Context: an optimization exercise on an open-source flow, tuned for small area. The choices shown serve that exercise and are no tape-out recipe. RTL that was checked went through simulation tests only; none was proved equivalent to the original. Not every run is shown, and edits may drop behaviour that the tests do not exercise. Function not checked in runs 2 and 3: the RTL went through the layout flow alone.

File: flow/run.sh
#!/bin/bash
# synth_recipe.tcl (not shown) runs the flow's synth.tcl, then flattens the netlist and writes it again
# the make line also repeats each setting of config.mk as NAME=value (left out here)
make -C /OpenROAD-flow-scripts/flow DESIGN_CONFIG=/design/flow/config.mk WORK_HOME=/design/flow/orfs CLKGATE_MAP_FILE= SYNTH_SCRIPT=/design/flow/synth_recipe.tcl finish
File: flow/constraint.sdc
create_clock -name core_clock -period 20.0 [get_ports {i_clk}]
set_input_delay 4.0000 -clock core_clock [delete_from_list [all_inputs] [get_ports {i_clk}]]
set_output_delay 4.0000 -clock core_clock [all_outputs]
set_load 0.01 [all_outputs]
File: flow/config.mk
export PLATFORM = sky130hd
export DESIGN_NAME = filt_fir
export DESIGN_NICKNAME = filt_fir
export VERILOG_FILES = /design/flow/design.v
export SDC_FILE = /design/flow/constraint.sdc
export NUM_CORES = 4
export LEC_CHECK = 0
export CAP_MARGIN = 20
export CORE_MARGIN = 2
export CORE_UTILIZATION = 40
export SLEW_MARGIN = 20
File: flow/design.v
module dff #(
  parameter gp_data_width = 8                   
) 
(
  input  wire                     i_rst_an,     
  input  wire                     i_ena,        
  input  wire                     i_clk,        
  input  wire [gp_data_width-1:0] i_data,       
  output wire [gp_data_width-1:0] o_data        
);
  reg [gp_data_width-1:0] r_data;
  always @(posedge i_clk or negedge i_rst_an)
    begin: p_dff
      if (!i_rst_an)
        r_data <= 'd0;
      else if (i_ena)
        r_data <= i_data;  
    end
  assign o_data = r_data;
endmodule
module filt_fir #(
  parameter gp_inp_width         = 8,                               
  parameter gp_coeff_length      = 17,
  parameter gp_coeff_width       = 8,
  parameter gp_tf_df             = 1,                               
  parameter gp_symm              = 1,
  parameter gp_oup_width         = gp_inp_width+gp_coeff_width+$clog2(gp_coeff_length)
) (
  input  wire                           i_rst_an,
  input  wire                           i_ena,
  input  wire                           i_clk,
  input  wire signed [gp_inp_width-1:0] i_data,
  output wire signed [gp_oup_width-1:0] o_data
);
  localparam c_mul_oup_width = gp_inp_width   + gp_coeff_width;
  localparam c_add_oup_width = c_mul_oup_width + $clog2(gp_coeff_length);
  localparam c_filler_length = c_add_oup_width - c_mul_oup_width;
  localparam c_coeff_2       = (gp_symm) ? (gp_coeff_length%2==0) ? (gp_coeff_length/2) : (gp_coeff_length/2+1) : gp_coeff_length;
  wire signed [gp_coeff_length*c_mul_oup_width-1:0]     w_mul;
  wire signed [gp_coeff_length*c_add_oup_width-1:0]     w_add; 
  wire signed [gp_coeff_width-1:0]                      c_coeff [0:c_coeff_2-1];
  genvar i;
  assign c_coeff[0] =  8'sd5;
  assign c_coeff[1] = -8'sd7;
  assign c_coeff[2] = -8'sd15;
  assign c_coeff[3] = -8'sd18;
  assign c_coeff[4] = -8'sd4;
  assign c_coeff[5] =  8'sd28;
  assign c_coeff[6] =  8'sd73;
  assign c_coeff[7] =  8'sd112;
  assign c_coeff[8] =  8'sd127;
  generate
    if (gp_tf_df)
      begin:g_fir_tf
        wire signed [(gp_coeff_length-1)*c_add_oup_width-1:0] r_dly_tf;
        for (i=0; i<gp_coeff_length; i=i+1)
	  begin: g_fir
	    if (gp_symm)
	      begin: g_fir_symm
	        if (i<c_coeff_2)
	          begin: g_fir_0_n_2
                    assign w_mul[(i+1)*c_mul_oup_width-1 -: c_mul_oup_width] = $signed(i_data) * c_coeff[i];
	          end
                else
	          begin: g_fir_n_2_n
                    assign w_mul[(i+1)*c_mul_oup_width-1 -: c_mul_oup_width] = $signed(i_data) * c_coeff[gp_coeff_length-1-i];
                  end
	      end
	    else
	      begin: g_fir_unsymm
	        assign w_mul[(i+1)*c_mul_oup_width-1 -: c_mul_oup_width] = $signed(i_data) * c_coeff[i];
	      end
	    if (i==gp_coeff_length-1)
	      begin: g_fir_add_last
                assign w_add[(i+1)*c_add_oup_width-1 -: c_add_oup_width] = $signed(w_mul[(i+1)*c_mul_oup_width-1 -: c_mul_oup_width]);  
	      end
            else
	      begin: g_fir_add
                assign w_add[(i+1)*c_add_oup_width-1 -: c_add_oup_width] = $signed(w_mul[(i+1)*c_mul_oup_width-1 -: c_mul_oup_width]) + $signed(r_dly_tf[(i+1)*c_add_oup_width-1 -: c_add_oup_width]);
              end
	    if (i>0)
              begin: g_fir_dly_tf
                dff #(
                  .gp_data_width (c_add_oup_width)
                ) FIR_TF_DFF (
                  .i_rst_an (i_rst_an),
	          .i_ena    (i_ena),
	          .i_clk    (i_clk),
                  .i_data   (w_add[(i+1)*c_add_oup_width-1 -: c_add_oup_width]),
                  .o_data   (r_dly_tf[i*c_add_oup_width-1 -: c_add_oup_width])
                );
              end
	  end 
      end 
    else
      begin: g_fir_df
        wire signed [gp_coeff_length*gp_inp_width-1:0]       r_dly_df;
	if (gp_symm)
	  begin: g_fir_symm
	    for (i=0; i<gp_coeff_length; i=i+1)
              begin: g_mul
		if (i<c_coeff_2)
	          begin: g_fir_0_n_2
                    assign w_mul[(i+1)*c_mul_oup_width-1 -: c_mul_oup_width] = $signed(r_dly_df[(i+1)*gp_inp_width-1 -: gp_inp_width]) * c_coeff[i];
	          end
                else
	          begin: g_fir_n_2_n
                    assign w_mul[(i+1)*c_mul_oup_width-1 -: c_mul_oup_width] = $signed(r_dly_df[(i+1)*gp_inp_width-1 -: gp_inp_width]) * c_coeff[gp_coeff_length-1-i];
                  end
              end 
	  end
	else
	  begin: g_fir_unsymm
	    for (i=0; i<gp_coeff_length; i=i+1)
	      begin: g_mul
	        assign w_mul[(i+1)*c_mul_oup_width-1 -: c_mul_oup_width] = $signed(r_dly_df[(i+1)*gp_inp_width-1 -: gp_inp_width]) * c_coeff[i];
              end 
	  end 
	for (i=0; i<gp_coeff_length; i=i+1)
	  begin: g_add    
	    if (i==0)
	      begin: g_fir_add_first
	        assign w_add[(i+1)*c_add_oup_width-1 -: c_add_oup_width] = $signed(w_mul[(i+1)*c_mul_oup_width-1 -: c_mul_oup_width]);
	      end
	    else
	      begin: g_fir_add
	        assign w_add[(i+1)*c_add_oup_width-1 -: c_add_oup_width] = $signed(w_mul[(i+1)*c_mul_oup_width-1 -: c_mul_oup_width]) + $signed(w_add[i*c_add_oup_width-1 -: c_add_oup_width]);
	      end
	  end 
	for (i=0; i<gp_coeff_length; i=i+1)
	  begin: g_dly 
	    if (i==0)
	      begin: g_fir_dly_first
	        assign  r_dly_df[(i+1)*gp_inp_width-1 -: gp_inp_width] = i_data;
	      end
	    else
              begin: g_fir_dly
                dff #(
                  .gp_data_width (gp_inp_width)
                ) FIR_TF_DFF (
                  .i_rst_an (i_rst_an),
	          .i_ena    (i_ena),
	          .i_clk    (i_clk),
                  .i_data   (r_dly_df[i*gp_inp_width-1 -: gp_inp_width]),
                  .o_data   (r_dly_df[(i+1)*gp_inp_width-1 -: gp_inp_width])
                );
              end	    
	  end 
      end
  endgenerate
generate
  if (gp_tf_df)
    assign o_data = w_add[c_add_oup_width-1:0];
  else
    assign o_data = w_add[gp_coeff_length*c_add_oup_width-1 -: gp_oup_width];
endgenerate
endmodule
==> Flow_metrics.wiki, run 1 <==
{| class="wikitable"
! Metric !! Value
|-
| Status || no timing/DRC/antenna violations
|-
| Routed Wire Length || 75300 um
|-
| Post-CTS Repair Setup Buffers || 0
|-
| Antenna violations before repair || 0
|-
| Mapped Nets || between 3000 and 4000
|-
| Final setup violation count || 0
|-
| Required arrival time at the worst endpoint || 16.00 ns
|-
| Endpoint kind of the worst setup timing path || output port
|-
| Number of fill cells in the layout || 7197
|-
| EDFF count, synth || 0
|-
| R2R Setup Slk || 15.35 ns
|-
| Crit Path Class || in2out
|-
| Startpoint type of the worst setup path || input port
|-
| TritonCTS clock tree || done
|-
| Synth Register Bits || around 320
|-
| Multi-input gate share of total cell area || 0.632
|-
| Headroom to the max-slew limit || 0.307
|-
| Share of the synthesized area in the top cell type || 0.268
|-
| Registers with the most flip-flops || g_fir_tf.g_fir.g_fir_dly_tf.FIR_TF_DFF.r_data x319
|-
| Final count of hold timing violations || 0
|-
| Wire length of the first global-routing pass || between 100000 and 150000 um
|-
| Non-clock buffer share of cell area || 0.0155
|-
| Final weighted congestion in routability-driven placement || 0.914
|-
| Critical path fanouts, max || 14
|-
| Number of cells on the worst reg-to-reg path || 16
|-
| Crit. Startpoint || i_data[3]
|-
| Flip-flop count of the largest register after layout || ~320
|-
| Area of combinational cells with multiple inputs || 20600 sq um
|-
| Arrival time at the worst endpoint || 9.63 ns
|-
| Count of inserted antenna diode cells || 0
|-
| Number of instances in the placed design || 4073
|-
| Via count of the first global-routing pass || 22500
|-
| Synthesized instance count || ~3100
|-
| Flip-flop cell with the highest count after synthesis || sky130_fd_sc_hd__dfrtp_1
|}
run 1: cells in the final DEF (no fill, tap or decap), types with 42 or more instances in the layout:
cell	instances
sky130_fd_sc_hd__nor2_1	176
sky130_fd_sc_hd__inv_1	255
sky130_fd_sc_hd__mux2_2	206
sky130_fd_sc_hd__fa_1	93
sky130_fd_sc_hd__xnor2_1	206
sky130_fd_sc_hd__nand2_1	135
sky130_fd_sc_hd__o21ai_0	96
sky130_fd_sc_hd__dfrtp_1	319
sky130_fd_sc_hd__a21oi_1	222
sky130_fd_sc_hd__nor3_1	65
sky130_fd_sc_hd__nand3_1	60
sky130_fd_sc_hd__clkbuf_16	42
sky130_fd_sc_hd__xor2_1	70
sky130_fd_sc_hd__ha_1	425
sky130_fd_sc_hd__a21o_1	121
sky130_fd_sc_hd__o21ai_1	62
run 1: critical path, stage by stage:
cell	delay, ns
sky130_fd_sc_hd__clkdlybuf4s50_1	0.45
sky130_fd_sc_hd__buf_4	0.27
sky130_fd_sc_hd__inv_1	0.27
sky130_fd_sc_hd__ha_1	0.42
sky130_fd_sc_hd__inv_1	0.06
sky130_fd_sc_hd__ha_1	0.31
sky130_fd_sc_hd__nor2b_1	0.14
sky130_fd_sc_hd__o21ai_1	0.16
sky130_fd_sc_hd__a21boi_1	0.11
sky130_fd_sc_hd__o21ai_0	0.20
sky130_fd_sc_hd__a21oi_1	0.14
sky130_fd_sc_hd__xnor2_1	0.49
sky130_fd_sc_hd__inv_1	0.33
sky130_fd_sc_hd__ha_1	0.45
sky130_fd_sc_hd__a21o_1	0.20
sky130_fd_sc_hd__a21o_1	0.17
sky130_fd_sc_hd__a21oi_1	0.13
sky130_fd_sc_hd__o21ai_1	0.14
sky130_fd_sc_hd__a211o_1	0.32
sky130_fd_sc_hd__a21oi_1	0.18
sky130_fd_sc_hd__xnor2_1	0.13
sky130_fd_sc_hd__clkdlybuf4s50_1	0.54
run 1: routing by layer:
metal,vias up,global-route usage,wire length [um]
li1,11300,-,-
met1,10800,0.258,34500
met2,361,0.339,36000
met3,116,0.0192,2430
met4,0,0.0633,2310
met5,-,0,0
run 1: logic make-up after synthesis:
family | share of synthesized area
fa+ha+maj | 0.241
flops | 0.268
mux | 0.0806
simple gates | 0.105
xor+xnor | 0.0825
buf+inv | 0.0413
compound gates | 0.182
==> run_1/layer_met3.png <==
Scale bar: 100 um.
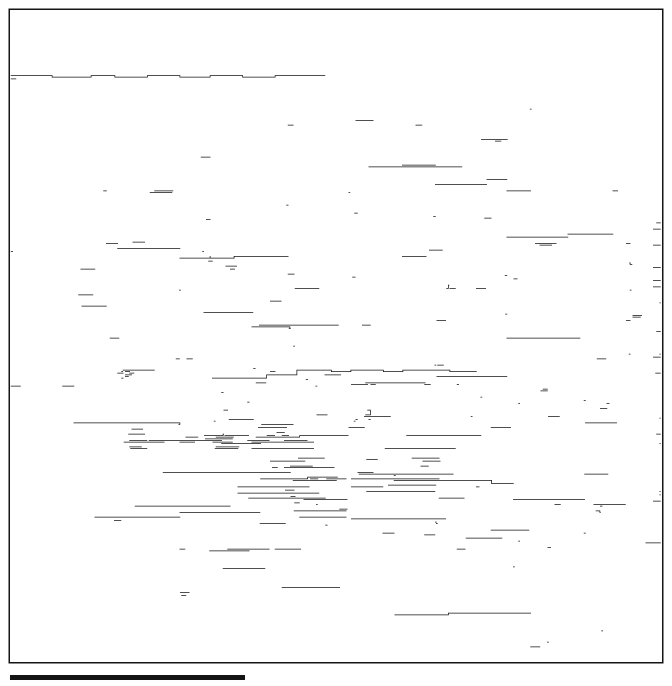
longest straight run: 54.1 um
nets with wire on the layer: 152
main direction: horizontal
share of all routed wire: 3.2%
wire length on this layer: 2430 um

==> run_1/layer_met2.png <==
Scale bar: 100 um.
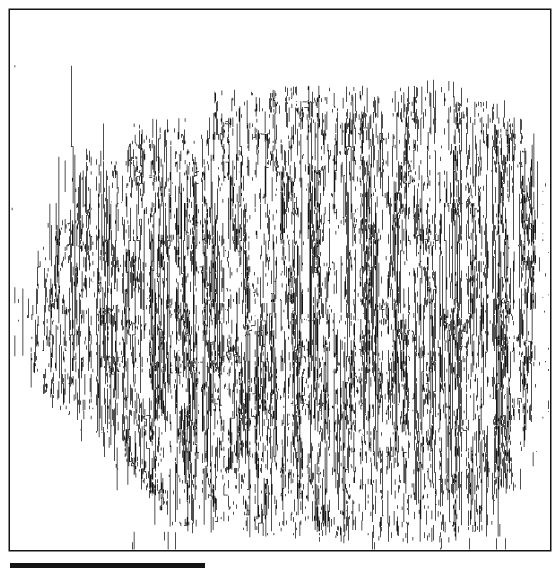
main direction: vertical
wire length on this layer: 36.0 mm
longest straight run: 92.4 um
share of all routed wire: 48%
nets with wire on the layer: 3020

==> run_1/congestion.png <==
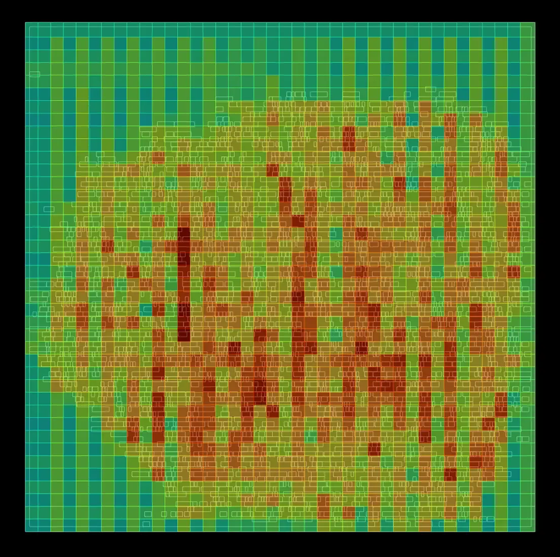
total global-route track usage: 0.196
GR Util met1: 0.258
post-DR wirelength/cell: 18.2 um
most utilized layer in the global route result: met2
share of the core filled with cells in the final layout: 0.440

==> run_1/clocks.png <==
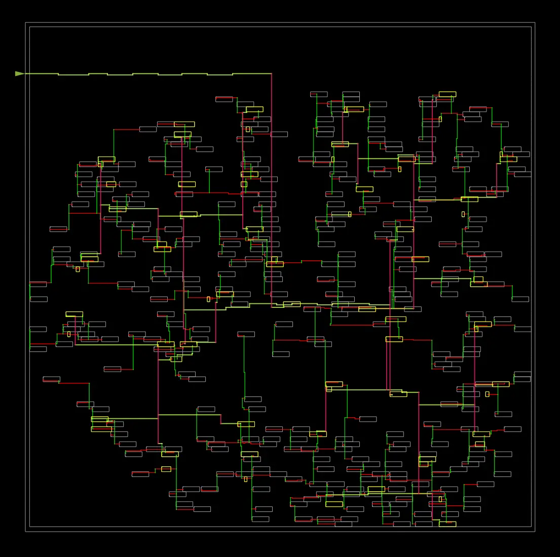

## Run 2: files that changed since run 1, shown whole
==> flow/design.v <==
module dff #(
  parameter gp_data_width = 8                   
) 
(
  input  wire                     i_rst_an,     
  input  wire                     i_ena,        
  input  wire                     i_clk,        
  input  wire [gp_data_width-1:0] i_data,       
  output wire [gp_data_width-1:0] o_data        
);
  reg [gp_data_width-1:0] r_data;
  always @(posedge i_clk or negedge i_rst_an)
    begin: p_dff
      if (!i_rst_an)
        r_data <= 'd0;
      else if (i_ena)
        r_data <= i_data;  
    end
  assign o_data = r_data;
endmodule
module filt_fir (
  input  wire        i_rst_an,
  input  wire        i_ena,
  input  wire        i_clk,
  input  wire [7:0]  i_data,
  output wire [20:0] o_data
);
  reg  [7:0] s1;
  reg  [7:0] s2;
  reg  [7:0] s3;
  reg  [7:0] s4;
  reg  [7:0] s5;
  reg  [7:0] s6;
  reg  [7:0] s7;
  reg  [7:0] s8;
  reg  [7:0] s9;
  reg  [7:0] s10;
  reg  [7:0] s11;
  reg  [7:0] s12;
  reg  [7:0] s13;
  reg  [7:0] s14;
  reg  [7:0] s15;
  reg  [7:0] s16;
  wire       ena_n = ~i_ena;
  wire [7:0] d1;
  fir_hold u_h1 [7:0] (.e(i_ena), .en(ena_n), .d(i_data), .q(s1), .y(d1));
  wire [7:0] d2;
  fir_hold u_h2 [7:0] (.e(i_ena), .en(ena_n), .d(s1), .q(s2), .y(d2));
  wire [7:0] d3;
  fir_hold u_h3 [7:0] (.e(i_ena), .en(ena_n), .d(s2), .q(s3), .y(d3));
  wire [7:0] d4;
  fir_hold u_h4 [7:0] (.e(i_ena), .en(ena_n), .d(s3), .q(s4), .y(d4));
  wire [7:0] d5;
  fir_hold u_h5 [7:0] (.e(i_ena), .en(ena_n), .d(s4), .q(s5), .y(d5));
  wire [7:0] d6;
  fir_hold u_h6 [7:0] (.e(i_ena), .en(ena_n), .d(s5), .q(s6), .y(d6));
  wire [7:0] d7;
  fir_hold u_h7 [7:0] (.e(i_ena), .en(ena_n), .d(s6), .q(s7), .y(d7));
  wire [7:0] d8;
  fir_hold u_h8 [7:0] (.e(i_ena), .en(ena_n), .d(s7), .q(s8), .y(d8));
  wire [7:0] d9;
  fir_hold u_h9 [7:0] (.e(i_ena), .en(ena_n), .d(s8), .q(s9), .y(d9));
  wire [7:0] d10;
  fir_hold u_h10 [7:0] (.e(i_ena), .en(ena_n), .d(s9), .q(s10), .y(d10));
  wire [7:0] d11;
  fir_hold u_h11 [7:0] (.e(i_ena), .en(ena_n), .d(s10), .q(s11), .y(d11));
  wire [7:0] d12;
  fir_hold u_h12 [7:0] (.e(i_ena), .en(ena_n), .d(s11), .q(s12), .y(d12));
  wire [7:0] d13;
  fir_hold u_h13 [7:0] (.e(i_ena), .en(ena_n), .d(s12), .q(s13), .y(d13));
  wire [7:0] d14;
  fir_hold u_h14 [7:0] (.e(i_ena), .en(ena_n), .d(s13), .q(s14), .y(d14));
  wire [7:0] d15;
  fir_hold u_h15 [7:0] (.e(i_ena), .en(ena_n), .d(s14), .q(s15), .y(d15));
  wire [7:0] d16;
  fir_hold u_h16 [7:0] (.e(i_ena), .en(ena_n), .d(s15), .q(s16), .y(d16));
  always @(posedge i_clk or negedge i_rst_an)
    if (!i_rst_an) begin
      s1 <= 8'd0;
      s2 <= 8'd0;
      s3 <= 8'd0;
      s4 <= 8'd0;
      s5 <= 8'd0;
      s6 <= 8'd0;
      s7 <= 8'd0;
      s8 <= 8'd0;
      s9 <= 8'd0;
      s10 <= 8'd0;
      s11 <= 8'd0;
      s12 <= 8'd0;
      s13 <= 8'd0;
      s14 <= 8'd0;
      s15 <= 8'd0;
      s16 <= 8'd0;
    end else begin
      s1 <= d1;
      s2 <= d2;
      s3 <= d3;
      s4 <= d4;
      s5 <= d5;
      s6 <= d6;
      s7 <= d7;
      s8 <= d8;
      s9 <= d9;
      s10 <= d10;
      s11 <= d11;
      s12 <= d12;
      s13 <= d13;
      s14 <= d14;
      s15 <= d15;
      s16 <= d16;
    end
  wire t_s1, t_c2;
  fir_ha u_t_s1 (s1[0], s15[0], t_s1, t_c2);
  wire t_s3, t_c4;
  fir_fa u_t_s3 (s1[1], s15[1], t_c2, t_s3, t_c4);
  wire t_s5, t_c6;
  fir_fa u_t_s5 (s1[2], s15[2], t_c4, t_s5, t_c6);
  wire t_s7, t_c8;
  fir_fa u_t_s7 (s1[3], s15[3], t_c6, t_s7, t_c8);
  wire t_s9, t_c10;
  fir_fa u_t_s9 (s1[4], s15[4], t_c8, t_s9, t_c10);
  wire t_s11, t_c12;
  fir_fa u_t_s11 (s1[5], s15[5], t_c10, t_s11, t_c12);
  wire t_s13, t_c14;
  fir_fa u_t_s13 (s1[6], s15[6], t_c12, t_s13, t_c14);
  wire t_n15 = ~t_c14;
  wire t_s16, t_c17;
  fir_fa u_t_s16 (s1[7], s15[7], t_n15, t_s16, t_c17);
  wire t_s18, t_c19;
  fir_ha u_t_s18 (s2[0], s14[0], t_s18, t_c19);
  wire t_s20, t_c21;
  fir_fa u_t_s20 (s2[1], s14[1], t_c19, t_s20, t_c21);
  wire t_s22, t_c23;
  fir_fa u_t_s22 (s2[2], s14[2], t_c21, t_s22, t_c23);
  wire t_s24, t_c25;
  fir_fa u_t_s24 (s2[3], s14[3], t_c23, t_s24, t_c25);
  wire t_s26, t_c27;
  fir_fa u_t_s26 (s2[4], s14[4], t_c25, t_s26, t_c27);
  wire t_s28, t_c29;
  fir_fa u_t_s28 (s2[5], s14[5], t_c27, t_s28, t_c29);
  wire t_s30, t_c31;
  fir_fa u_t_s30 (s2[6], s14[6], t_c29, t_s30, t_c31);
  wire t_n32 = ~t_c31;
  wire t_s33, t_c34;
  fir_fa u_t_s33 (s2[7], s14[7], t_n32, t_s33, t_c34);
  wire t_s35, t_c36;
  fir_ha u_t_s35 (s3[0], s13[0], t_s35, t_c36);
  wire t_s37, t_c38;
  fir_fa u_t_s37 (s3[1], s13[1], t_c36, t_s37, t_c38);
  wire t_s39, t_c40;
  fir_fa u_t_s39 (s3[2], s13[2], t_c38, t_s39, t_c40);
  wire t_s41, t_c42;
  fir_fa u_t_s41 (s3[3], s13[3], t_c40, t_s41, t_c42);
  wire t_s43, t_c44;
  fir_fa u_t_s43 (s3[4], s13[4], t_c42, t_s43, t_c44);
  wire t_s45, t_c46;
  fir_fa u_t_s45 (s3[5], s13[5], t_c44, t_s45, t_c46);
  wire t_s47, t_c48;
  fir_fa u_t_s47 (s3[6], s13[6], t_c46, t_s47, t_c48);
  wire t_n49 = ~t_c48;
  wire t_s50, t_c51;
  fir_fa u_t_s50 (s3[7], s13[7], t_n49, t_s50, t_c51);
  wire t_s52, t_c53;
  fir_ha u_t_s52 (s5[0], s11[0], t_s52, t_c53);
  wire t_s54, t_c55;
  fir_fa u_t_s54 (s5[1], s11[1], t_c53, t_s54, t_c55);
  wire t_s56, t_c57;
  fir_fa u_t_s56 (s5[2], s11[2], t_c55, t_s56, t_c57);
  wire t_s58, t_c59;
  fir_fa u_t_s58 (s5[3], s11[3], t_c57, t_s58, t_c59);
  wire t_s60, t_c61;
  fir_fa u_t_s60 (s5[4], s11[4], t_c59, t_s60, t_c61);
  wire t_s62, t_c63;
  fir_fa u_t_s62 (s5[5], s11[5], t_c61, t_s62, t_c63);
  wire t_s64, t_c65;
  fir_fa u_t_s64 (s5[6], s11[6], t_c63, t_s64, t_c65);
  wire t_n66 = ~t_c65;
  wire t_s67, t_c68;
  fir_fa u_t_s67 (s5[7], s11[7], t_n66, t_s67, t_c68);
  wire t_s69, t_c70;
  fir_ha u_t_s69 (s6[0], s10[0], t_s69, t_c70);
  wire t_s71, t_c72;
  fir_fa u_t_s71 (s6[1], s10[1], t_c70, t_s71, t_c72);
  wire t_s73, t_c74;
  fir_fa u_t_s73 (s6[2], s10[2], t_c72, t_s73, t_c74);
  wire t_s75, t_c76;
  fir_fa u_t_s75 (s6[3], s10[3], t_c74, t_s75, t_c76);
  wire t_s77, t_c78;
  fir_fa u_t_s77 (s6[4], s10[4], t_c76, t_s77, t_c78);
  wire t_s79, t_c80;
  fir_fa u_t_s79 (s6[5], s10[5], t_c78, t_s79, t_c80);
  wire t_s81, t_c82;
  fir_fa u_t_s81 (s6[6], s10[6], t_c80, t_s81, t_c82);
  wire t_n83 = ~t_c82;
  wire t_s84, t_c85;
  fir_fa u_t_s84 (s6[7], s10[7], t_n83, t_s84, t_c85);
  wire t_s86, t_c87;
  fir_ha u_t_s86 (s7[0], s9[0], t_s86, t_c87);
  wire t_s88, t_c89;
  fir_fa u_t_s88 (s7[1], s9[1], t_c87, t_s88, t_c89);
  wire t_s90, t_c91;
  fir_fa u_t_s90 (s7[2], s9[2], t_c89, t_s90, t_c91);
  wire t_s92, t_c93;
  fir_fa u_t_s92 (s7[3], s9[3], t_c91, t_s92, t_c93);
  wire t_s94, t_c95;
  fir_fa u_t_s94 (s7[4], s9[4], t_c93, t_s94, t_c95);
  wire t_s96, t_c97;
  fir_fa u_t_s96 (s7[5], s9[5], t_c95, t_s96, t_c97);
  wire t_s98, t_c99;
  fir_fa u_t_s98 (s7[6], s9[6], t_c97, t_s98, t_c99);
  wire t_n100 = ~t_c99;
  wire t_s101, t_c102;
  fir_fa u_t_s101 (s7[7], s9[7], t_n100, t_s101, t_c102);
  wire t_s103, t_c104;
  fir_fa u_t_s103 (t_s1, t_s18, t_s69, t_s103, t_c104);
  wire t_n105 = ~t_s103;
  wire t_s106, t_c107;
  fir_fa u_t_s106 (s8[0], s16[0], t_n105, t_s106, t_c107);
  wire t_s108 = t_s106 ^ i_data[0];
  wire t_c109 = ~t_s106 & i_data[0];
  wire t_s110, t_c111;
  fir_fa u_t_s110 (s8[1], s16[1], t_s35, t_s110, t_c111);
  wire t_s112, t_c113;
  fir_fa u_t_s112 (s16[0], t_s3, t_s20, t_s112, t_c113);
  wire t_s114, t_c115;
  fir_fa u_t_s114 (t_s71, t_c104, t_s112, t_s114, t_c115);
  wire t_n116 = ~t_s114;
  wire t_s117, t_c118;
  fir_fa u_t_s117 (t_s110, t_c107, t_n116, t_s117, t_c118);
  wire t_n119 = ~t_s117;
  wire t_s120, t_c121;
  fir_fa u_t_s120 (t_n119, i_data[1], t_c109, t_s120, t_c121);
  wire t_s122, t_c123;
  fir_fa u_t_s122 (s4[0], s12[0], s8[2], t_s122, t_c123);
  wire t_s124, t_c125;
  fir_fa u_t_s124 (s16[0], t_s52, t_s122, t_s124, t_c125);
  wire t_s126, t_c127;
  fir_fa u_t_s126 (t_s37, t_c111, t_s124, t_s126, t_c127);
  wire t_s128, t_c129;
  fir_fa u_t_s128 (s16[2], s16[1], t_s5, t_s128, t_c129);
  wire t_s130, t_c131;
  fir_fa u_t_s130 (t_s22, t_s73, t_c113, t_s130, t_c131);
  wire t_s132, t_c133;
  fir_fa u_t_s132 (t_c115, t_s128, t_s130, t_s132, t_c133);
  wire t_n134 = ~t_s132;
  wire t_s135, t_c136;
  fir_fa u_t_s135 (t_s126, t_n134, t_c118, t_s135, t_c136);
  wire t_n137 = ~t_s135;
  wire t_s138, t_c139;
  fir_fa u_t_s138 (t_n137, i_data[0], i_data[2], t_s138, t_c139);
  wire t_s140, t_c141;
  fir_ha u_t_s140 (t_s138, t_c121, t_s140, t_c141);
  wire t_s142, t_c143;
  fir_fa u_t_s142 (s16[1], s16[3], s16[0], t_s142, t_c143);
  wire t_s144, t_c145;
  fir_fa u_t_s144 (s4[1], s12[1], s8[3], t_s144, t_c145);
  wire t_s146, t_c147;
  fir_fa u_t_s146 (t_s1, t_c123, t_s144, t_s146, t_c147);
  wire t_s148, t_c149;
  fir_fa u_t_s148 (t_s54, t_c125, t_s146, t_s148, t_c149);
  wire t_s150, t_c151;
  fir_fa u_t_s150 (t_s39, t_c127, t_s148, t_s150, t_c151);
  wire t_s152, t_c153;
  fir_fa u_t_s152 (t_s69, t_s142, t_s7, t_s152, t_c153);
  wire t_s154, t_c155;
  fir_fa u_t_s154 (t_s24, t_s75, t_c129, t_s154, t_c155);
  wire t_s156, t_c157;
  fir_fa u_t_s156 (t_c131, t_c133, t_s152, t_s156, t_c157);
  wire t_n158 = ~t_s150;
  wire t_s159, t_c160;
  fir_fa u_t_s159 (t_n158, t_s154, t_s156, t_s159, t_c160);
  wire t_s161, t_c162;
  fir_fa u_t_s161 (t_s159, i_data[1], i_data[3], t_s161, t_c162);
  wire t_n163 = ~t_c136;
  wire t_s164, t_c165;
  fir_fa u_t_s164 (t_n163, t_c139, t_s161, t_s164, t_c165);
  wire t_s166, t_c167;
  fir_ha u_t_s166 (t_s164, t_c141, t_s166, t_c167);
  wire t_s168, t_c169;
  fir_fa u_t_s168 (s4[2], s12[2], s8[4], t_s168, t_c169);
  wire t_s170, t_c171;
  fir_fa u_t_s170 (t_s18, t_s35, t_s86, t_s170, t_c171);
  wire t_s172, t_c173;
  fir_fa u_t_s172 (s16[2], s16[4], t_c143, t_s172, t_c173);
  wire t_s174, t_c175;
  fir_fa u_t_s174 (t_c145, t_s168, t_s3, t_s174, t_c175);
  wire t_s176, t_c177;
  fir_fa u_t_s176 (t_s170, t_c147, t_s56, t_s176, t_c177);
  wire t_s178, t_c179;
  fir_fa u_t_s178 (t_s174, t_c149, t_s41, t_s178, t_c179);
  wire t_s180, t_c181;
  fir_fa u_t_s180 (t_s71, t_s172, t_s9, t_s180, t_c181);
  wire t_s182, t_c183;
  fir_fa u_t_s182 (t_s176, t_c151, t_s178, t_s182, t_c183);
  wire t_s184, t_c185;
  fir_fa u_t_s184 (t_s26, t_s77, t_c153, t_s184, t_c185);
  wire t_s186, t_c187;
  fir_fa u_t_s186 (t_c155, t_c157, t_s180, t_s186, t_c187);
  wire t_s188, t_c189;
  fir_fa u_t_s188 (t_s184, t_c160, t_s186, t_s188, t_c189);
  wire t_s190, t_c191;
  fir_fa u_t_s190 (t_s188, i_data[2], i_data[4], t_s190, t_c191);
  wire t_s192, t_c193;
  fir_fa u_t_s192 (t_c162, t_s190, t_c165, t_s192, t_c193);
  wire t_n194 = ~t_s182;
  wire t_s195, t_c196;
  fir_fa u_t_s195 (t_n194, t_c167, t_s192, t_s195, t_c196);
  wire t_s197, t_c198;
  fir_fa u_t_s197 (s4[3], s12[3], s8[5], t_s197, t_c198);
  wire t_s199, t_c200;
  fir_fa u_t_s199 (s16[3], s16[5], t_s52, t_s199, t_c200);
  wire t_s201, t_c202;
  fir_fa u_t_s201 (t_c169, t_s197, t_s20, t_s201, t_c202);
  wire t_s203, t_c204;
  fir_fa u_t_s203 (t_s37, t_s88, t_c171, t_s203, t_c204);
  wire t_s205, t_c206;
  fir_fa u_t_s205 (t_s199, t_c173, t_s73, t_s205, t_c206);
  wire t_s207, t_c208;
  fir_fa u_t_s207 (t_s5, t_c175, t_s201, t_s207, t_c208);
  wire t_s209, t_c210;
  fir_fa u_t_s209 (t_s203, t_s58, t_c177, t_s209, t_c210);
  wire t_s211, t_c212;
  fir_fa u_t_s211 (t_s207, t_s43, t_c179, t_s211, t_c212);
  wire t_s213, t_c214;
  fir_fa u_t_s213 (t_s205, t_s11, t_s28, t_s213, t_c214);
  wire t_s215, t_c216;
  fir_fa u_t_s215 (t_s79, t_c181, t_c185, t_s215, t_c216);
  wire t_s217, t_c218;
  fir_fa u_t_s217 (t_s209, t_c183, t_s211, t_s217, t_c218);
  wire t_s219, t_c220;
  fir_fa u_t_s219 (t_c187, t_s213, t_s215, t_s219, t_c220);
  wire t_s221, t_c222;
  fir_fa u_t_s221 (t_c189, t_s219, i_data[3], t_s221, t_c222);
  wire t_s223, t_c224;
  fir_fa u_t_s223 (i_data[5], t_c191, t_s221, t_s223, t_c224);
  wire t_s225, t_c226;
  fir_fa u_t_s225 (t_s223, t_c193, t_c196, t_s225, t_c226);
  wire t_s227 = t_s217 ^ t_s225;
  wire t_c228 = ~t_s217 & t_s225;
  wire t_s229, t_c230;
  fir_fa u_t_s229 (s4[4], s12[4], s8[6], t_s229, t_c230);
  wire t_s231, t_c232;
  fir_fa u_t_s231 (s16[4], t_c198, t_s229, t_s231, t_c232);
  wire t_s233, t_c234;
  fir_fa u_t_s233 (s16[6], t_s69, t_s54, t_s233, t_c234);
  wire t_s235, t_c236;
  fir_fa u_t_s235 (t_s231, t_s22, t_s39, t_s235, t_c236);
  wire t_s237, t_c238;
  fir_fa u_t_s237 (t_s90, t_c202, t_c204, t_s237, t_c238);
  wire t_s239, t_c240;
  fir_fa u_t_s239 (t_c200, t_s233, t_s75, t_s239, t_c240);
  wire t_s241, t_c242;
  fir_fa u_t_s241 (t_s7, t_c208, t_s235, t_s241, t_c242);
  wire t_s243, t_c244;
  fir_fa u_t_s243 (t_s237, t_s60, t_c210, t_s243, t_c244);
  wire t_s245, t_c246;
  fir_fa u_t_s245 (t_s241, t_s45, t_c212, t_s245, t_c246);
  wire t_s247, t_c248;
  fir_fa u_t_s247 (t_c206, t_s239, t_s13, t_s247, t_c248);
  wire t_s249, t_c250;
  fir_fa u_t_s249 (t_s30, t_s81, t_c214, t_s249, t_c250);
  wire t_s251, t_c252;
  fir_fa u_t_s251 (t_s243, t_c218, t_s245, t_s251, t_c252);
  wire t_s253, t_c254;
  fir_fa u_t_s253 (t_c216, t_c220, t_s247, t_s253, t_c254);
  wire t_s255, t_c256;
  fir_fa u_t_s255 (t_s249, i_data[4], i_data[6], t_s255, t_c256);
  wire t_s257, t_c258;
  fir_fa u_t_s257 (t_s253, t_c222, t_s255, t_s257, t_c258);
  wire t_n259 = ~t_s251;
  wire t_s260, t_c261;
  fir_fa u_t_s260 (t_n259, t_c224, t_s257, t_s260, t_c261);
  wire t_s262, t_c263;
  fir_fa u_t_s262 (t_s260, t_c226, t_c228, t_s262, t_c263);
  wire t_s264, t_c265;
  fir_fa u_t_s264 (s16[7], s4[5], s12[5], t_s264, t_c265);
  wire t_s266, t_c267;
  fir_fa u_t_s266 (s8[0], s8[7], s16[4], t_s266, t_c267);
  wire t_s268, t_c269;
  fir_fa u_t_s268 (s16[5], t_c230, t_s264, t_s268, t_c269);
  wire t_s270, t_c271;
  fir_fa u_t_s270 (t_s86, t_s266, t_s71, t_s270, t_c271);
  wire t_s272, t_c273;
  fir_fa u_t_s272 (t_s56, t_c234, t_s270, t_s272, t_c273);
  wire t_s274, t_c275;
  fir_fa u_t_s274 (t_c232, t_s268, t_s24, t_s274, t_c275);
  wire t_s276, t_c277;
  fir_fa u_t_s276 (t_s41, t_s92, t_c236, t_s276, t_c277);
  wire t_s278, t_c279;
  fir_fa u_t_s278 (t_c238, t_s9, t_c242, t_s278, t_c279);
  wire t_s280, t_c281;
  fir_fa u_t_s280 (t_s272, t_s77, t_c240, t_s280, t_c281);
  wire t_s282, t_c283;
  fir_fa u_t_s282 (t_s274, t_s276, t_s62, t_s282, t_c283);
  wire t_s284, t_c285;
  fir_fa u_t_s284 (t_c244, t_s278, t_s47, t_s284, t_c285);
  wire t_s286, t_c287;
  fir_fa u_t_s286 (t_s280, t_c248, t_c250, t_s286, t_c287);
  wire t_s288, t_c289;
  fir_fa u_t_s288 (t_c246, t_s282, t_c252, t_s288, t_c289);
  wire t_s290, t_c291;
  fir_fa u_t_s290 (t_s284, t_s16, t_s33, t_s290, t_c291);
  wire t_s292, t_c293;
  fir_fa u_t_s292 (t_s84, i_data[7], t_s288, t_s292, t_c293);
  wire t_s294, t_c295;
  fir_fa u_t_s294 (i_data[5], t_c254, t_s286, t_s294, t_c295);
  wire t_s296, t_c297;
  fir_fa u_t_s296 (t_c256, t_s294, t_c258, t_s296, t_c297);
  wire t_n298 = ~t_c261;
  wire t_s299, t_c300;
  fir_fa u_t_s299 (t_s290, t_s292, t_n298, t_s299, t_c300);
  wire t_n301 = ~t_s299;
  wire t_s302, t_c303;
  fir_fa u_t_s302 (t_s296, t_n301, t_c263, t_s302, t_c303);
  wire t_s304, t_c305;
  fir_fa u_t_s304 (s4[6], s12[6], s16[6], t_s304, t_c305);
  wire t_s306, t_c307;
  fir_fa u_t_s306 (s8[1], s16[5], t_c267, t_s306, t_c307);
  wire t_s308, t_c309;
  fir_fa u_t_s308 (t_c265, t_s304, t_c269, t_s308, t_c309);
  wire t_s310, t_c311;
  fir_fa u_t_s310 (t_s88, t_s306, t_s73, t_s310, t_c311);
  wire t_s312, t_c313;
  fir_fa u_t_s312 (t_c271, t_s58, t_c273, t_s312, t_c313);
  wire t_s314, t_c315;
  fir_fa u_t_s314 (t_s308, t_s26, t_s43, t_s314, t_c315);
  wire t_s316, t_c317;
  fir_fa u_t_s316 (t_s94, t_c275, t_c277, t_s316, t_c317);
  wire t_s318, t_c319;
  fir_fa u_t_s318 (t_s310, t_s312, t_s79, t_s318, t_c319);
  wire t_s320, t_c321;
  fir_fa u_t_s320 (t_s11, t_c279, t_s314, t_s320, t_c321);
  wire t_s322, t_c323;
  fir_fa u_t_s322 (t_s316, t_s64, t_c283, t_s322, t_c323);
  wire t_s324, t_c325;
  fir_fa u_t_s324 (t_s320, t_c285, t_s322, t_s324, t_c325);
  wire t_s326, t_c327;
  fir_fa u_t_s326 (t_c281, t_s318, t_s50, t_s326, t_c327);
  wire t_s328, t_c329;
  fir_fa u_t_s328 (t_c17, t_c34, t_c85, t_s328, t_c329);
  wire t_s330, t_c331;
  fir_fa u_t_s330 (i_data[6], t_c287, t_s326, t_s330, t_c331);
  wire t_s332, t_c333;
  fir_fa u_t_s332 (t_c289, t_s324, t_c291, t_s332, t_c333);
  wire t_s334, t_c335;
  fir_fa u_t_s334 (t_s328, t_c293, t_s332, t_s334, t_c335);
  wire t_s336, t_c337;
  fir_fa u_t_s336 (t_c295, t_s330, t_c297, t_s336, t_c337);
  wire t_n338 = ~t_s336;
  wire t_s339, t_c340;
  fir_fa u_t_s339 (t_s334, t_n338, t_c300, t_s339, t_c340);
  wire t_s341 = t_s339 ^ t_c303;
  wire t_c342 = ~t_s339 & t_c303;
  wire t_s343, t_c344;
  fir_fa u_t_s343 (s4[7], s12[7], s8[2], t_s343, t_c344);
  wire t_s345, t_c346;
  fir_fa u_t_s345 (s16[6], t_s343, t_c307, t_s345, t_c346);
  wire t_s347, t_c348;
  fir_fa u_t_s347 (s16[7], t_c305, t_c309, t_s347, t_c348);
  wire t_s349, t_c350;
  fir_fa u_t_s349 (t_s90, t_s345, t_s75, t_s349, t_c350);
  wire t_s351, t_c352;
  fir_fa u_t_s351 (t_c311, t_s60, t_c313, t_s351, t_c352);
  wire t_s353, t_c354;
  fir_fa u_t_s353 (t_s347, t_s28, t_s45, t_s353, t_c354);
  wire t_s355, t_c356;
  fir_fa u_t_s355 (t_s96, t_c315, t_c317, t_s355, t_c356);
  wire t_s357, t_c358;
  fir_fa u_t_s357 (t_s349, t_s351, t_s81, t_s357, t_c358);
  wire t_s359, t_c360;
  fir_fa u_t_s359 (t_s13, t_c321, t_s353, t_s359, t_c360);
  wire t_s361, t_c362;
  fir_fa u_t_s361 (t_s355, t_c323, t_s359, t_s361, t_c362);
  wire t_s363, t_c364;
  fir_fa u_t_s363 (t_c319, t_s357, t_c51, t_s363, t_c364);
  wire t_s365, t_c366;
  fir_fa u_t_s365 (i_data[7], t_c325, t_s361, t_s365, t_c366);
  wire t_s367, t_c368;
  fir_fa u_t_s367 (t_s67, t_c327, t_s363, t_s367, t_c368);
  wire t_s369, t_c370;
  fir_fa u_t_s369 (t_c329, t_s365, t_c333, t_s369, t_c370);
  wire t_n371 = ~t_c335;
  wire t_s372, t_c373;
  fir_fa u_t_s372 (t_c331, t_s367, t_n371, t_s372, t_c373);
  wire t_n374 = ~t_s369;
  wire t_s375, t_c376;
  fir_fa u_t_s375 (t_n374, t_s372, t_c337, t_s375, t_c376);
  wire t_n377 = ~t_c340;
  wire t_s378, t_c379;
  fir_fa u_t_s378 (t_s375, t_n377, t_c342, t_s378, t_c379);
  wire t_s380, t_c381;
  fir_fa u_t_s380 (t_c344, t_c346, t_s92, t_s380, t_c381);
  wire t_s382, t_c383;
  fir_fa u_t_s382 (t_s77, t_c350, t_s380, t_s382, t_c383);
  wire t_s384, t_c385;
  fir_fa u_t_s384 (t_s62, t_c352, t_s382, t_s384, t_c385);
  wire t_s386, t_c387;
  fir_fa u_t_s386 (s8[3], t_c348, t_s30, t_s386, t_c387);
  wire t_s388, t_c389;
  fir_fa u_t_s388 (t_s47, t_s98, t_c354, t_s388, t_c389);
  wire t_s390, t_c391;
  fir_fa u_t_s390 (t_c356, t_c360, t_s386, t_s390, t_c391);
  wire t_s392, t_c393;
  fir_fa u_t_s392 (t_s384, t_c358, t_s16, t_s392, t_c393);
  wire t_s394, t_c395;
  fir_fa u_t_s394 (t_s388, t_s84, t_c362, t_s394, t_c395);
  wire t_s396, t_c397;
  fir_fa u_t_s396 (t_c68, t_c364, t_s392, t_s396, t_c397);
  wire t_s398, t_c399;
  fir_fa u_t_s398 (t_s390, t_c366, t_s394, t_s398, t_c399);
  wire t_n400 = ~t_s398;
  wire t_s401, t_c402;
  fir_fa u_t_s401 (t_c368, t_s396, t_n400, t_s401, t_c402);
  wire t_n403 = ~t_c370;
  wire t_s404, t_c405;
  fir_fa u_t_s404 (t_n403, t_s401, t_c373, t_s404, t_c405);
  wire t_s406, t_c407;
  fir_fa u_t_s406 (t_s404, t_c376, t_c379, t_s406, t_c407);
  wire t_s408, t_c409;
  fir_fa u_t_s408 (s8[3], t_s94, t_c381, t_s408, t_c409);
  wire t_s410, t_c411;
  fir_fa u_t_s410 (t_s79, t_c383, t_s408, t_s410, t_c411);
  wire t_s412, t_c413;
  fir_fa u_t_s412 (t_s64, t_c385, t_s410, t_s412, t_c413);
  wire t_s414, t_c415;
  fir_fa u_t_s414 (s8[4], t_c387, t_c389, t_s414, t_c415);
  wire t_s416, t_c417;
  fir_fa u_t_s416 (t_s412, t_c17, t_s33, t_s416, t_c417);
  wire t_s418, t_c419;
  fir_fa u_t_s418 (t_c85, t_c391, t_s414, t_s418, t_c419);
  wire t_s420, t_c421;
  fir_fa u_t_s420 (t_s50, t_s101, t_c393, t_s420, t_c421);
  wire t_s422, t_c423;
  fir_fa u_t_s422 (t_s416, t_c397, t_s420, t_s422, t_c423);
  wire t_s424, t_c425;
  fir_fa u_t_s424 (t_c395, t_s418, t_c399, t_s424, t_c425);
  wire t_n426 = ~t_s424;
  wire t_s427, t_c428;
  fir_fa u_t_s427 (t_s422, t_n426, t_c402, t_s427, t_c428);
  wire t_s429, t_c430;
  fir_fa u_t_s429 (t_s427, t_c405, t_c407, t_s429, t_c430);
  wire t_s431, t_c432;
  fir_fa u_t_s431 (s8[5], s8[4], t_s96, t_s431, t_c432);
  wire t_s433, t_c434;
  fir_fa u_t_s433 (t_c409, t_s81, t_c411, t_s433, t_c434);
  wire t_s435, t_c436;
  fir_fa u_t_s435 (t_s431, t_c413, t_s433, t_s435, t_c436);
  wire t_s437, t_c438;
  fir_fa u_t_s437 (t_c34, t_c51, t_c102, t_s437, t_c438);
  wire t_s439, t_c440;
  fir_fa u_t_s439 (t_s435, t_c417, t_s437, t_s439, t_c440);
  wire t_s441, t_c442;
  fir_fa u_t_s441 (t_s67, t_c415, t_c419, t_s441, t_c442);
  wire t_s443, t_c444;
  fir_fa u_t_s443 (t_c421, t_s439, t_c423, t_s443, t_c444);
  wire t_n445 = ~t_s443;
  wire t_s446, t_c447;
  fir_fa u_t_s446 (t_s441, t_c425, t_n445, t_s446, t_c447);
  wire t_n448 = ~t_s446;
  wire t_s449, t_c450;
  fir_fa u_t_s449 (t_c428, t_n448, t_c430, t_s449, t_c450);
  wire t_s451, t_c452;
  fir_fa u_t_s451 (s8[6], t_s98, t_c432, t_s451, t_c452);
  wire t_s453, t_c454;
  fir_fa u_t_s453 (t_c434, t_s451, t_c436, t_s453, t_c454);
  wire t_s455, t_c456;
  fir_fa u_t_s455 (t_c438, t_s453, t_c440, t_s455, t_c456);
  wire t_s457, t_c458;
  fir_fa u_t_s457 (t_c68, t_s84, t_c442, t_s457, t_c458);
  wire t_n459 = ~t_s457;
  wire t_s460, t_c461;
  fir_fa u_t_s460 (t_s455, t_n459, t_c444, t_s460, t_c461);
  wire t_n462 = ~t_c447;
  wire t_s463, t_c464;
  fir_fa u_t_s463 (t_s460, t_n462, t_c450, t_s463, t_c464);
  wire t_s465, t_c466;
  fir_fa u_t_s465 (s8[7], t_c85, t_s101, t_s465, t_c466);
  wire t_n467 = ~t_s465;
  wire t_s468, t_c469;
  fir_fa u_t_s468 (t_c452, t_n467, t_c454, t_s468, t_c469);
  wire t_n470 = ~t_c458;
  wire t_s471, t_c472;
  fir_fa u_t_s471 (t_s468, t_c456, t_n470, t_s471, t_c472);
  wire t_s473, t_c474;
  fir_fa u_t_s473 (t_s471, t_c461, t_c464, t_s473, t_c474);
  wire t_n475 = ~t_c466;
  wire t_s476, t_c477;
  fir_fa u_t_s476 (t_c102, t_n475, t_c469, t_s476, t_c477);
  wire t_s478, t_c479;
  fir_fa u_t_s478 (t_s476, t_c472, t_c474, t_s478, t_c479);
  wire t_n480 = ~t_c102;
  wire t_s481, t_c482;
  fir_fa u_t_s481 (t_n480, t_c477, t_c479, t_s481, t_c482);
  wire t_n483 = ~t_s108;
  wire t_n484 = ~t_s227;
  wire t_n485 = ~t_s341;
  wire t_n486 = ~t_c482;
  assign o_data = {t_n486, t_n486, t_n486, t_n486, t_s481, t_s478, t_s473, t_s463, t_s449, t_s429, t_s406, t_s378, t_n485, t_s302, t_s262, t_n484, t_s195, t_s166, t_s140, t_s120, t_n483};
endmodule
module fir_fa (input wire a, input wire b, input wire c, output wire s, output wire co);
  assign s  = a ^ b ^ c;
  assign co = (a & b) | (a & c) | (b & c);
endmodule
module fir_ha (input wire a, input wire b, output wire s, output wire co);
  assign s  = a ^ b;
  assign co = a & b;
endmodule
module fir_hold (input wire e, input wire en, input wire d, input wire q, output wire y);
  assign y = (e & d) | (en & q);
endmodule
==> flow/config.mk <==
export PLATFORM = sky130hd
export DESIGN_NAME = filt_fir
export DESIGN_NICKNAME = filt_fir
export VERILOG_FILES = /design/flow/design.v
export SDC_FILE = /design/flow/constraint.sdc
export NUM_CORES = 4
export LEC_CHECK = 0
export CAP_MARGIN = 20
export CORE_MARGIN = 2
export CORE_UTILIZATION = 70
export CTS_BUF_LIST = sky130_fd_sc_hd__clkbuf_4
export SLEW_MARGIN = 20
export SYNTH_HIERARCHICAL = 1
export SYNTH_MINIMUM_KEEP_SIZE = 0
==> run_2/clocks.png <==
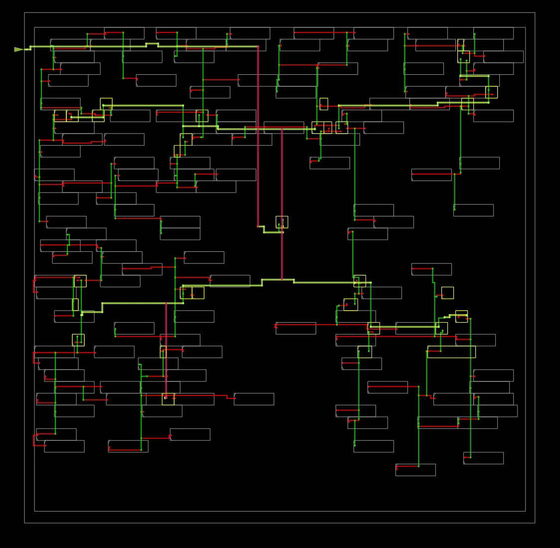
number of buffers created by CTS: 17
clock buf count: 19
clock latency on the worst-skew pair: 0.54 ns
Worst Skew: 0.0142 ns
count of flip-flops and latches: 128

==> run_2/layer_met2.png <==
Scale bar: 20 um.
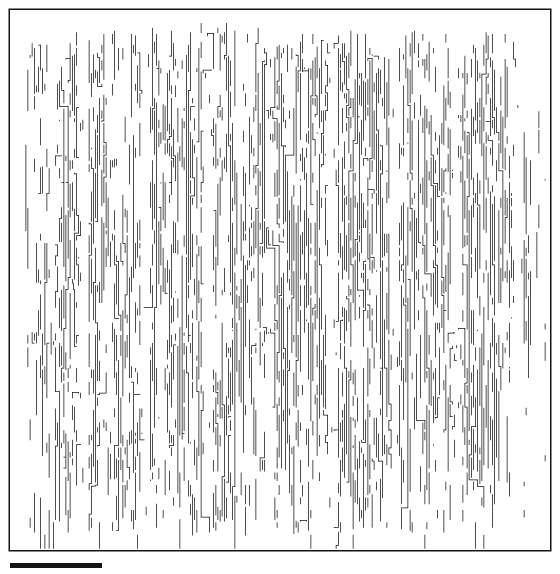
main direction: vertical
longest straight run: 47.9 um
share of all routed wire: 50%
wire length on this layer: 9250 um

==> run 2 against run 1 <==
Against the previous run:
- still clean
- final area down 70%
- count of clock-buffer cells in the layout is 40 lower
- synthesized cell count down 83%
- final cell count is 82% lower
- global-route usage grew 10 points
==> Flow_metrics.wiki, run 2 <==
{| class="wikitable"
! Metric !! Value
|-
| Most common cell after layout, fill and taps aside || sky130_fd_sc_hd__fa_1
|-
| Status || no timing/DRC/antenna violations
|-
| Mapped Nets || 775 (-79%)
|-
| Startpoint type of the worst setup path || input port
|-
| Highest-delay cell along the critical path || sky130_fd_sc_hd__clkdlybuf4s50_1
|-
| TritonCTS clock tree || done
|-
| Cell Chain, Critical Path || clkdlybuf4s50_1 > fa_1 > fa_1 > fa_1 > fa_1 > fa_1 > ha_1 > fa_1 > fa_1 > ha_1 > fa_1 > fa_1 > fa_1 > fa_1 > fa_1 > fa_1 > fa_1 > fa_1 > inv_1 > clkdlybuf4s50_1
|-
| Number of cells on the critical path || 20 (-9.1%)
|-
| Crit Path Class || in2out
|-
| Post-CTS Repair Setup Buffers || 0 (unchanged)
|-
| Share of the core filled with cells in the final layout || 0.766 (+0.327)
|-
| Share of the synthesized area in the top cell type || 0.474 (+0.206)
|-
| Via count || a little under 5000
|-
| Total global-route track usage || 0.301 (+0.105)
|-
| Most common cell type on the critical path || sky130_fd_sc_hd__fa_1
|-
| Number of cells on the worst reg-to-reg path || 1 (-15)
|-
| Flip-flop cell with the highest count after synthesis || sky130_fd_sc_hd__dfrtp_1
|-
| Final weighted congestion in routability-driven placement || 0.881 (-3.5%)
|-
| Final setup violation count || 0 (unchanged)
|-
| Commonest cells after routing, fill and taps aside || sky130_fd_sc_hd__fa_1, sky130_fd_sc_hd__a22o_1, sky130_fd_sc_hd__dfrtp_1, sky130_fd_sc_hd__inv_1, sky130_fd_sc_hd__clkdlybuf4s50_1
|-
| Routed Wire Length || 18500 um (-75%)
|-
| Worst path top cell family by delay || adder cells
|-
| Final count of hold timing violations || 0 (unchanged)
|-
| Synth Register Bits || 128 (-60%)
|-
| Endpoint kind of the worst setup timing path || output port
|-
| Arrival time at the worst endpoint || 11.73 ns (+2.10 ns)
|-
| Post-DR wirelength/cell || 24.5 um (+35%)
|-
| Synthesized instance count || 539 (-83%)
|-
| Via count of the first global-routing pass || 5358 (-76%)
|-
| Crit. Startpoint || i_data[1]
|-
| Critical path fanouts, max || 4 (-10)
|}
==> run_2/detail.png <==
Region (73, 73) to (103, 103) um. Cells in gray, sequential cells in the stronger gray; small squares are vias.
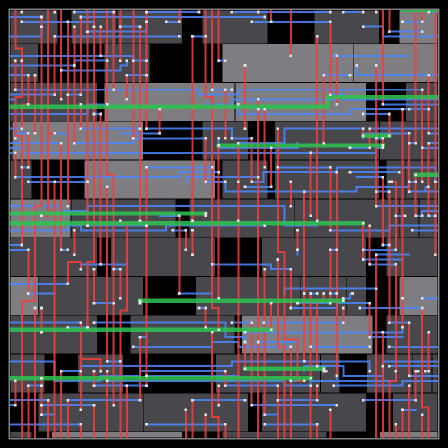
| layer | color |
|---|---|
| metal 1 | blue |
| metal 2 | red |
| metal 3 | green |
most frequent: fa_1 (17), a22o_1 (9), dfrtp_1 (7)
sequential cells in the window: 7
netlist names of flops here include: `s15` (2)
cells with their middle in the window: 45

## run 2: per-stage QoR
step | cell area [sq um] | worst slack (ns) | std cells
6_report | 9670 | 4.27 | 755
5_1_grt | 9670 | 4.03 | 755
4_1_cts | 9670 | 4.20 | 755
3_5_place_dp | 9430 | 4.22 | 724
3_3_place_gp | 9430 | 4.33 | 724
2_1_floorplan | 9040 | 5.52 | 539
## run 2: how the worst min path moves through the flow
stage	endpoint
global route	s9[0]
finish	s14[0]
CTS	s9[0]
floorplan	s10[0]
global placement	s10[0]
detailed placement	s9[0]
## run 2: kinds of logic (layout without fill, tap and decap cells)
group | count (synthesis) | count (layout) | share of synthesized area
fa+ha+maj | 225 | 225 | 0.489
compound gates | 128 | 128 | 0.124
flops | 128 | 128 | 0.354
buf+inv | 58 | 102 | 0.0328
## run 2: area by class of cell
type                            count  area [sq um]
Tap cell                          172           215
Timing Repair Buffer               34           332
Sequential cell                   128          3200
Inverter                           37           140
Multi-Input combinational cell    353          5540
Clock inverter                     12          95.1
Fill cell                         781          2950
Clock buffer                       19           143
## run 2: metal layers
metal	GRT usage	vias to the layer above	routed length [um]
li1	-	1931	-
met1	0.469	2740	8010
met2	0.456	160	9250
met3	0.0669	13	1060
met4	0.0625	0	182
met5	0	-	0
## run 2: modules after synthesis (local to each module, per instance)
| module | flip-flops and latches | times used | cell area (sq um) |
|---|---|---|---|
| fir_ha | 0 | 8 | 12.5 |
| fir_fa | 0 | 214 | 20.0 |
| filt_fir | 128 | 1 | 3540 |
| fir_hold | 0 | 128 | 8.76 |
==> run_2/congestion.png <==
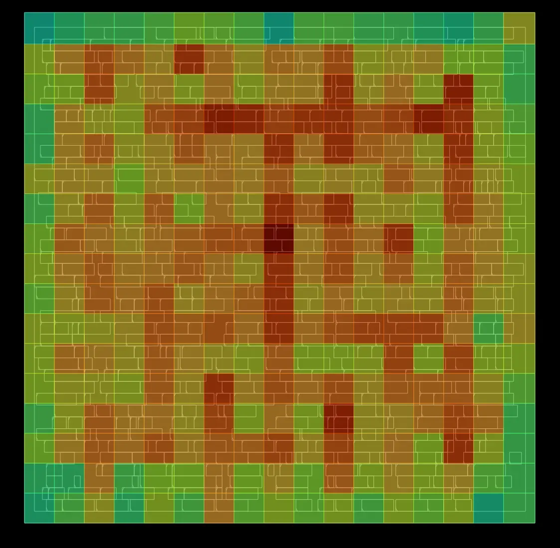

==> run 3: changes to the inputs <==
--- a/flow/config.mk
+++ b/flow/config.mk
@@ -7,8 +7,9 @@
 export LEC_CHECK = 0
 export CAP_MARGIN = 20
 export CORE_MARGIN = 2
-export CORE_UTILIZATION = 70
-export CTS_BUF_LIST = sky130_fd_sc_hd__clkbuf_4
+export CORE_UTILIZATION = 40
+export CTS_BUF_LIST = sky130_fd_sc_hd__clkbuf_2 sky130_fd_sc_hd__clkbuf_4 sky130_fd_sc_hd__clkbuf_8
+export CTS_CLUSTER_SIZE = 40
 export SLEW_MARGIN = 20
 export SYNTH_HIERARCHICAL = 1
 export SYNTH_MINIMUM_KEEP_SIZE = 0
==> run_3/congestion.png <==
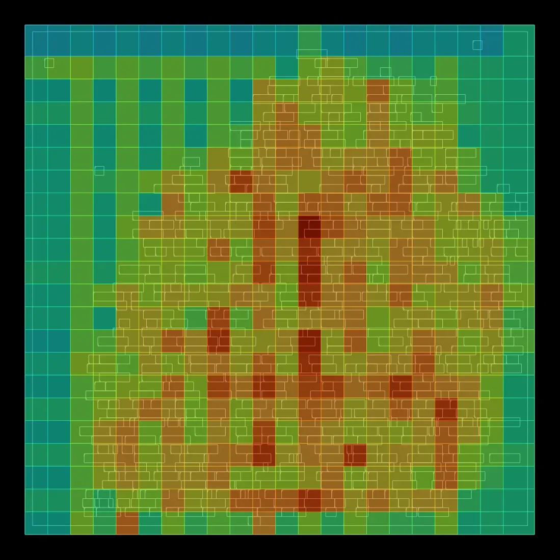
met3 layer usage reported by global route: 0.0373
total global-route track usage: 0.178
GR Util met2: 0.278
GR Util met1: 0.259
share of the core filled with cells in the final layout: 0.443

==> run_3/wires.png <==
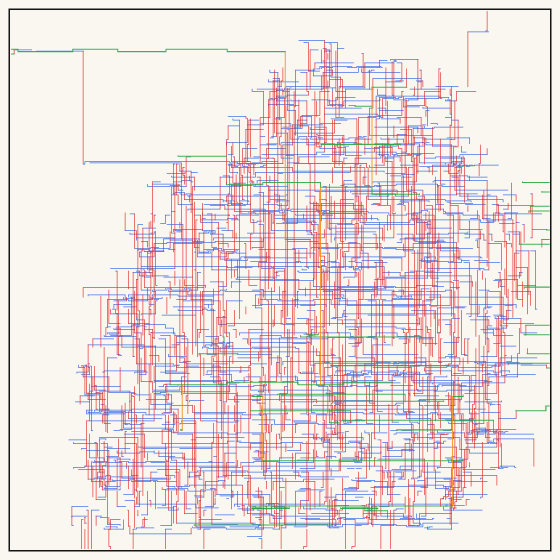
| layer | color | wire length |
|---|---|---|
| metal 2 | red | 9470 um |
| metal 3 | green | 914 um |
| metal 1 | blue | 8540 um |
| metal 4 | orange | 201 um |

==> run_3/clocks.png <==
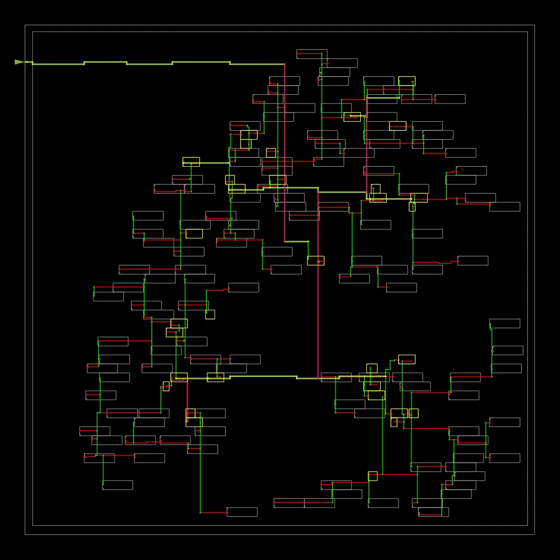
sinks on the clock net: 128
Worst Skew: 0.00729 ns

==> run 3 against run 2 <==
Against the previous run:
- maximum frequency shrank 0.13%
- synthesized area stayed put
- register-to-register slack improved by 0.03 ns
- clock skew is 0.0069 ns lower
- count of clock-buffer cells in the layout grew 1
==> Flow_metrics.wiki, run 3 <==
{| class="wikitable"
! Metric !! Value
|-
| Post-DR wirelength/cell || 22.0 um (-10%)
|-
| Share of the synthesized area in the top cell type || 0.474 (unchanged)
|-
| Number of fill cells in the layout || 1964 (+150%)
|-
| Via count || 4718 (-2.6%)
|-
| Most common cell after layout, fill and taps aside || sky130_fd_sc_hd__fa_1
|-
| Routed Wire Length || 19100 um (+3.4%)
|-
| Synth Register Bits || 128 (unchanged)
|-
| Post-CTS Repair Setup Buffers || 0 (unchanged)
|-
| Status || no timing/DRC/antenna violations
|-
| Most common cell type on the critical path || sky130_fd_sc_hd__fa_1
|-
| Highest-delay cell along the critical path || sky130_fd_sc_hd__clkdlybuf4s50_1
|-
| Cell Chain, Critical Path || clkdlybuf4s50_1 > fa_1 > fa_1 > fa_1 > fa_1 > fa_1 > ha_1 > fa_1 > fa_1 > ha_1 > fa_1 > fa_1 > fa_1 > fa_1 > fa_1 > fa_1 > fa_1 > fa_1 > clkdlybuf4s50_1
|-
| Worst path top cell family by delay || adder cells
|-
| Endpoint kind of the worst setup timing path || output port
|-
| Final weighted congestion in routability-driven placement || 0.840 (-4.7%)
|-
| Synthesized instance count || 539 (unchanged)
|-
| Final setup violation count || 0 (unchanged)
|-
| First DRT Iteration DRCs || 323
|-
| Final count of hold timing violations || 0 (unchanged)
|-
| Critical path fanouts, max || 3 (-1)
|-
| Startpoint type of the worst setup path || input port
|-
| Top cells by area, synth || sky130_fd_sc_hd__fa_1, sky130_fd_sc_hd__dfrtp_1, sky130_fd_sc_hd__a22o_1, sky130_fd_sc_hd__buf_4, sky130_fd_sc_hd__inv_1
|-
| Maximum number of pins on one net before global-route repair || 98
|-
| TritonCTS clock tree || done
|-
| Number of buffers created by CTS || 17 (unchanged)
|-
| Placeable Area || 22400 sq um
|-
| Crit Path Class || in2out
|}
## run 3: routing by layer
layer	up-vias	routed length, um	global-route usage
li1	1920	-	-
met1	2687	8540	0.259
met2	96	9470	0.278
met3	15	914	0.0373
met4	0	201	0.0432
met5	-	0	0
## run 3: final cells by class
| class | instances | area (sq um) | area share |
|---|---|---|---|
| clock inverters | 12 | 85.1 | 0.00857 |
| clock buffers | 20 | 275 | 0.0277 |
| inverters | 37 | 140 | 0.0141 |
| multi-input cells | 353 | 5540 | 0.558 |
| repair buffers | 34 | 328 | 0.0330 |
| well taps | 285 | 357 | 0.0359 |
| flip-flops and latches | 128 | 3200 | 0.323 |
## run 3: path summary, 6_finish.rpt
path	cells past startpoint	slack, ns	startpoint	end
setup / recovery	19	4.24	i_data[1]	o_data[16]
hold / removal	1	0.54	s11[0]	s11[0]
setup reg to reg	1	19.09	s8[4]	s9[4]
hold reg to reg	1	0.54	s11[0]	s11[0]
max in group asynchronous	2	15.01	i_rst_an	s4[6]
min in group asynchronous	1	3.64	i_rst_an	s5[0]
## run 3: logic make-up (layout without fill, tap and decap cells)
logic type | count (synthesis) | in the layout | synth area share
buf+inv | 58 | 103 | 0.0328
compound gates | 128 | 128 | 0.124
fa+ha+maj | 225 | 225 | 0.489
flops | 128 | 128 | 0.354
## run 3: modules after synthesis, one instance, submodules excluded
| module | cell area [sq um] | cells inside |
|---|---|---|
| filt_fir | 3540 | 189 |
| fir_hold | 8.76 | 1 |
| fir_fa | 20.0 | 1 |
| fir_ha | 12.5 | 1 |
## run 3: stage by stage
| step | hold slack, ns | utilization | instance area [sq um] | setup WS (ns) | cells |
|---|---|---|---|---|---|
| after CTS | 0.545 | 0.443 | 9930 | 4.16 | 869 |
| after global routing | 0.570 | 0.443 | 9930 | 3.98 | 869 |
| after global placement | 0.520 | 0.427 | 9570 | 4.27 | 837 |
| after floorplan | 0.490 | - | 9040 | 5.52 | 539 |
| after detailed placement | 0.525 | 0.427 | 9570 | 4.16 | 837 |
| final | 0.544 | 0.443 | 9930 | 4.24 | 869 |
==> run_3/detail.png <==
Region (101, 101) to (131, 131) um. Cells in gray, sequential cells in the stronger gray; small squares are vias.
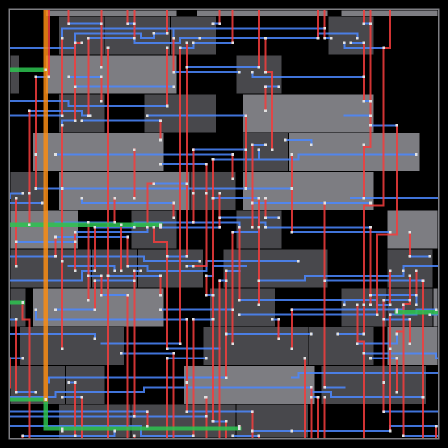

==> run 4: changes to the inputs <==
--- a/flow/design.v
+++ b/flow/design.v
@@ -1,21 +1,17 @@
 module dff #(
-  parameter gp_data_width = 8                   
-) 
+  parameter gp_data_width = 8
+)
 (
-  input  wire                     i_rst_an,     
-  input  wire                     i_ena,        
-  input  wire                     i_clk,        
-  input  wire [gp_data_width-1:0] i_data,       
-  output wire [gp_data_width-1:0] o_data        
+  input  wire                     i_rst_an,
+  input  wire                     i_ena,
+  input  wire                     i_clk,
+  input  wire [gp_data_width-1:0] i_data,
+  output wire [gp_data_width-1:0] o_data
 );
   reg [gp_data_width-1:0] r_data;
   always @(posedge i_clk or negedge i_rst_an)
-    begin: p_dff
-      if (!i_rst_an)
-        r_data <= 'd0;
-      else if (i_ena)
-        r_data <= i_data;  
-    end
+    if (!i_rst_an) r_data <= 'd0;
+    else if (i_ena) r_data <= i_data;
   assign o_data = r_data;
 endmodule
 module filt_fir (
--- a/flow/config.mk
+++ b/flow/config.mk
@@ -8,8 +8,6 @@
 export CAP_MARGIN = 20
 export CORE_MARGIN = 2
 export CORE_UTILIZATION = 40
-export CTS_BUF_LIST = sky130_fd_sc_hd__clkbuf_2 sky130_fd_sc_hd__clkbuf_4 sky130_fd_sc_hd__clkbuf_8
-export CTS_CLUSTER_SIZE = 40
 export SLEW_MARGIN = 20
 export SYNTH_HIERARCHICAL = 1
 export SYNTH_MINIMUM_KEEP_SIZE = 0
==> run_4/detail.png <==
Region (101, 101) to (131, 131) um. Cells in gray, sequential cells in the stronger gray; small squares are vias.
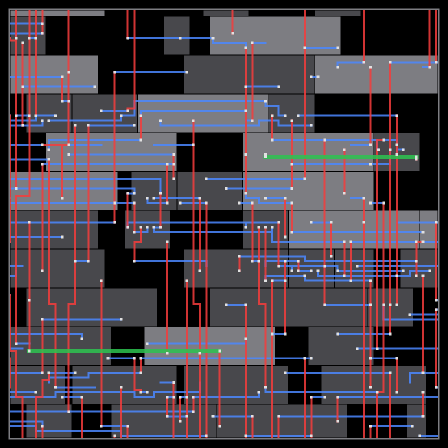
| layer | color |
|---|---|
| metal 1 | blue |
| metal 2 | red |
| metal 3 | green |
cells with their middle in the window: 40
sequential cells in the window: 10
most frequent: a22o_1 (10), dfrtp_1 (10), fa_1 (8)
netlist names of flops here include: `s14` (2), `s15` (2), `s3` (2)

==> run_4/layer_met2.png <==
Scale bar: 50 um.
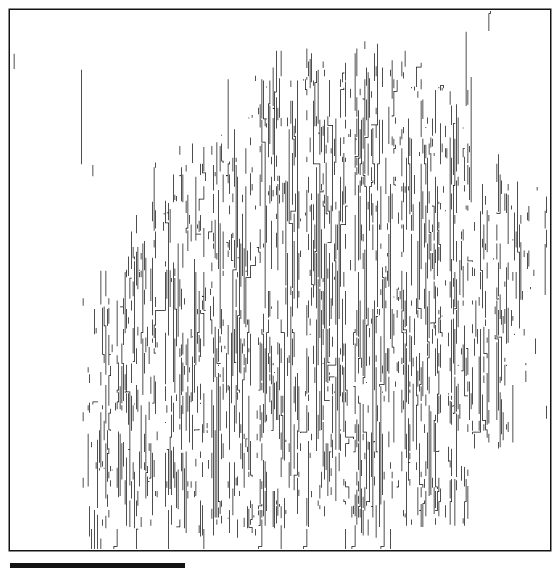
wire length on this layer: 9670 um
longest straight run: 64.9 um
main direction: vertical

==> run 4 against run 3 <==
Against the previous run:
- still clean on timing, DRC and antenna
- first-iteration DRC count up 8.0%
- sequential share of layout area down 0.94 points
- die area unchanged
- global-route usage up 0.19 points
- hold slack worse by 0.0028 ns
- register-to-register slack about the same
- setup slack worse by 0.0099 ns
- non-clock buffer count up 1
- critical path depth unchanged
- routed wire length up 1.8%
- critical path type unchanged
- highest routed layer unchanged
==> Flow_metrics.wiki, run 4 <==
{| class="wikitable"
! Metric !! Value
|-
| Status || no timing/DRC/antenna violations
|-
| Compound-gate portion of the synthesized area || 0.124 (unchanged)
|-
| Startpoint type of the worst setup path || input port
|-
| Maximum number of pins on one net before global-route repair || 99 (+1.0%)
|-
| Crit Path Class || in2out
|-
| Number of buffers created by CTS || 17 (unchanged)
|-
| Most common cell after layout, fill and taps aside || sky130_fd_sc_hd__fa_1
|-
| Destination of the worst hold path || s8[0]
|-
| Startpoint of the tightest hold check path || s7[0]
|-
| Critical path fanouts, max || 3 (unchanged)
|-
| Mux cell area share after synthesis || 0 (unchanged)
|-
| Number of fill cells in the layout || 1932 (-1.6%)
|-
| Post-DR wirelength/cell || 22.4 um (+1.7%)
|-
| Placeable Area || 22400 sq um (unchanged)
|-
| Final weighted congestion in routability-driven placement || 0.832 (-0.99%)
|-
| Final count of hold timing violations || 0 (unchanged)
|-
| Basic-gate share of the synthesized area counting and, or, nand and nor cells || 0 (unchanged)
|-
| Number of cells on the worst reg-to-reg path || 1 (unchanged)
|-
| Share of the synthesized area in the top cell type || 0.474 (unchanged)
|-
| First DRT Iteration DRCs || 349 (+8.0%)
|-
| Main combinational cell family by area after synthesis || adder cells
|-
| Total global-route track usage || 0.180 (+0.00189)
|-
| Worst Skew || 0.00987 ns (+0.00258 ns)
|-
| Highest-delay cell along the critical path || sky130_fd_sc_hd__clkdlybuf4s50_1
|-
| Reg-to-reg critical path startpoint || s8[3]
|-
| Final setup violation count || 0 (unchanged)
|-
| Top cells by area, synth || sky130_fd_sc_hd__fa_1, sky130_fd_sc_hd__dfrtp_1, sky130_fd_sc_hd__a22o_1, sky130_fd_sc_hd__buf_4, sky130_fd_sc_hd__inv_1
|-
| Most common cell type on the critical path || sky130_fd_sc_hd__fa_1
|-
| Hold Path Depth || 1 (unchanged)
|-
| Routed Wire Length || 19500 um (+1.8%)
|-
| Post-synthesis adder-cell area fraction || 0.489 (unchanged)
|-
| R2R Setup Slk || 19.08 ns (about the same)
|-
| Sinks on the clock net || 128 (unchanged)
|-
| Synth Register Bits || 128 (unchanged)
|-
| TritonCTS clock tree || done
|-
| Post-CTS Repair Setup Buffers || 0 (unchanged)
|-
| Endpoint kind of the worst setup timing path || output port
|}
==> run_4/wires.png <==
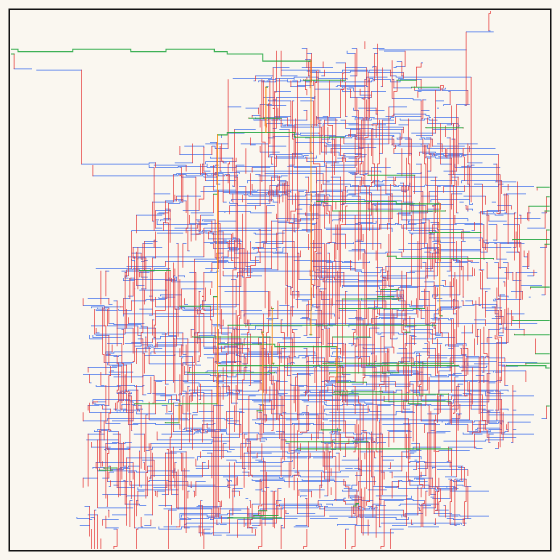
| layer | color | wire length |
|---|---|---|
| metal 1 | blue | 8610 um |
| metal 2 | red | 9670 um |
| metal 3 | green | 932 um |
| metal 4 | orange | 254 um |

## run 4: cell counts after synthesis
No cell type changed its count.
## run 4: worst max path at each step
stage              start    endpoint  slack [ns]  cells past startpoint
3_3_place_gp   i_data[1]  o_data[17]        4.27                     20
2_1_floorplan  i_data[1]  o_data[16]        5.52                     18
3_5_place_dp   i_data[1]  o_data[16]        4.15                     19
4_1_cts        i_data[1]  o_data[16]        4.15                     19
6_report       i_data[1]  o_data[16]        4.24                     19
5_1_grt        i_data[1]  o_data[18]        3.94                     20
## run 4: modules after synthesis, one instance, submodules excluded
module    flip-flops and latches  cells inside
filt_fir                     128           189
fir_ha                         0             1
fir_fa                         0             1
fir_hold                       0             1
## run 4: logic make-up after synthesis
logic type / after synthesis
buffers and inverters: 58
AO/OA/AOI/OAI: 128
adder cells (fa/ha/maj): 225
flip-flops: 128
## run 4: routing by layer
layer,share of wire,track usage,vias to the layer above
li1,-,-,1919
met1,0.44,0.256,2707
met2,0.50,0.280,117
met3,0.048,0.0401,19
met4,0.013,0.0556,0
met5,0,0,-
## run 4: layout make-up
cell class	instances	area, sq um	area share
multi-input cells	353	5540	0.542
flip-flops and latches	128	3200	0.313
clock buffers	19	443	0.0433
well taps	285	357	0.0349
repair buffers	35	355	0.0347
clock inverters	13	186	0.0182
inverters	37	140	0.0137
## run 4: through the flow
| stage | std cells | instance area, sq um | setup slack (ns) | util |
|---|---|---|---|---|
| 2_1_floorplan | 539 | 9040 | 5.52 | - |
| 3_3_place_gp | 837 | 9570 | 4.27 | 0.427 |
| 3_5_place_dp | 837 | 9570 | 4.15 | 0.427 |
| 4_1_cts | 869 | 10200 | 4.15 | 0.455 |
| 5_1_grt | 870 | 10200 | 3.94 | 0.456 |
| 6_report | 870 | 10200 | 4.24 | 0.456 |
==> run_4/clocks.png <==
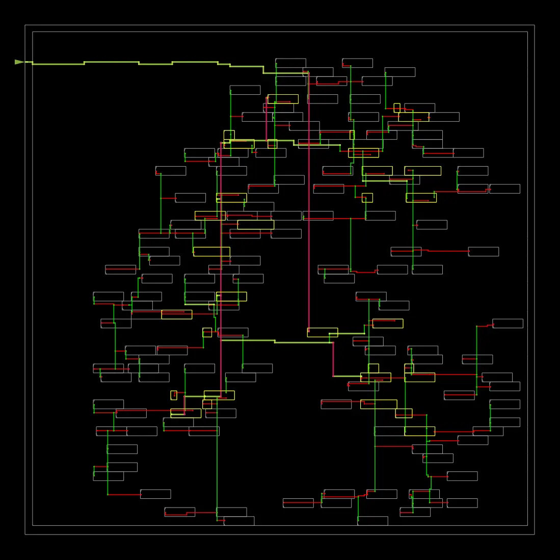

--- run 5: outline of the changes from run 4 ---
flow/design.v: 607 -> 607 lines; modules unchanged: 3
  dff: edited, 16 -> 20 lines
  filt_fir: edited, 580 -> 576 lines
==> module dff as of run 5 <==
module dff #(
  parameter gp_data_width = 8                   
) 
(
  input  wire                     i_rst_an,     
  input  wire                     i_ena,        
  input  wire                     i_clk,        
  input  wire [gp_data_width-1:0] i_data,       
  output wire [gp_data_width-1:0] o_data        
);
  reg [gp_data_width-1:0] r_data;
  always @(posedge i_clk or negedge i_rst_an)
    begin: p_dff
      if (!i_rst_an)
        r_data <= 'd0;
      else if (i_ena)
        r_data <= i_data;  
    end
  assign o_data = r_data;
endmodule
==> flow/flow/run.sh (new file) <==
#!/bin/bash
# The standard layout (standard.sh: the standard flow's synthesis and ORFS flow, unchanged),
# with two extra ORFS knobs:
#  - port buffers use the smallest buffer cell instead of the default choice;
#  - clock tree synthesis without dummy load cells.
set -euo pipefail
bash standard.sh \
  "BUFFER_PORTS_ARGS=-buffer_cell sky130_fd_sc_hd__buf_1" \
  "CTS_ARGS=-sink_clustering_enable -repair_clock_nets -dont_use_dummy_load -buf_list sky130_fd_sc_hd__clkbuf_4" \
  finish > standard.log 2>&1
==> flow/standard.sh (new file) <==
#!/bin/bash
# synth_recipe.tcl (not shown) runs the flow's synth.tcl, then flattens the netlist and writes it again
# the make line also repeats each setting of config.mk as NAME=value (left out here)
make -C /OpenROAD-flow-scripts/flow DESIGN_CONFIG=/design/flow/config.mk WORK_HOME=/design/flow/orfs CLKGATE_MAP_FILE= SYNTH_SCRIPT=/design/flow/synth_recipe.tcl "${@:-finish}"
--- a/flow/config.mk
+++ b/flow/config.mk
@@ -8,5 +8,6 @@
 export CAP_MARGIN = 20
 export CORE_MARGIN = 2
-export CORE_UTILIZATION = 40
+export CORE_UTILIZATION = 70
+export CTS_BUF_LIST = sky130_fd_sc_hd__clkbuf_4
 export SLEW_MARGIN = 20
 export SYNTH_HIERARCHICAL = 1
removed: flow/run.sh
==> run_5/clocks.png <==
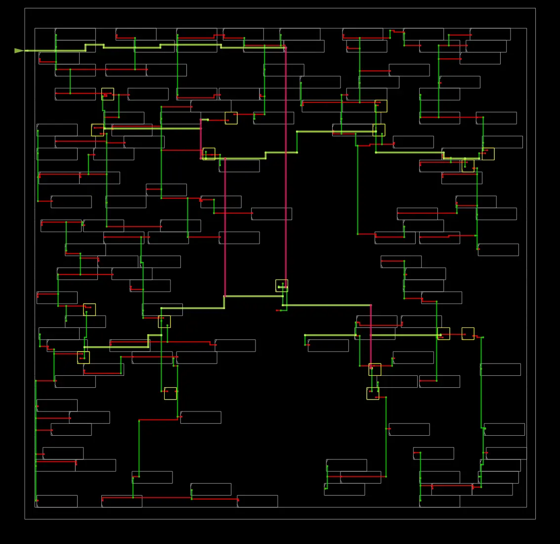
Worst Skew: 0.0366 ns
clock latency on the worst-skew pair: 0.53 ns
clock buf count: 17

==> run_5/congestion.png <==
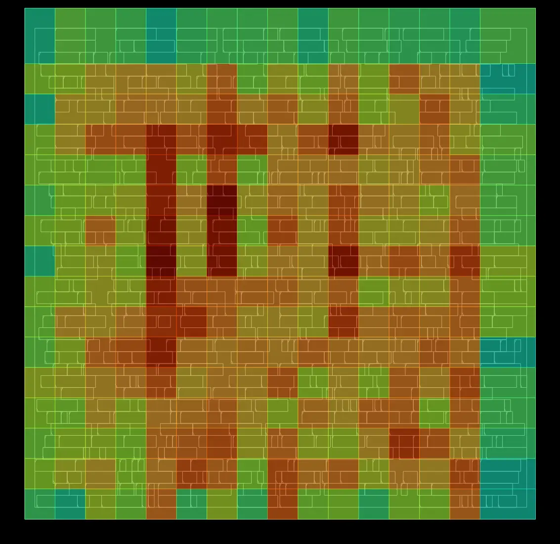
met3 layer usage reported by global route: 0.0602
GR Util met1: 0.453

==> run_5/layer_met3.png <==
Scale bar: 20 um.
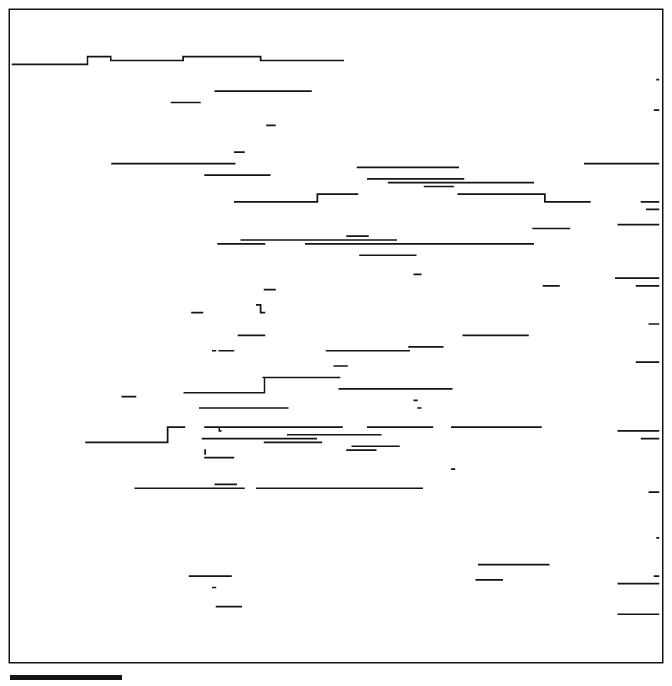
nets with wire on the layer: 54
longest straight run: 40.5 um
main direction: horizontal
share of all routed wire: 4.3%
wire length on this layer: 742 um

==> run 5 against run 4 <==
Against the previous run:
- setup slack worse by 0.57 ns
- via count is 1.7% lower
- synthesized cell count is 2.4% higher
- synthesized area is 2.7% lower
- first-iteration DRC count is 1.7% higher
- critical path type is now reg2out
==> Flow_metrics.wiki, run 5 <==
{| class="wikitable"
! Metric !! Value
|-
| R2R Setup Slk || 19.08 ns (about the same)
|-
| Routed Wire Length || 17400 um (-11%)
|-
| Startpoint type of the worst setup path || register
|-
| Reg-to-reg critical path startpoint || s8[1]
|-
| Path type of the worst min-delay path || reg2reg
|-
| Highest-delay cell along the critical path || sky130_fd_sc_hd__fa_1
|-
| First DRT Iteration DRCs || 355 (+1.7%)
|-
| Antenna violations before repair || 1
|-
| Area growth syn-to-layout || 3.80%
|-
| Share of the synthesized netlist area taken by xor and xnor gates || 0.000996
|-
| Placeable Area || 12200 sq um (-46%)
|-
| Destination of the worst hold path || s16[7]
|-
| Final weighted congestion in routability-driven placement || 0.832 (about the same)
|-
| EDFF count, synth || 0
|-
| Sinks on the clock net || 128 (unchanged)
|-
| Post-DR wirelength/cell || 23.1 um (+3.3%)
|-
| Endpoint kind of the worst setup timing path || output port
|-
| Mux cell area share after synthesis || 0 (unchanged)
|-
| Ratio of final minimum period to clock period || 0.817
|-
| Synth Register Bits || 128 (unchanged)
|-
| Post-CTS Repair Setup Buffers || 0 (unchanged)
|-
| Number of DRC violations after detailed routing || 0
|-
| Top cells by area, synth || sky130_fd_sc_hd__fa_1, sky130_fd_sc_hd__dfrtp_1, sky130_fd_sc_hd__a22o_1, sky130_fd_sc_hd__ha_1, sky130_fd_sc_hd__inv_1
|-
| Fraction of registers with async set/reset || 1.00
|-
| Post-DP HPWL || 13500 um
|-
| Number of max-cap violations || 0
|-
| Number of buffers created by CTS || 17 (unchanged)
|-
| Number of fill cells in the layout || 774 (-60%)
|-
| Unrepaired setup endpoints after global routing || no
|-
| Final setup violation count || 0 (unchanged)
|-
| Total global-route track usage || 0.289 (+0.109)
|-
| Post-layout instance count excluding filler cells || 751 (-14%)
|-
| Status || no timing/DRC/antenna violations
|-
| Die area || 13500 sq um
|-
| Startpoint of the tightest hold check path || s16[7]
|-
| Number of instances in the placed design || 733 (-12%)
|-
| Hold Path Depth || 1 (unchanged)
|-
| Most common cell type on the critical path || sky130_fd_sc_hd__fa_1
|-
| Maximum number of pins on one net before global-route repair || 84 (-15%)
|-
| Average cell area after synthesis || about 16 sq um
|-
| Post-synthesis adder-cell area fraction || 0.463 (-0.0261)
|-
| Compound-gate portion of the synthesized area || 0.127 (+0.00349)
|-
| Final count of hold timing violations || 0 (unchanged)
|-
| Worst path max stage delay || 0.55 ns
|-
| TritonCTS clock tree || done
|-
| Basic-gate share of the synthesized area counting and, or, nand and nor cells || 0 (unchanged)
|-
| Crit Path Class || reg2out
|-
| Height of the chip || 116 um
|-
| Wire length of the first global-routing pass || 28000 um
|-
| Worst Tran Pin Value || 0.861 ns
|-
| Most common cell after layout, fill and taps aside || sky130_fd_sc_hd__fa_1
|-
| Total negative slack for setup checks || 0 ns
|-
| Main combinational cell family by area after synthesis || adder cells
|-
| Share of the synthesized area in the top cell type || 0.430 (-0.0436)
|-
| Number of cells on the worst reg-to-reg path || 1 (unchanged)
|-
| Critical path fanouts, max || 4 (+1)
|}
## run 5: layer usage
layer | routed length (um) | global-route usage
met3 | 741 | 0.0602
met4 | 246 | 0.0722
met2 | 8430 | 0.433
met1 | 7950 | 0.453
met5 | 0 | 0
## run 5: logic make-up (layout without fill, tap and decap cells)
| group | count (synthesis) | after routing |
|---|---|---|
| adders and majority gates | 212 | 212 |
| AOI/OAI and AO/OA | 128 | 128 |
| xor gates and xnor gates | 1 | 1 |
| other | 0 | 1 |
| buffers and inverters | 83 | 113 |
| DFF | 128 | 128 |
## run 5: final cells by class
cell class	instances	area [sq um]	share of cell area
antenna	1	2.50	0.000274
clock buffer	17	128	0.0140
inverter	62	234	0.0256
multi-input combinational	341	5200	0.570
sequential	128	3200	0.351
tap	168	210	0.0230
timing repair buffer	34	150	0.0164
## run 5: critical path: cells and delay by family, from the launching register on
| kind | cells | cell delay (ns) |
|---|---|---|
| buf+inv | 4 | 0.43 |
| flops | 1 | 0.42 |
| fa+ha+maj | 26 | 10.98 |
## run 5: worst max path at each step
stage,depth (start not counted),slack [ns],start,end
after CTS,30,3.61,s1[0],o_data[19]
after detailed placement,23,3.68,i_data[0],o_data[19]
after floorplan,21,4.26,i_data[0],o_data[16]
after global routing,30,3.33,s15[0],o_data[19]
final,30,3.67,s15[0],o_data[19]
after global placement,22,3.88,i_data[0],o_data[16]
## run 5: through the flow
stage	util	cell area (sq um)	worst slack (ns)	hold slack, ns
final	0.751	9130	3.67	0.511
after floorplan	-	8790	4.26	0.463
after global placement	0.740	8990	3.88	0.484
after CTS	0.750	9120	3.61	0.513
after detailed placement	0.740	8990	3.68	0.485
after global routing	0.751	9130	3.33	0.548
## run 5: per-module statistics from Yosys, one instance, submodules excluded
module / flip-flops and latches / cells / area, sq um / copies in the design
filt_fir: 128 / 217 / 3660 / 1
fir_fa: 0 / 1 / 20.0 / 189
fir_ha: 0 / 1 / 12.5 / 18
fir_hold: 0 / 1 / 8.76 / 128
==> run_5/wires.png <==
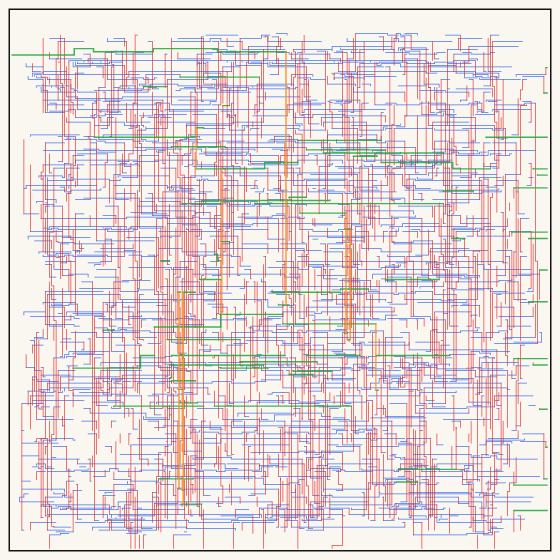

==> run 6: changes to the inputs <==
--- a/flow/flow/run.sh
+++ b/flow/flow/run.sh
@@ -6,5 +6,5 @@
 set -euo pipefail
 bash standard.sh \
   "BUFFER_PORTS_ARGS=-buffer_cell sky130_fd_sc_hd__buf_1" \
-  "CTS_ARGS=-sink_clustering_enable -repair_clock_nets -dont_use_dummy_load -buf_list sky130_fd_sc_hd__clkbuf_4" \
+  "CTS_ARGS=-sink_clustering_enable -repair_clock_nets -dont_use_dummy_load -buf_list sky130_fd_sc_hd__clkbuf_8 -sink_clustering_size 30 -sink_clustering_max_diameter 100" \
   finish > standard.log 2>&1
==> run_6/wires.png <==
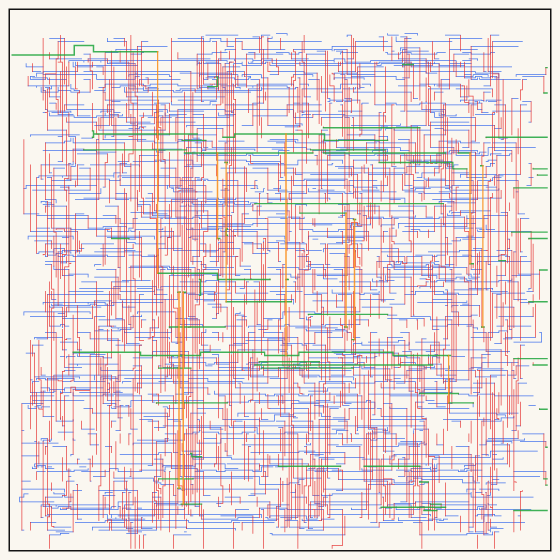
| layer | color | wire length |
|---|---|---|
| metal 2 | red | 8360 um |
| metal 3 | green | 691 um |
| metal 4 | orange | 350 um |
| metal 1 | blue | 7900 um |

==> run_6/congestion.png <==
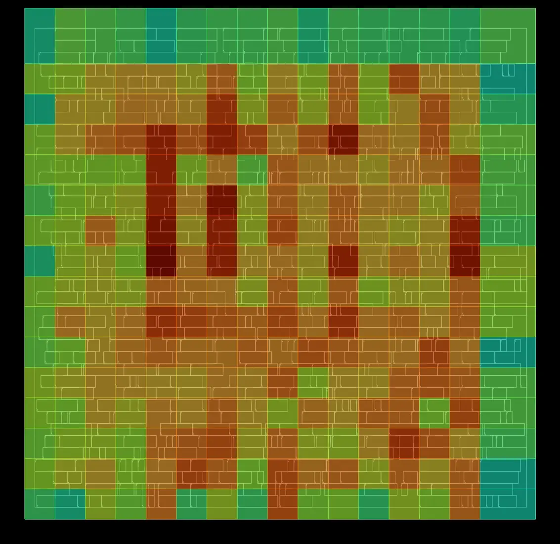
share of the core filled with cells in the final layout: 0.759
total global-route track usage: 0.289

==> run 6 against run 5 <==
Against the previous run:
- synthesized area is the same
- via count down 0.68%
- sequential cell count unchanged
- final cell count fell by 0.13%
- clock skew decreased by 0.014 ns
- first-iteration DRC count down 18%
- setup slack gained 0.035 ns
- count of clock-buffer cells in the layout did not move
- critical path depth down 7
- final area increased by 1.1%
- die area is the same
==> Flow_metrics.wiki, run 6 <==
{| class="wikitable"
! Metric !! Value
|-
| Endpoint kind of the worst setup timing path || output port
|-
| Reg-to-reg critical path startpoint || s8[1]
|-
| Worst path top cell family by delay || adder cells
|-
| Maximum number of pins on one net before global-route repair || 84 (unchanged)
|-
| Number of cells on the critical path || 23 (-23%)
|-
| Number of max-cap violations || 0 (unchanged)
|-
| Worst Setup EP || o_data[19]
|-
| Ratio of final minimum period to clock period || 0.815 (-0.00174)
|-
| Number of instances in the placed design || 733 (unchanged)
|-
| Bufs and invs on worst path || 3 (-1)
|-
| EDFF count, synth || 0 (unchanged)
|-
| Pre-CTS setup slack || 3.68 ns (unchanged)
|-
| Post-CTS Repair Setup Buffers || 0 (unchanged)
|-
| Final setup violation count || 0 (unchanged)
|-
| Status || no timing/DRC/antenna violations
|-
| Design Area, Final || 9230 sq um (+1.1%)
|-
| Area growth syn-to-layout || 4.98%
|-
| Number of cells on the worst reg-to-reg path || 1 (unchanged)
|-
| Post-layout instance count excluding filler cells || 750 (-0.13%)
|-
| R2R Setup Slk || 19.08 ns (about the same)
|-
| Placeable Area || 12200 sq um (unchanged)
|-
| Wire length of the first global-routing pass || 28000 um (-0.12%)
|-
| Antenna violations before repair || 0 (-1)
|-
| Final weighted congestion in routability-driven placement || 0.832 (unchanged)
|-
| Hold Path Depth || 1 (unchanged)
|-
| Synth Register Bits || 128 (unchanged)
|-
| Worst Slack Setup Final || 3.70 ns (+0.0349 ns)
|-
| Most common cell after layout, fill and taps aside || sky130_fd_sc_hd__fa_1
|-
| Highest-delay cell along the critical path || sky130_fd_sc_hd__fa_1
|-
| Final count of hold timing violations || 0 (unchanged)
|-
| Clock latency on the worst-skew pair || 0.43 ns (-0.10 ns)
|-
| Startpoint type of the worst setup path || input port
|-
| Routed Wire Length || 17300 um (-0.41%)
|-
| Worst hold-check slack || 0.507 ns (-0.00447 ns)
|-
| Unrepaired setup endpoints after global routing || no
|-
| Average cell area after synthesis || 15.9 sq um (unchanged)
|-
| First DRT Iteration DRCs || 290 (-18%)
|-
| TritonCTS clock tree || done
|-
| Number of buffers created by CTS || 17 (unchanged)
|-
| Most common cell type on the critical path || sky130_fd_sc_hd__fa_1
|-
| Worst path max stage delay || 0.50 ns (-0.05 ns)
|-
| Count of inserted antenna diode cells || 0 (-1)
|-
| Total negative slack for setup checks || 0 ns (unchanged)
|-
| Crit Path Class || in2out
|-
| Instance area after placement || 8990 sq um (unchanged)
|-
| Number of DRC violations after detailed routing || 0 (unchanged)
|}
==> run_6/layer_met3.png <==
Scale bar: 20 um.
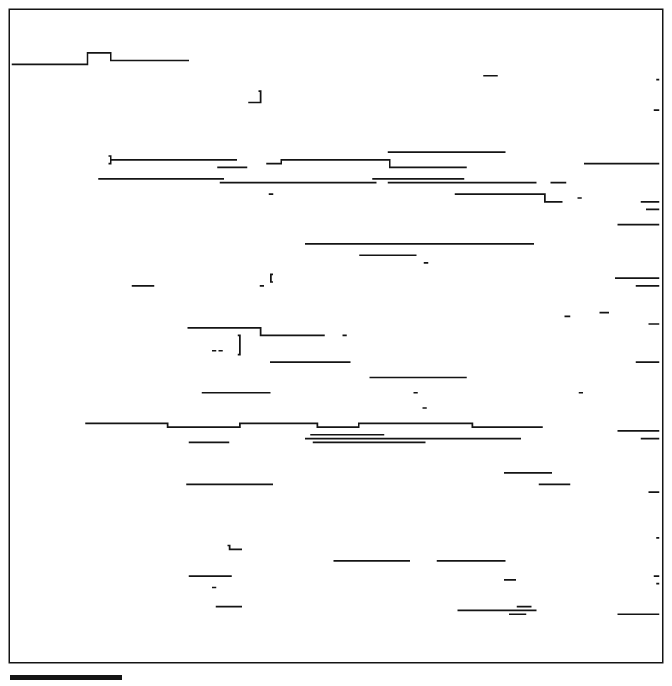
longest straight run: 40.5 um
share of all routed wire: 4.0%

-- run 6: cell counts after synthesis --
No cell type changed its count.
-- run 6: cell type report --
cell class | instances | area [sq um]
Clock buffer | 17 | 234
Fill cell | 761 | 2930
Tap cell | 168 | 210
Timing Repair Buffer | 34 | 150
Multi-Input combinational cell | 341 | 5200
Sequential cell | 128 | 3200
Inverter | 62 | 234
-- run 6: how the worst min path moves through the flow --
| stage | from | end | slack, ns |
|---|---|---|---|
| after floorplan | s16[7] | s16[7] | 0.46 |
| after global placement | s16[7] | s16[7] | 0.48 |
| final | s16[7] | s16[7] | 0.51 |
| after global routing | s16[7] | s16[7] | 0.54 |
| after CTS | s16[7] | s16[7] | 0.50 |
| after detailed placement | s16[7] | s16[7] | 0.49 |
-- run 6: routing by layer --
metal  vias up  routed length (um)  GRT usage
li1       1931                   -          -
met3        23                 690     0.0669
met5         -                   0          0
met1      2589                7900      0.445
met4         0                 350     0.0810
met2       108                8360      0.430
-- run 6: cells by family (layout without fill, tap and decap cells) --
kind of cell / Yosys count / after routing / share of synthesized area
AOI/OAI and AO/OA: 128 / 128 / 0.127
adders and majority gates: 212 / 212 / 0.463
buffers and inverters: 83 / 113 / 0.0444
xor gates and xnor gates: 1 / 1 / 0.000996
DFF: 128 / 128 / 0.364
-- run 6: per-module statistics from Yosys, one instance, submodules excluded --
module,cells inside,flip-flops and latches
filt_fir,217,128
fir_ha,1,0
fir_fa,1,0
fir_hold,1,0
==> run_6/clocks.png <==
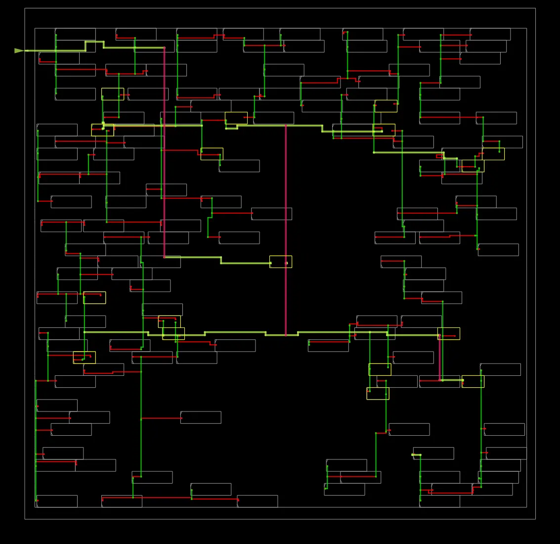

==> run 7: changes to the inputs <==
--- a/flow/flow/run.sh
+++ b/flow/flow/run.sh
@@ -6,5 +6,5 @@
 set -euo pipefail
 bash standard.sh \
   "BUFFER_PORTS_ARGS=-buffer_cell sky130_fd_sc_hd__buf_1" \
-  "CTS_ARGS=-sink_clustering_enable -repair_clock_nets -dont_use_dummy_load -buf_list sky130_fd_sc_hd__clkbuf_8 -sink_clustering_size 30 -sink_clustering_max_diameter 100" \
+  "CTS_ARGS=-sink_clustering_enable -repair_clock_nets -dont_use_dummy_load -buf_list sky130_fd_sc_hd__clkbuf_16 -sink_clustering_size 64 -sink_clustering_max_diameter 200" \
   finish > standard.log 2>&1
==> run_7/clocks.png <==
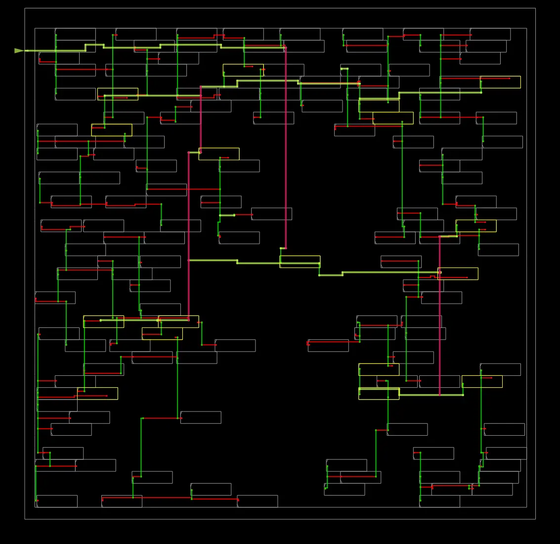
Worst Skew: 0.0169 ns

==> run_7/detail.png <==
Region (72, 72) to (102, 102) um. Cells in gray, sequential cells in the stronger gray; small squares are vias.
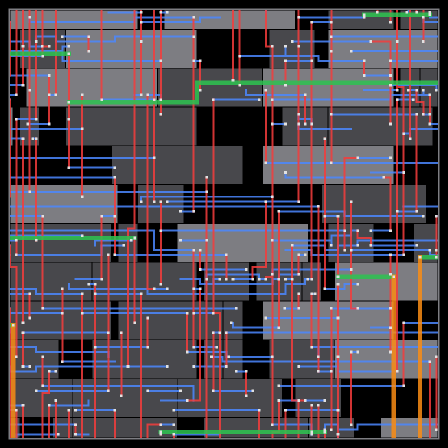
| layer | color |
|---|---|
| metal 4 | orange |
| metal 2 | red |
| metal 1 | blue |
| metal 3 | green |
cells with their middle in the window: 45
netlist names of flops here include: `s14` (2), `s15` (2), `s2` (2)
sequential cells in the window: 10
most frequent: fa_1 (13), a22o_1 (10), dfrtp_1 (10)

==> run 7 against run 6 <==
Against the previous run:
- non-clock buffer count is 1 higher
- routed wire length is 3.3% higher
- largest cell class unchanged
- synthesized area stayed put
- synthesized cell count stayed put
- still clean on timing, DRC and antenna
- global-route usage is 1.1 points higher
- final area is 2.3% higher
- register-to-register slack worse by 0.02 ns
- first-iteration DRC count is 9.7% higher
- via count is 0.24% higher
- core utilization is 1.8 points higher
==> Flow_metrics.wiki, run 7 <==
{| class="wikitable"
! Metric !! Value
|-
| Number of cells on the worst reg-to-reg path || 1 (unchanged)
|-
| Hold Path Depth || 1 (unchanged)
|-
| Most common cell after layout, fill and taps aside || sky130_fd_sc_hd__fa_1
|-
| Antenna violations before repair || 0 (unchanged)
|-
| Number of max-cap violations || 0 (unchanged)
|-
| Final setup violation count || 0 (unchanged)
|-
| Number of cells on the critical path || 23 (unchanged)
|-
| R2R Setup Slk || 19.06 ns (-0.02 ns)
|-
| Number of buffers created by CTS || 17 (unchanged)
|-
| Status || no timing/DRC/antenna violations
|-
| Startpoint type of the worst setup path || input port
|-
| Final weighted congestion in routability-driven placement || 0.832 (unchanged)
|-
| Synth Register Bits || 128 (unchanged)
|-
| Worst path max stage delay || 0.50 ns (about the same)
|-
| Most common cell type on the critical path || sky130_fd_sc_hd__fa_1
|-
| Number of DRC violations after detailed routing || 0 (unchanged)
|-
| Reg-to-reg critical path startpoint || s8[1]
|-
| Endpoint kind of the worst setup timing path || output port
|-
| Maximum number of pins on one net before global-route repair || 84 (unchanged)
|-
| Routed Wire Length || 17900 um (+3.3%)
|-
| Worst path top cell family by delay || adder cells
|-
| Area growth syn-to-layout || 7.43%
|-
| Post-CTS Repair Setup Buffers || 0 (unchanged)
|}
==> run_7/layer_met2.png <==
Scale bar: 20 um.
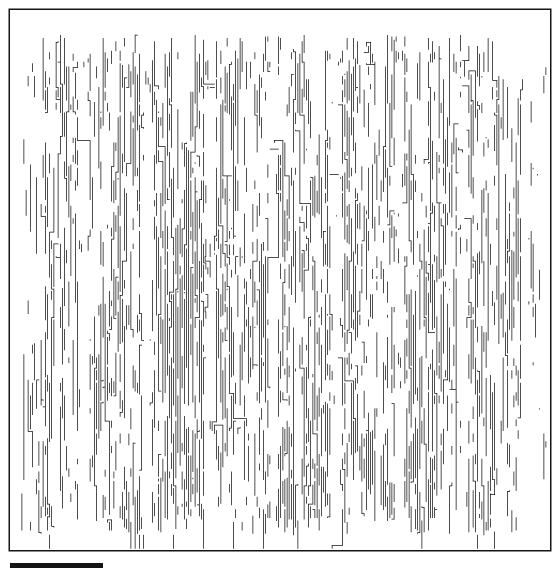
main direction: vertical
wire length on this layer: 8850 um

==> run 7: cell count changes in the layout (fill, tap and decap cells not counted) <==
cell	previous run	this run
sky130_fd_sc_hd__clkbuf_16	0	17
sky130_fd_sc_hd__clkbuf_8	17	0
sky130_fd_sc_hd__buf_16	0	1
sky130_fd_sc_hd__buf_4	3	4
sky130_fd_sc_hd__buf_6	1	0
==> run 7: routing by layer <==
metal	wire, um	global-route usage	vias up
met4	375	0.0865	0
met1	7890	0.448	2569
met5	0	0	-
li1	-	-	1935
met3	741	0.0680	28
met2	8850	0.460	130
==> run 7: kinds of logic (layout without fill, tap and decap cells) <==
logic type / after synthesis / count (layout) / share of synthesized area
adders and majority gates: 212 / 212 / 0.463
DFF: 128 / 128 / 0.364
AOI/OAI and AO/OA: 128 / 128 / 0.127
buffers and inverters: 83 / 114 / 0.0444
xor gates and xnor gates: 1 / 1 / 0.000996
==> run 7: layout make-up <==
class | instances | area, sq um
fill | 734 | 2710
inverter | 62 | 234
tap | 168 | 210
clock buffer | 17 | 425
multi-input combinational | 341 | 5200
sequential | 128 | 3200
timing repair buffer | 35 | 174
==> run 7: stage by stage <==
| step | worst slack (ns) | cell area (sq um) | instances | util |
|---|---|---|---|---|
| 2_1_floorplan | 4.26 | 8790 | 552 | - |
| 3_3_place_gp | 3.88 | 8990 | 733 | 0.740 |
| 3_5_place_dp | 3.68 | 8990 | 733 | 0.740 |
| 4_1_cts | 3.65 | 9420 | 750 | 0.775 |
| 5_1_grt | 3.44 | 9450 | 751 | 0.777 |
| 6_report | 3.72 | 9450 | 751 | 0.777 |
==> run_7/congestion.png <==
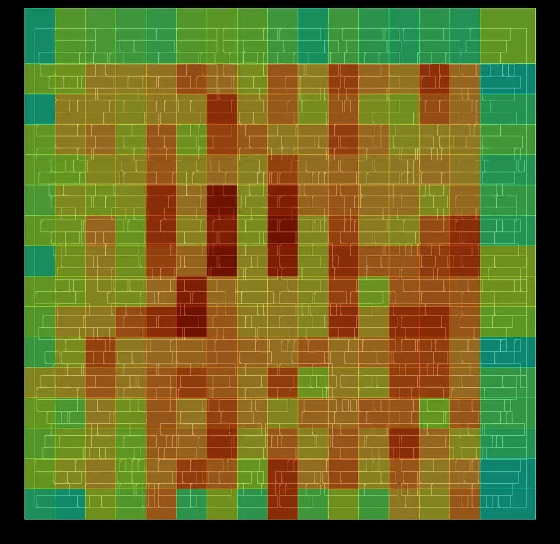

==> run 8: changes to the inputs <==
==> flow/run.sh (new file) <==
#!/bin/bash
# synth_recipe.tcl (not shown) runs the flow's synth.tcl, then flattens the netlist and writes it again
# the make line also repeats each setting of config.mk as NAME=value (left out here)
make -C /OpenROAD-flow-scripts/flow DESIGN_CONFIG=/design/flow/config.mk WORK_HOME=/design/flow/orfs CLKGATE_MAP_FILE= SYNTH_SCRIPT=/design/flow/synth_recipe.tcl finish
removed: flow/flow/run.sh
removed: flow/standard.sh
==> run_8/congestion.png <==
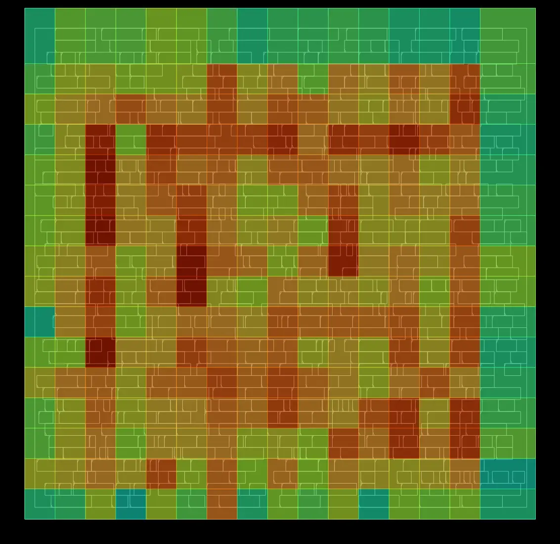
total global-route track usage: 0.296
share of the core filled with cells in the final layout: 0.777
met3 layer usage reported by global route: 0.0737
most utilized layer in the global route result: met1

==> run_8/layer_met3.png <==
Scale bar: 20 um.
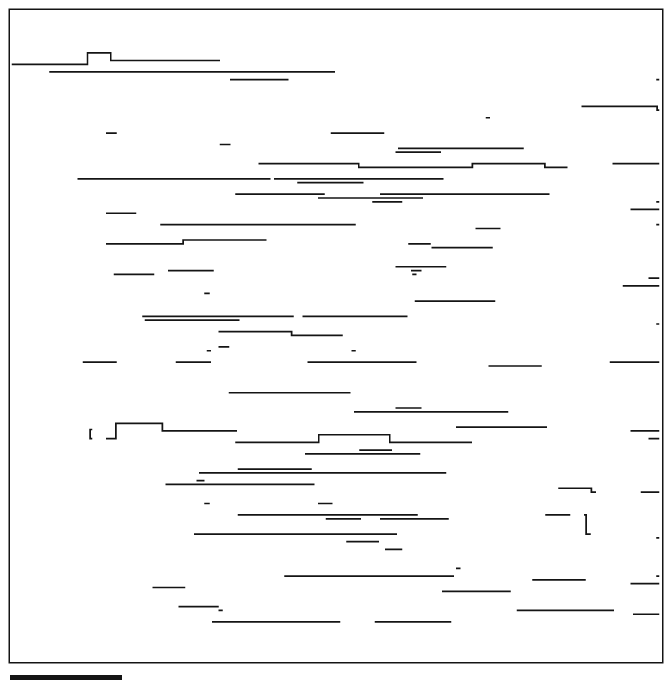
main direction: horizontal
nets with wire on the layer: 68
share of all routed wire: 6.6%
longest straight run: 50.6 um

==> run_8/wires.png <==
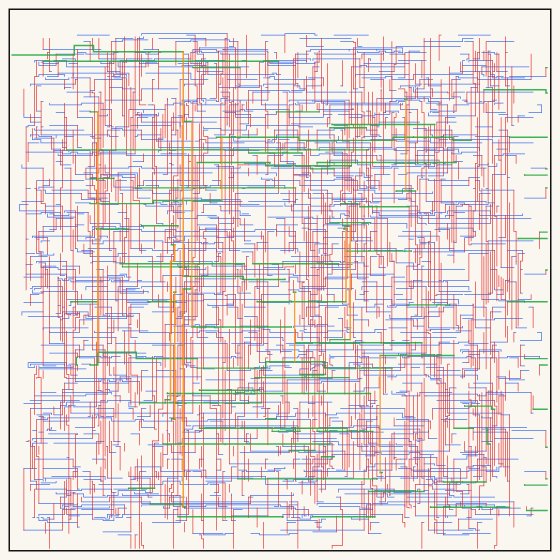
| layer | color | wire length |
|---|---|---|
| metal 3 | green | 1140 um |
| metal 4 | orange | 366 um |
| metal 2 | red | 8410 um |
| metal 1 | blue | 7350 um |

==> run 8 against run 7 <==
Against the previous run:
- global-route usage down 0.36 points
- register-to-register slack improved by 0.04 ns
- critical endpoint is now o_data[18]
==> Flow_metrics.wiki, run 8 <==
{| class="wikitable"
! Metric !! Value
|-
| Post-CTS Repair Setup Buffers || 0 (unchanged)
|-
| Area growth syn-to-layout || 7.51% (about the same)
|-
| Worst path max stage delay || 0.56 ns (+0.06 ns)
|-
| Synth Register Bits || 128 (unchanged)
|-
| Number of fill cells in the layout || 746 (+1.6%)
|-
| Required arrival time at the worst endpoint || 16.00 ns
|-
| Pre-CTS setup slack || 2.95 ns (-0.727 ns)
|-
| Number of buffers created by CTS || 17 (unchanged)
|-
| Clock latency on the worst-skew pair || roughly 0.56 ns
|-
| Number of max-cap violations || 0 (unchanged)
|-
| Most common cell type on the critical path || sky130_fd_sc_hd__fa_1
|-
| Maximum number of pins on one net before global-route repair || 84 (unchanged)
|-
| Cell Chain, Critical Path || clkdlybuf4s50_1 > ha_1 > fa_1 > fa_1 > fa_1 > fa_1 > fa_1 > fa_1 > fa_1 > fa_1 > fa_1 > ha_1 > fa_1 > fa_1 > fa_1 > fa_1 > fa_1 > fa_1 > fa_1 > fa_1 > fa_1 > inv_1 > clkdlybuf4s50_1
|-
| Post-layout instance count excluding filler cells || 762 (+1.5%)
|-
| Final setup violation count || 0 (unchanged)
|-
| Reg-to-reg critical path startpoint || s8[1]
|-
| Startpoint type of the worst setup path || input port
|-
| Worst Skew || 0.0172 ns (+0.000333 ns)
|-
| Most common cell after layout, fill and taps aside || sky130_fd_sc_hd__fa_1
|-
| First DRT Iteration DRCs || 343
|-
| Endpoint kind of the worst setup timing path || output port
|-
| Wire length of the first global-routing pass || about 29000 um
|-
| Via count of the first global-routing pass || about 5400
|-
| Worst Slack Setup Final || 3.00 ns (-0.719 ns)
|-
| Status || no timing/DRC/antenna violations
|-
| Share of final-layout standard cells stronger than drive strength 1 || 0.0589
|-
| Routed Wire Length || 17300 um (-3.3%)
|}
## run 8: changes by cell type in the layout (fill, tap and decap cells not counted), sizes merged
cell	change
clkinvlp	+1
clkdlybuf4s50	+29
bufinv	+3
buf	-29
clkinv	+7
## run 8: kinds of logic after synthesis
kind of cell / share of synthesized area
AO/OA/AOI/OAI: 0.127
XOR/XNOR: 0.000996
adder cells (fa/ha/maj): 0.463
buffers and inverters: 0.0444
flip-flops: 0.364
## run 8: worst paths after layout
kind,to,slack [ns],cells past startpoint
min in group asynchronous,s1[7],3.47,1
min,s16[7],0.52,1
max reg2reg,s9[1],19.10,1
max,o_data[18],3.00,23
max in group asynchronous,s12[3],15.15,2
min reg2reg,s16[7],0.52,1
## run 8: metal layers
layer,share of wire,vias up,global-route usage
li1,-,1943,-
met2,0.49,155,0.443
met4,0.021,0,0.0905
met3,0.066,28,0.0737
met1,0.43,2641,0.449
met5,0,-,0
## run 8: cell type report
cell class | instances | area [sq um] | share of cell area
Inverter | 62 | 234 | 0.0247
Sequential cell | 128 | 3200 | 0.339
Clock buffer | 18 | 135 | 0.0143
Multi-Input combinational cell | 341 | 5200 | 0.550
Timing Repair Buffer | 34 | 328 | 0.0347
Tap cell | 168 | 210 | 0.0222
Clock inverter | 11 | 144 | 0.0152
## run 8: through the flow
stage          area [sq um]  hold slack (ns)
2_1_floorplan          8790            0.463
3_3_place_gp           9180            0.483
3_5_place_dp           9180            0.487
4_1_cts                9460            0.515
5_1_grt                9460            0.534
6_report               9460            0.517
## run 8: per-module statistics from Yosys (local to each module, per instance)
module	copies in the design	cell area, sq um	flip-flops and latches	cells
filt_fir	1	3660	128	217
fir_fa	189	20.0	0	1
fir_ha	18	12.5	0	1
fir_hold	128	8.76	0	1
## run 8: critical path, delay by kind of cell
family,cells,cell delay [ns]
buffers and inverters,3,1.10
adder cells (fa/ha/maj),20,7.88
==> run_8/clocks.png <==
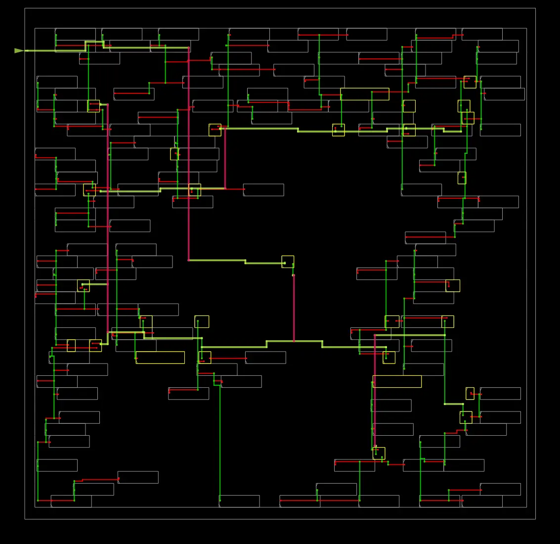

==> run 9: too many edits to list; what changed since run 8 <==
flow/design.v: 607 -> 595 lines; modules unchanged: 4
  filt_fir: edited, 576 -> 564 lines
==> flow/flow/run.sh (new file) <==
#!/bin/bash
# The standard layout (standard.sh: the standard flow's synthesis and ORFS flow, unchanged),
# with two extra ORFS knobs:
#  - port buffers use the smallest buffer cell instead of the default choice;
#  - clock tree synthesis without dummy load cells.
set -euo pipefail
bash standard.sh \
  "BUFFER_PORTS_ARGS=-buffer_cell sky130_fd_sc_hd__buf_1" \
  "CTS_ARGS=-sink_clustering_enable -repair_clock_nets -dont_use_dummy_load -buf_list {sky130_fd_sc_hd__clkbuf_4 sky130_fd_sc_hd__clkbuf_8}" \
  finish > standard.log 2>&1
==> flow/standard.sh (new file) <==
#!/bin/bash
# synth_recipe.tcl (not shown) runs the flow's synth.tcl, then flattens the netlist and writes it again
# the make line also repeats each setting of config.mk as NAME=value (left out here)
make -C /OpenROAD-flow-scripts/flow DESIGN_CONFIG=/design/flow/config.mk WORK_HOME=/design/flow/orfs CLKGATE_MAP_FILE= SYNTH_SCRIPT=/design/flow/synth_recipe.tcl "${@:-finish}"
removed: flow/run.sh
==> run_9/clocks.png <==
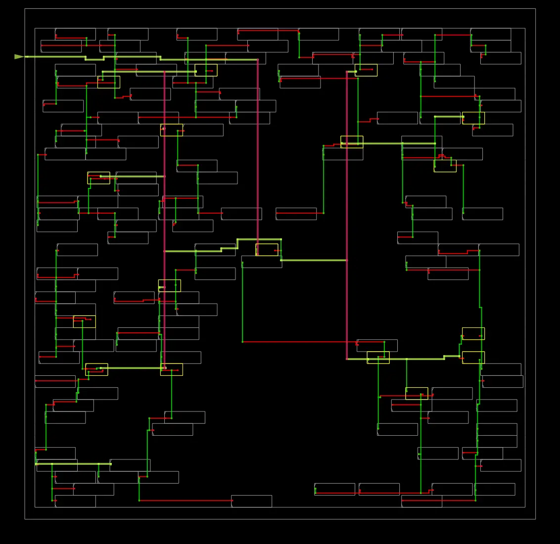
Worst Skew: 0.0265 ns
clock latency on the worst-skew pair: 0.46 ns

==> run_9/layer_met2.png <==
Scale bar: 20 um.
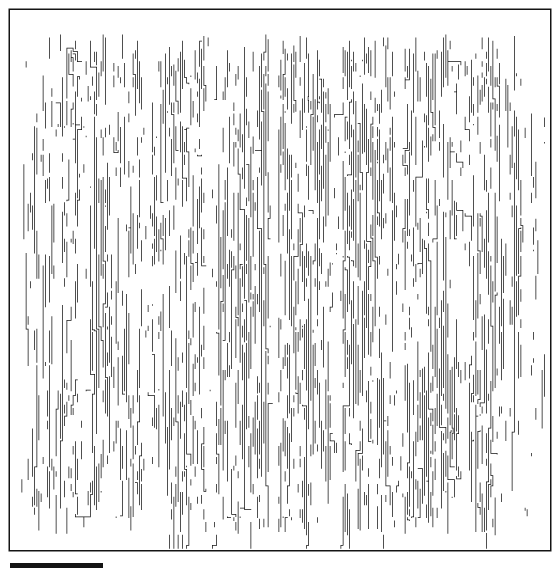
longest straight run: 57.8 um
wire length on this layer: 8400 um
main direction: vertical
share of all routed wire: 49%

==> run_9/detail.png <==
Region (72, 72) to (102, 102) um. Cells in gray, sequential cells in the stronger gray; small squares are vias.
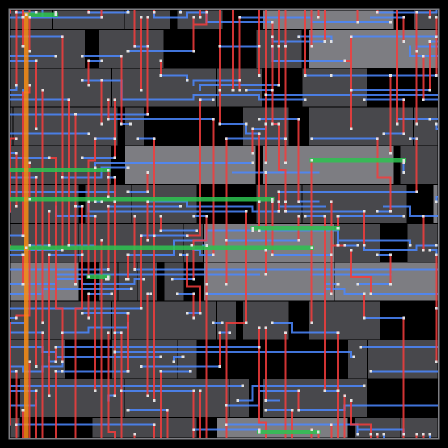
| layer | color |
|---|---|
| metal 4 | orange |
| metal 2 | red |
| metal 1 | blue |
| metal 3 | green |
most frequent: fa_1 (17), a22o_1 (11), inv_1 (10)
netlist names of flops here include: `s15` (3), `s2` (2)
cells with their middle in the window: 53
sequential cells in the window: 8

==> run 9 against run 8 <==
Against the previous run:
- maximum frequency up 9.7%
- largest cell class unchanged
- still clean
- die area is 0.17% lower
- global-route usage decreased by 0.060 points
- count of clock-buffer cells in the layout decreased by 1
==> Flow_metrics.wiki, run 9 <==
{| class="wikitable"
! Metric !! Value
|-
| Number of cells on the worst reg-to-reg path || 1 (unchanged)
|-
| Post-CTS Repair Setup Buffers || 0 (unchanged)
|-
| Reg-to-reg critical path startpoint || s8[2]
|-
| First DRT Iteration DRCs || 346 (+0.87%)
|-
| Status || no timing/DRC/antenna violations
|-
| Most common cell after layout, fill and taps aside || sky130_fd_sc_hd__fa_1
|-
| Via count of the first global-routing pass || 5328 (-0.47%)
|-
| Share of the synthesized area in the top cell type || 0.404
|-
| Number of search-and-repair iterations in the first detailed-routing pass || 4
|-
| Post-DP HPWL || 13100 um
|-
| R2R Setup Slk || 19.12 ns (+0.02 ns)
|-
| Pre-CTS setup slack || 4.48 ns (+1.53 ns)
|-
| Root Buffer Master || sky130_fd_sc_hd__clkbuf_8
|-
| Required arrival time at the worst endpoint || 16.00 ns (about the same)
|-
| Average cell area after synthesis || 15.3 sq um
|-
| Routed Wire Length || 17200 um (-0.68%)
|-
| Placeable Area || around 12000 sq um
|-
| Maximum number of pins on one net before global-route repair || 93 (+11%)
|-
| Synth Register Bits || 128 (unchanged)
|-
| Count of inserted antenna diode cells || 0
|-
| Sinks on the clock net || 128
|-
| Worst Setup EP || o_data[18]
|-
| Clock transition at path regs || 0.07 ns
|-
| Area growth syn-to-layout || 5.26%
|-
| Count of pins on the block boundary || 32
|-
| Critical R2R Capture || s9[2]
|-
| Number of pins with negative max-slew slack in the final report || 0
|-
| Initial Utilization || 0.725
|-
| Endpoint kind of the worst setup timing path || output port
|-
| Most common cell type on the critical path || sky130_fd_sc_hd__fa_1
|-
| Count of unique library cells instantiated by Yosys || 7
|-
| Wire length of the first global-routing pass || 28600 um (-0.31%)
|-
| Count of yosys warnings during synthesis || 7
|-
| Total global-route track usage || 0.296 (-0.000601)
|-
| Worst path max stage delay || 0.58 ns (+0.02 ns)
|-
| Worst Slack Setup Final || 4.50 ns (+1.50 ns)
|-
| Startpoint type of the worst setup path || input port
|-
| Crit. Startpoint || i_data[0]
|-
| Unrepaired setup endpoints after global routing || no
|-
| Number of buffers created by CTS || 17 (unchanged)
|-
| Number of max-cap violations || 0 (unchanged)
|-
| Final setup violation count || 0 (unchanged)
|-
| Crit Path Class || in2out
|-
| Area of the mapped netlist || 8780 sq um
|-
| Headroom to the max-slew limit || 0.351
|-
| Number of fill cells in the layout || 786 (+5.4%)
|-
| Share of final-layout standard cells stronger than drive strength 1 || 0.0398 (-0.0191)
|}
==> run 9: cell types whose count changed after synthesis, sizes merged <==
cell and delta:
xor2 -1, inv +20, fa -12, xnor2 +1, ha +12
==> run 9: per-module statistics from Yosys, one instance, submodules excluded <==
| module | flip-flops and latches | cell area [sq um] |
|---|---|---|
| filt_fir | 128 | 3860 |
| fir_fa | 0 | 20.0 |
| fir_ha | 0 | 12.5 |
| fir_hold | 0 | 8.76 |
==> run 9: cells by family (layout without fill, tap and decap cells) <==
| group | after synthesis | in the layout | share of synthesized area |
|---|---|---|---|
| compound gates | 128 | 128 | 0.128 |
| xor+xnor | 1 | 1 | 0.000998 |
| flops | 128 | 128 | 0.365 |
| fa+ha+maj | 212 | 212 | 0.453 |
| buf+inv | 103 | 134 | 0.0530 |
==> run 9: cell type report <==
| cell class | instances | area, sq um | share of cell area |
|---|---|---|---|
| sequential | 128 | 3200 | 0.347 |
| timing repair buffer | 35 | 174 | 0.0188 |
| tap | 168 | 210 | 0.0227 |
| inverter | 82 | 309 | 0.0334 |
| multi-input combinational | 341 | 5110 | 0.553 |
| clock buffer | 17 | 234 | 0.0253 |
==> run 9: critical path: cells and delay by family <==
kind,cells,cell delay [ns]
adder cells (fa/ha/maj),20,6.81
buffers and inverters,4,0.40
XOR/XNOR,1,0.27
==> run 9: layer usage <==
metal / wire [um] / global-route usage / part of all wire / vias up
met3: 735 / 0.0617 / 0.043 / 16
li1: - / - / - / 1977
met4: 219 / 0.0667 / 0.013 / 0
met1: 7800 / 0.453 / 0.45 / 2648
met2: 8400 / 0.453 / 0.49 / 138
met5: 0 / 0 / 0 / -
==> run 9: worst min-delay path by stage <==
stage                     slack (ns)  cells after the start      to
after CTS                       0.53                      1  s11[7]
after global placement          0.51                      1  s11[7]
after floorplan                 0.47                      1  s16[0]
after global routing            0.55                      1   s7[7]
after detailed placement        0.51                      1  s11[7]
final                           0.53                      1  s11[7]
==> run 9: metrics by stage <==
| stage | instances | utilization | cell area [sq um] | hold WS, ns |
|---|---|---|---|---|
| after floorplan | 572 | - | 8780 | 0.470 |
| after global placement | 753 | 0.741 | 8980 | 0.508 |
| after detailed placement | 753 | 0.741 | 8980 | 0.513 |
| after CTS | 770 | 0.761 | 9210 | 0.530 |
| after global routing | 771 | 0.763 | 9240 | 0.554 |
| final | 771 | 0.763 | 9240 | 0.528 |

==> layout pictures side by side <==
Met3 routing.
(a)
Scale bar: 50 um.
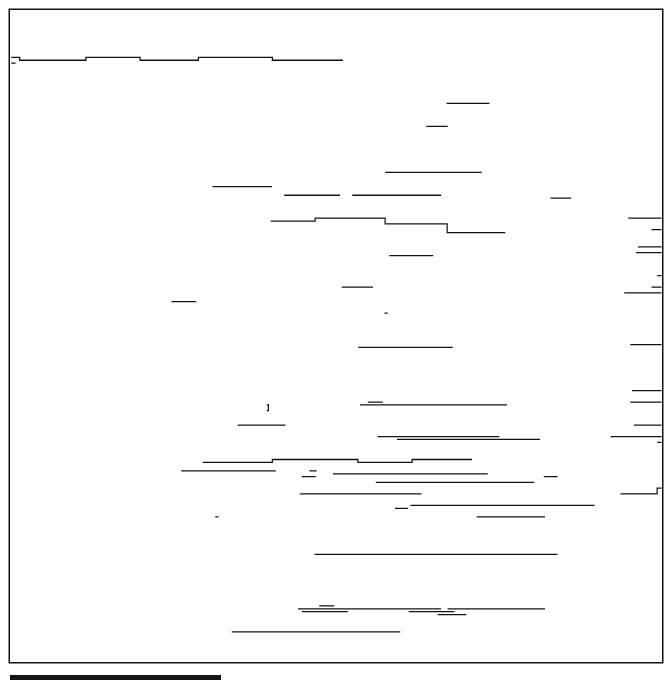
(b)
Scale bar: 20 um.
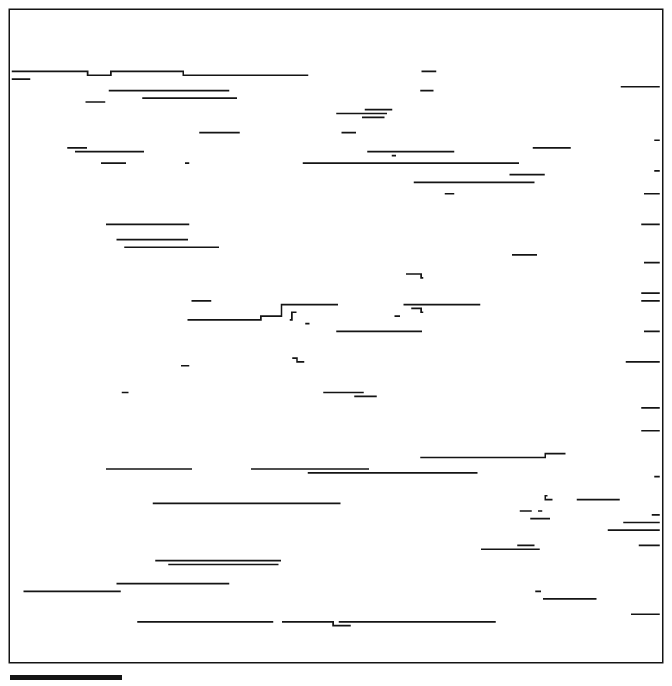
run 3: (a)
run 9: (b)
Of these, largest die: (a)

what the ideal ports hide:
Ports are ideal in the flow. The routed layouts listed here were re-timed in OpenROAD. Step 1 (the two cells are an assumption about what drives the block):
set clk [get_ports {i_clk}]
set_driving_cell -lib_cell sky130_fd_sc_hd__clkbuf_16 $clk
set_driving_cell -lib_cell sky130_fd_sc_hd__buf_2 [delete_from_list [all_inputs] $clk]
Step 2, shift: input delay + t, output delay - t, t = (earliest + latest rising clock arrival at the registers) / 2. This alone moves slack from input paths to output paths. Three values: ideal, step 1, step 2; two values: the first two.
run | shift t [ns] | setup slack, ns | worst setup path after step 2 | worst data-port slew with drivers (ns)
run 1 | 0.628 | 6.367 / 6.322 / 6.322 | input to output | 0.05
run 2 | 0.567 | 4.266 / 4.239 / 4.239 | input to output | 0.03
run 3 | 0.480 | 4.245 / 4.213 / 4.213 | input to output | 0.03
run 4 | 0.466 | 4.235 / 4.207 / 4.207 | input to output | 0.03
run 5 | 0.555 | 3.670 / 3.628 / 3.664 | input to output | 0.04
run 6 | 0.459 | 3.704 / 3.681 / 3.681 | input to output | 0.04
run 7 | 0.454 | 3.718 / 3.694 / 3.694 | input to output | 0.03
run 8 | 0.584 | 2.999 / 2.975 / 2.975 | input to output | 0.04
run 9 | 0.482 | 4.504 / 4.482 / 4.482 | input to output | 0.03
After both steps setup and hold are still met in every run listed. For run 1, which loses most, drivers alone change the setup slack by -0.045 ns; drivers and shift together by -0.045 ns.
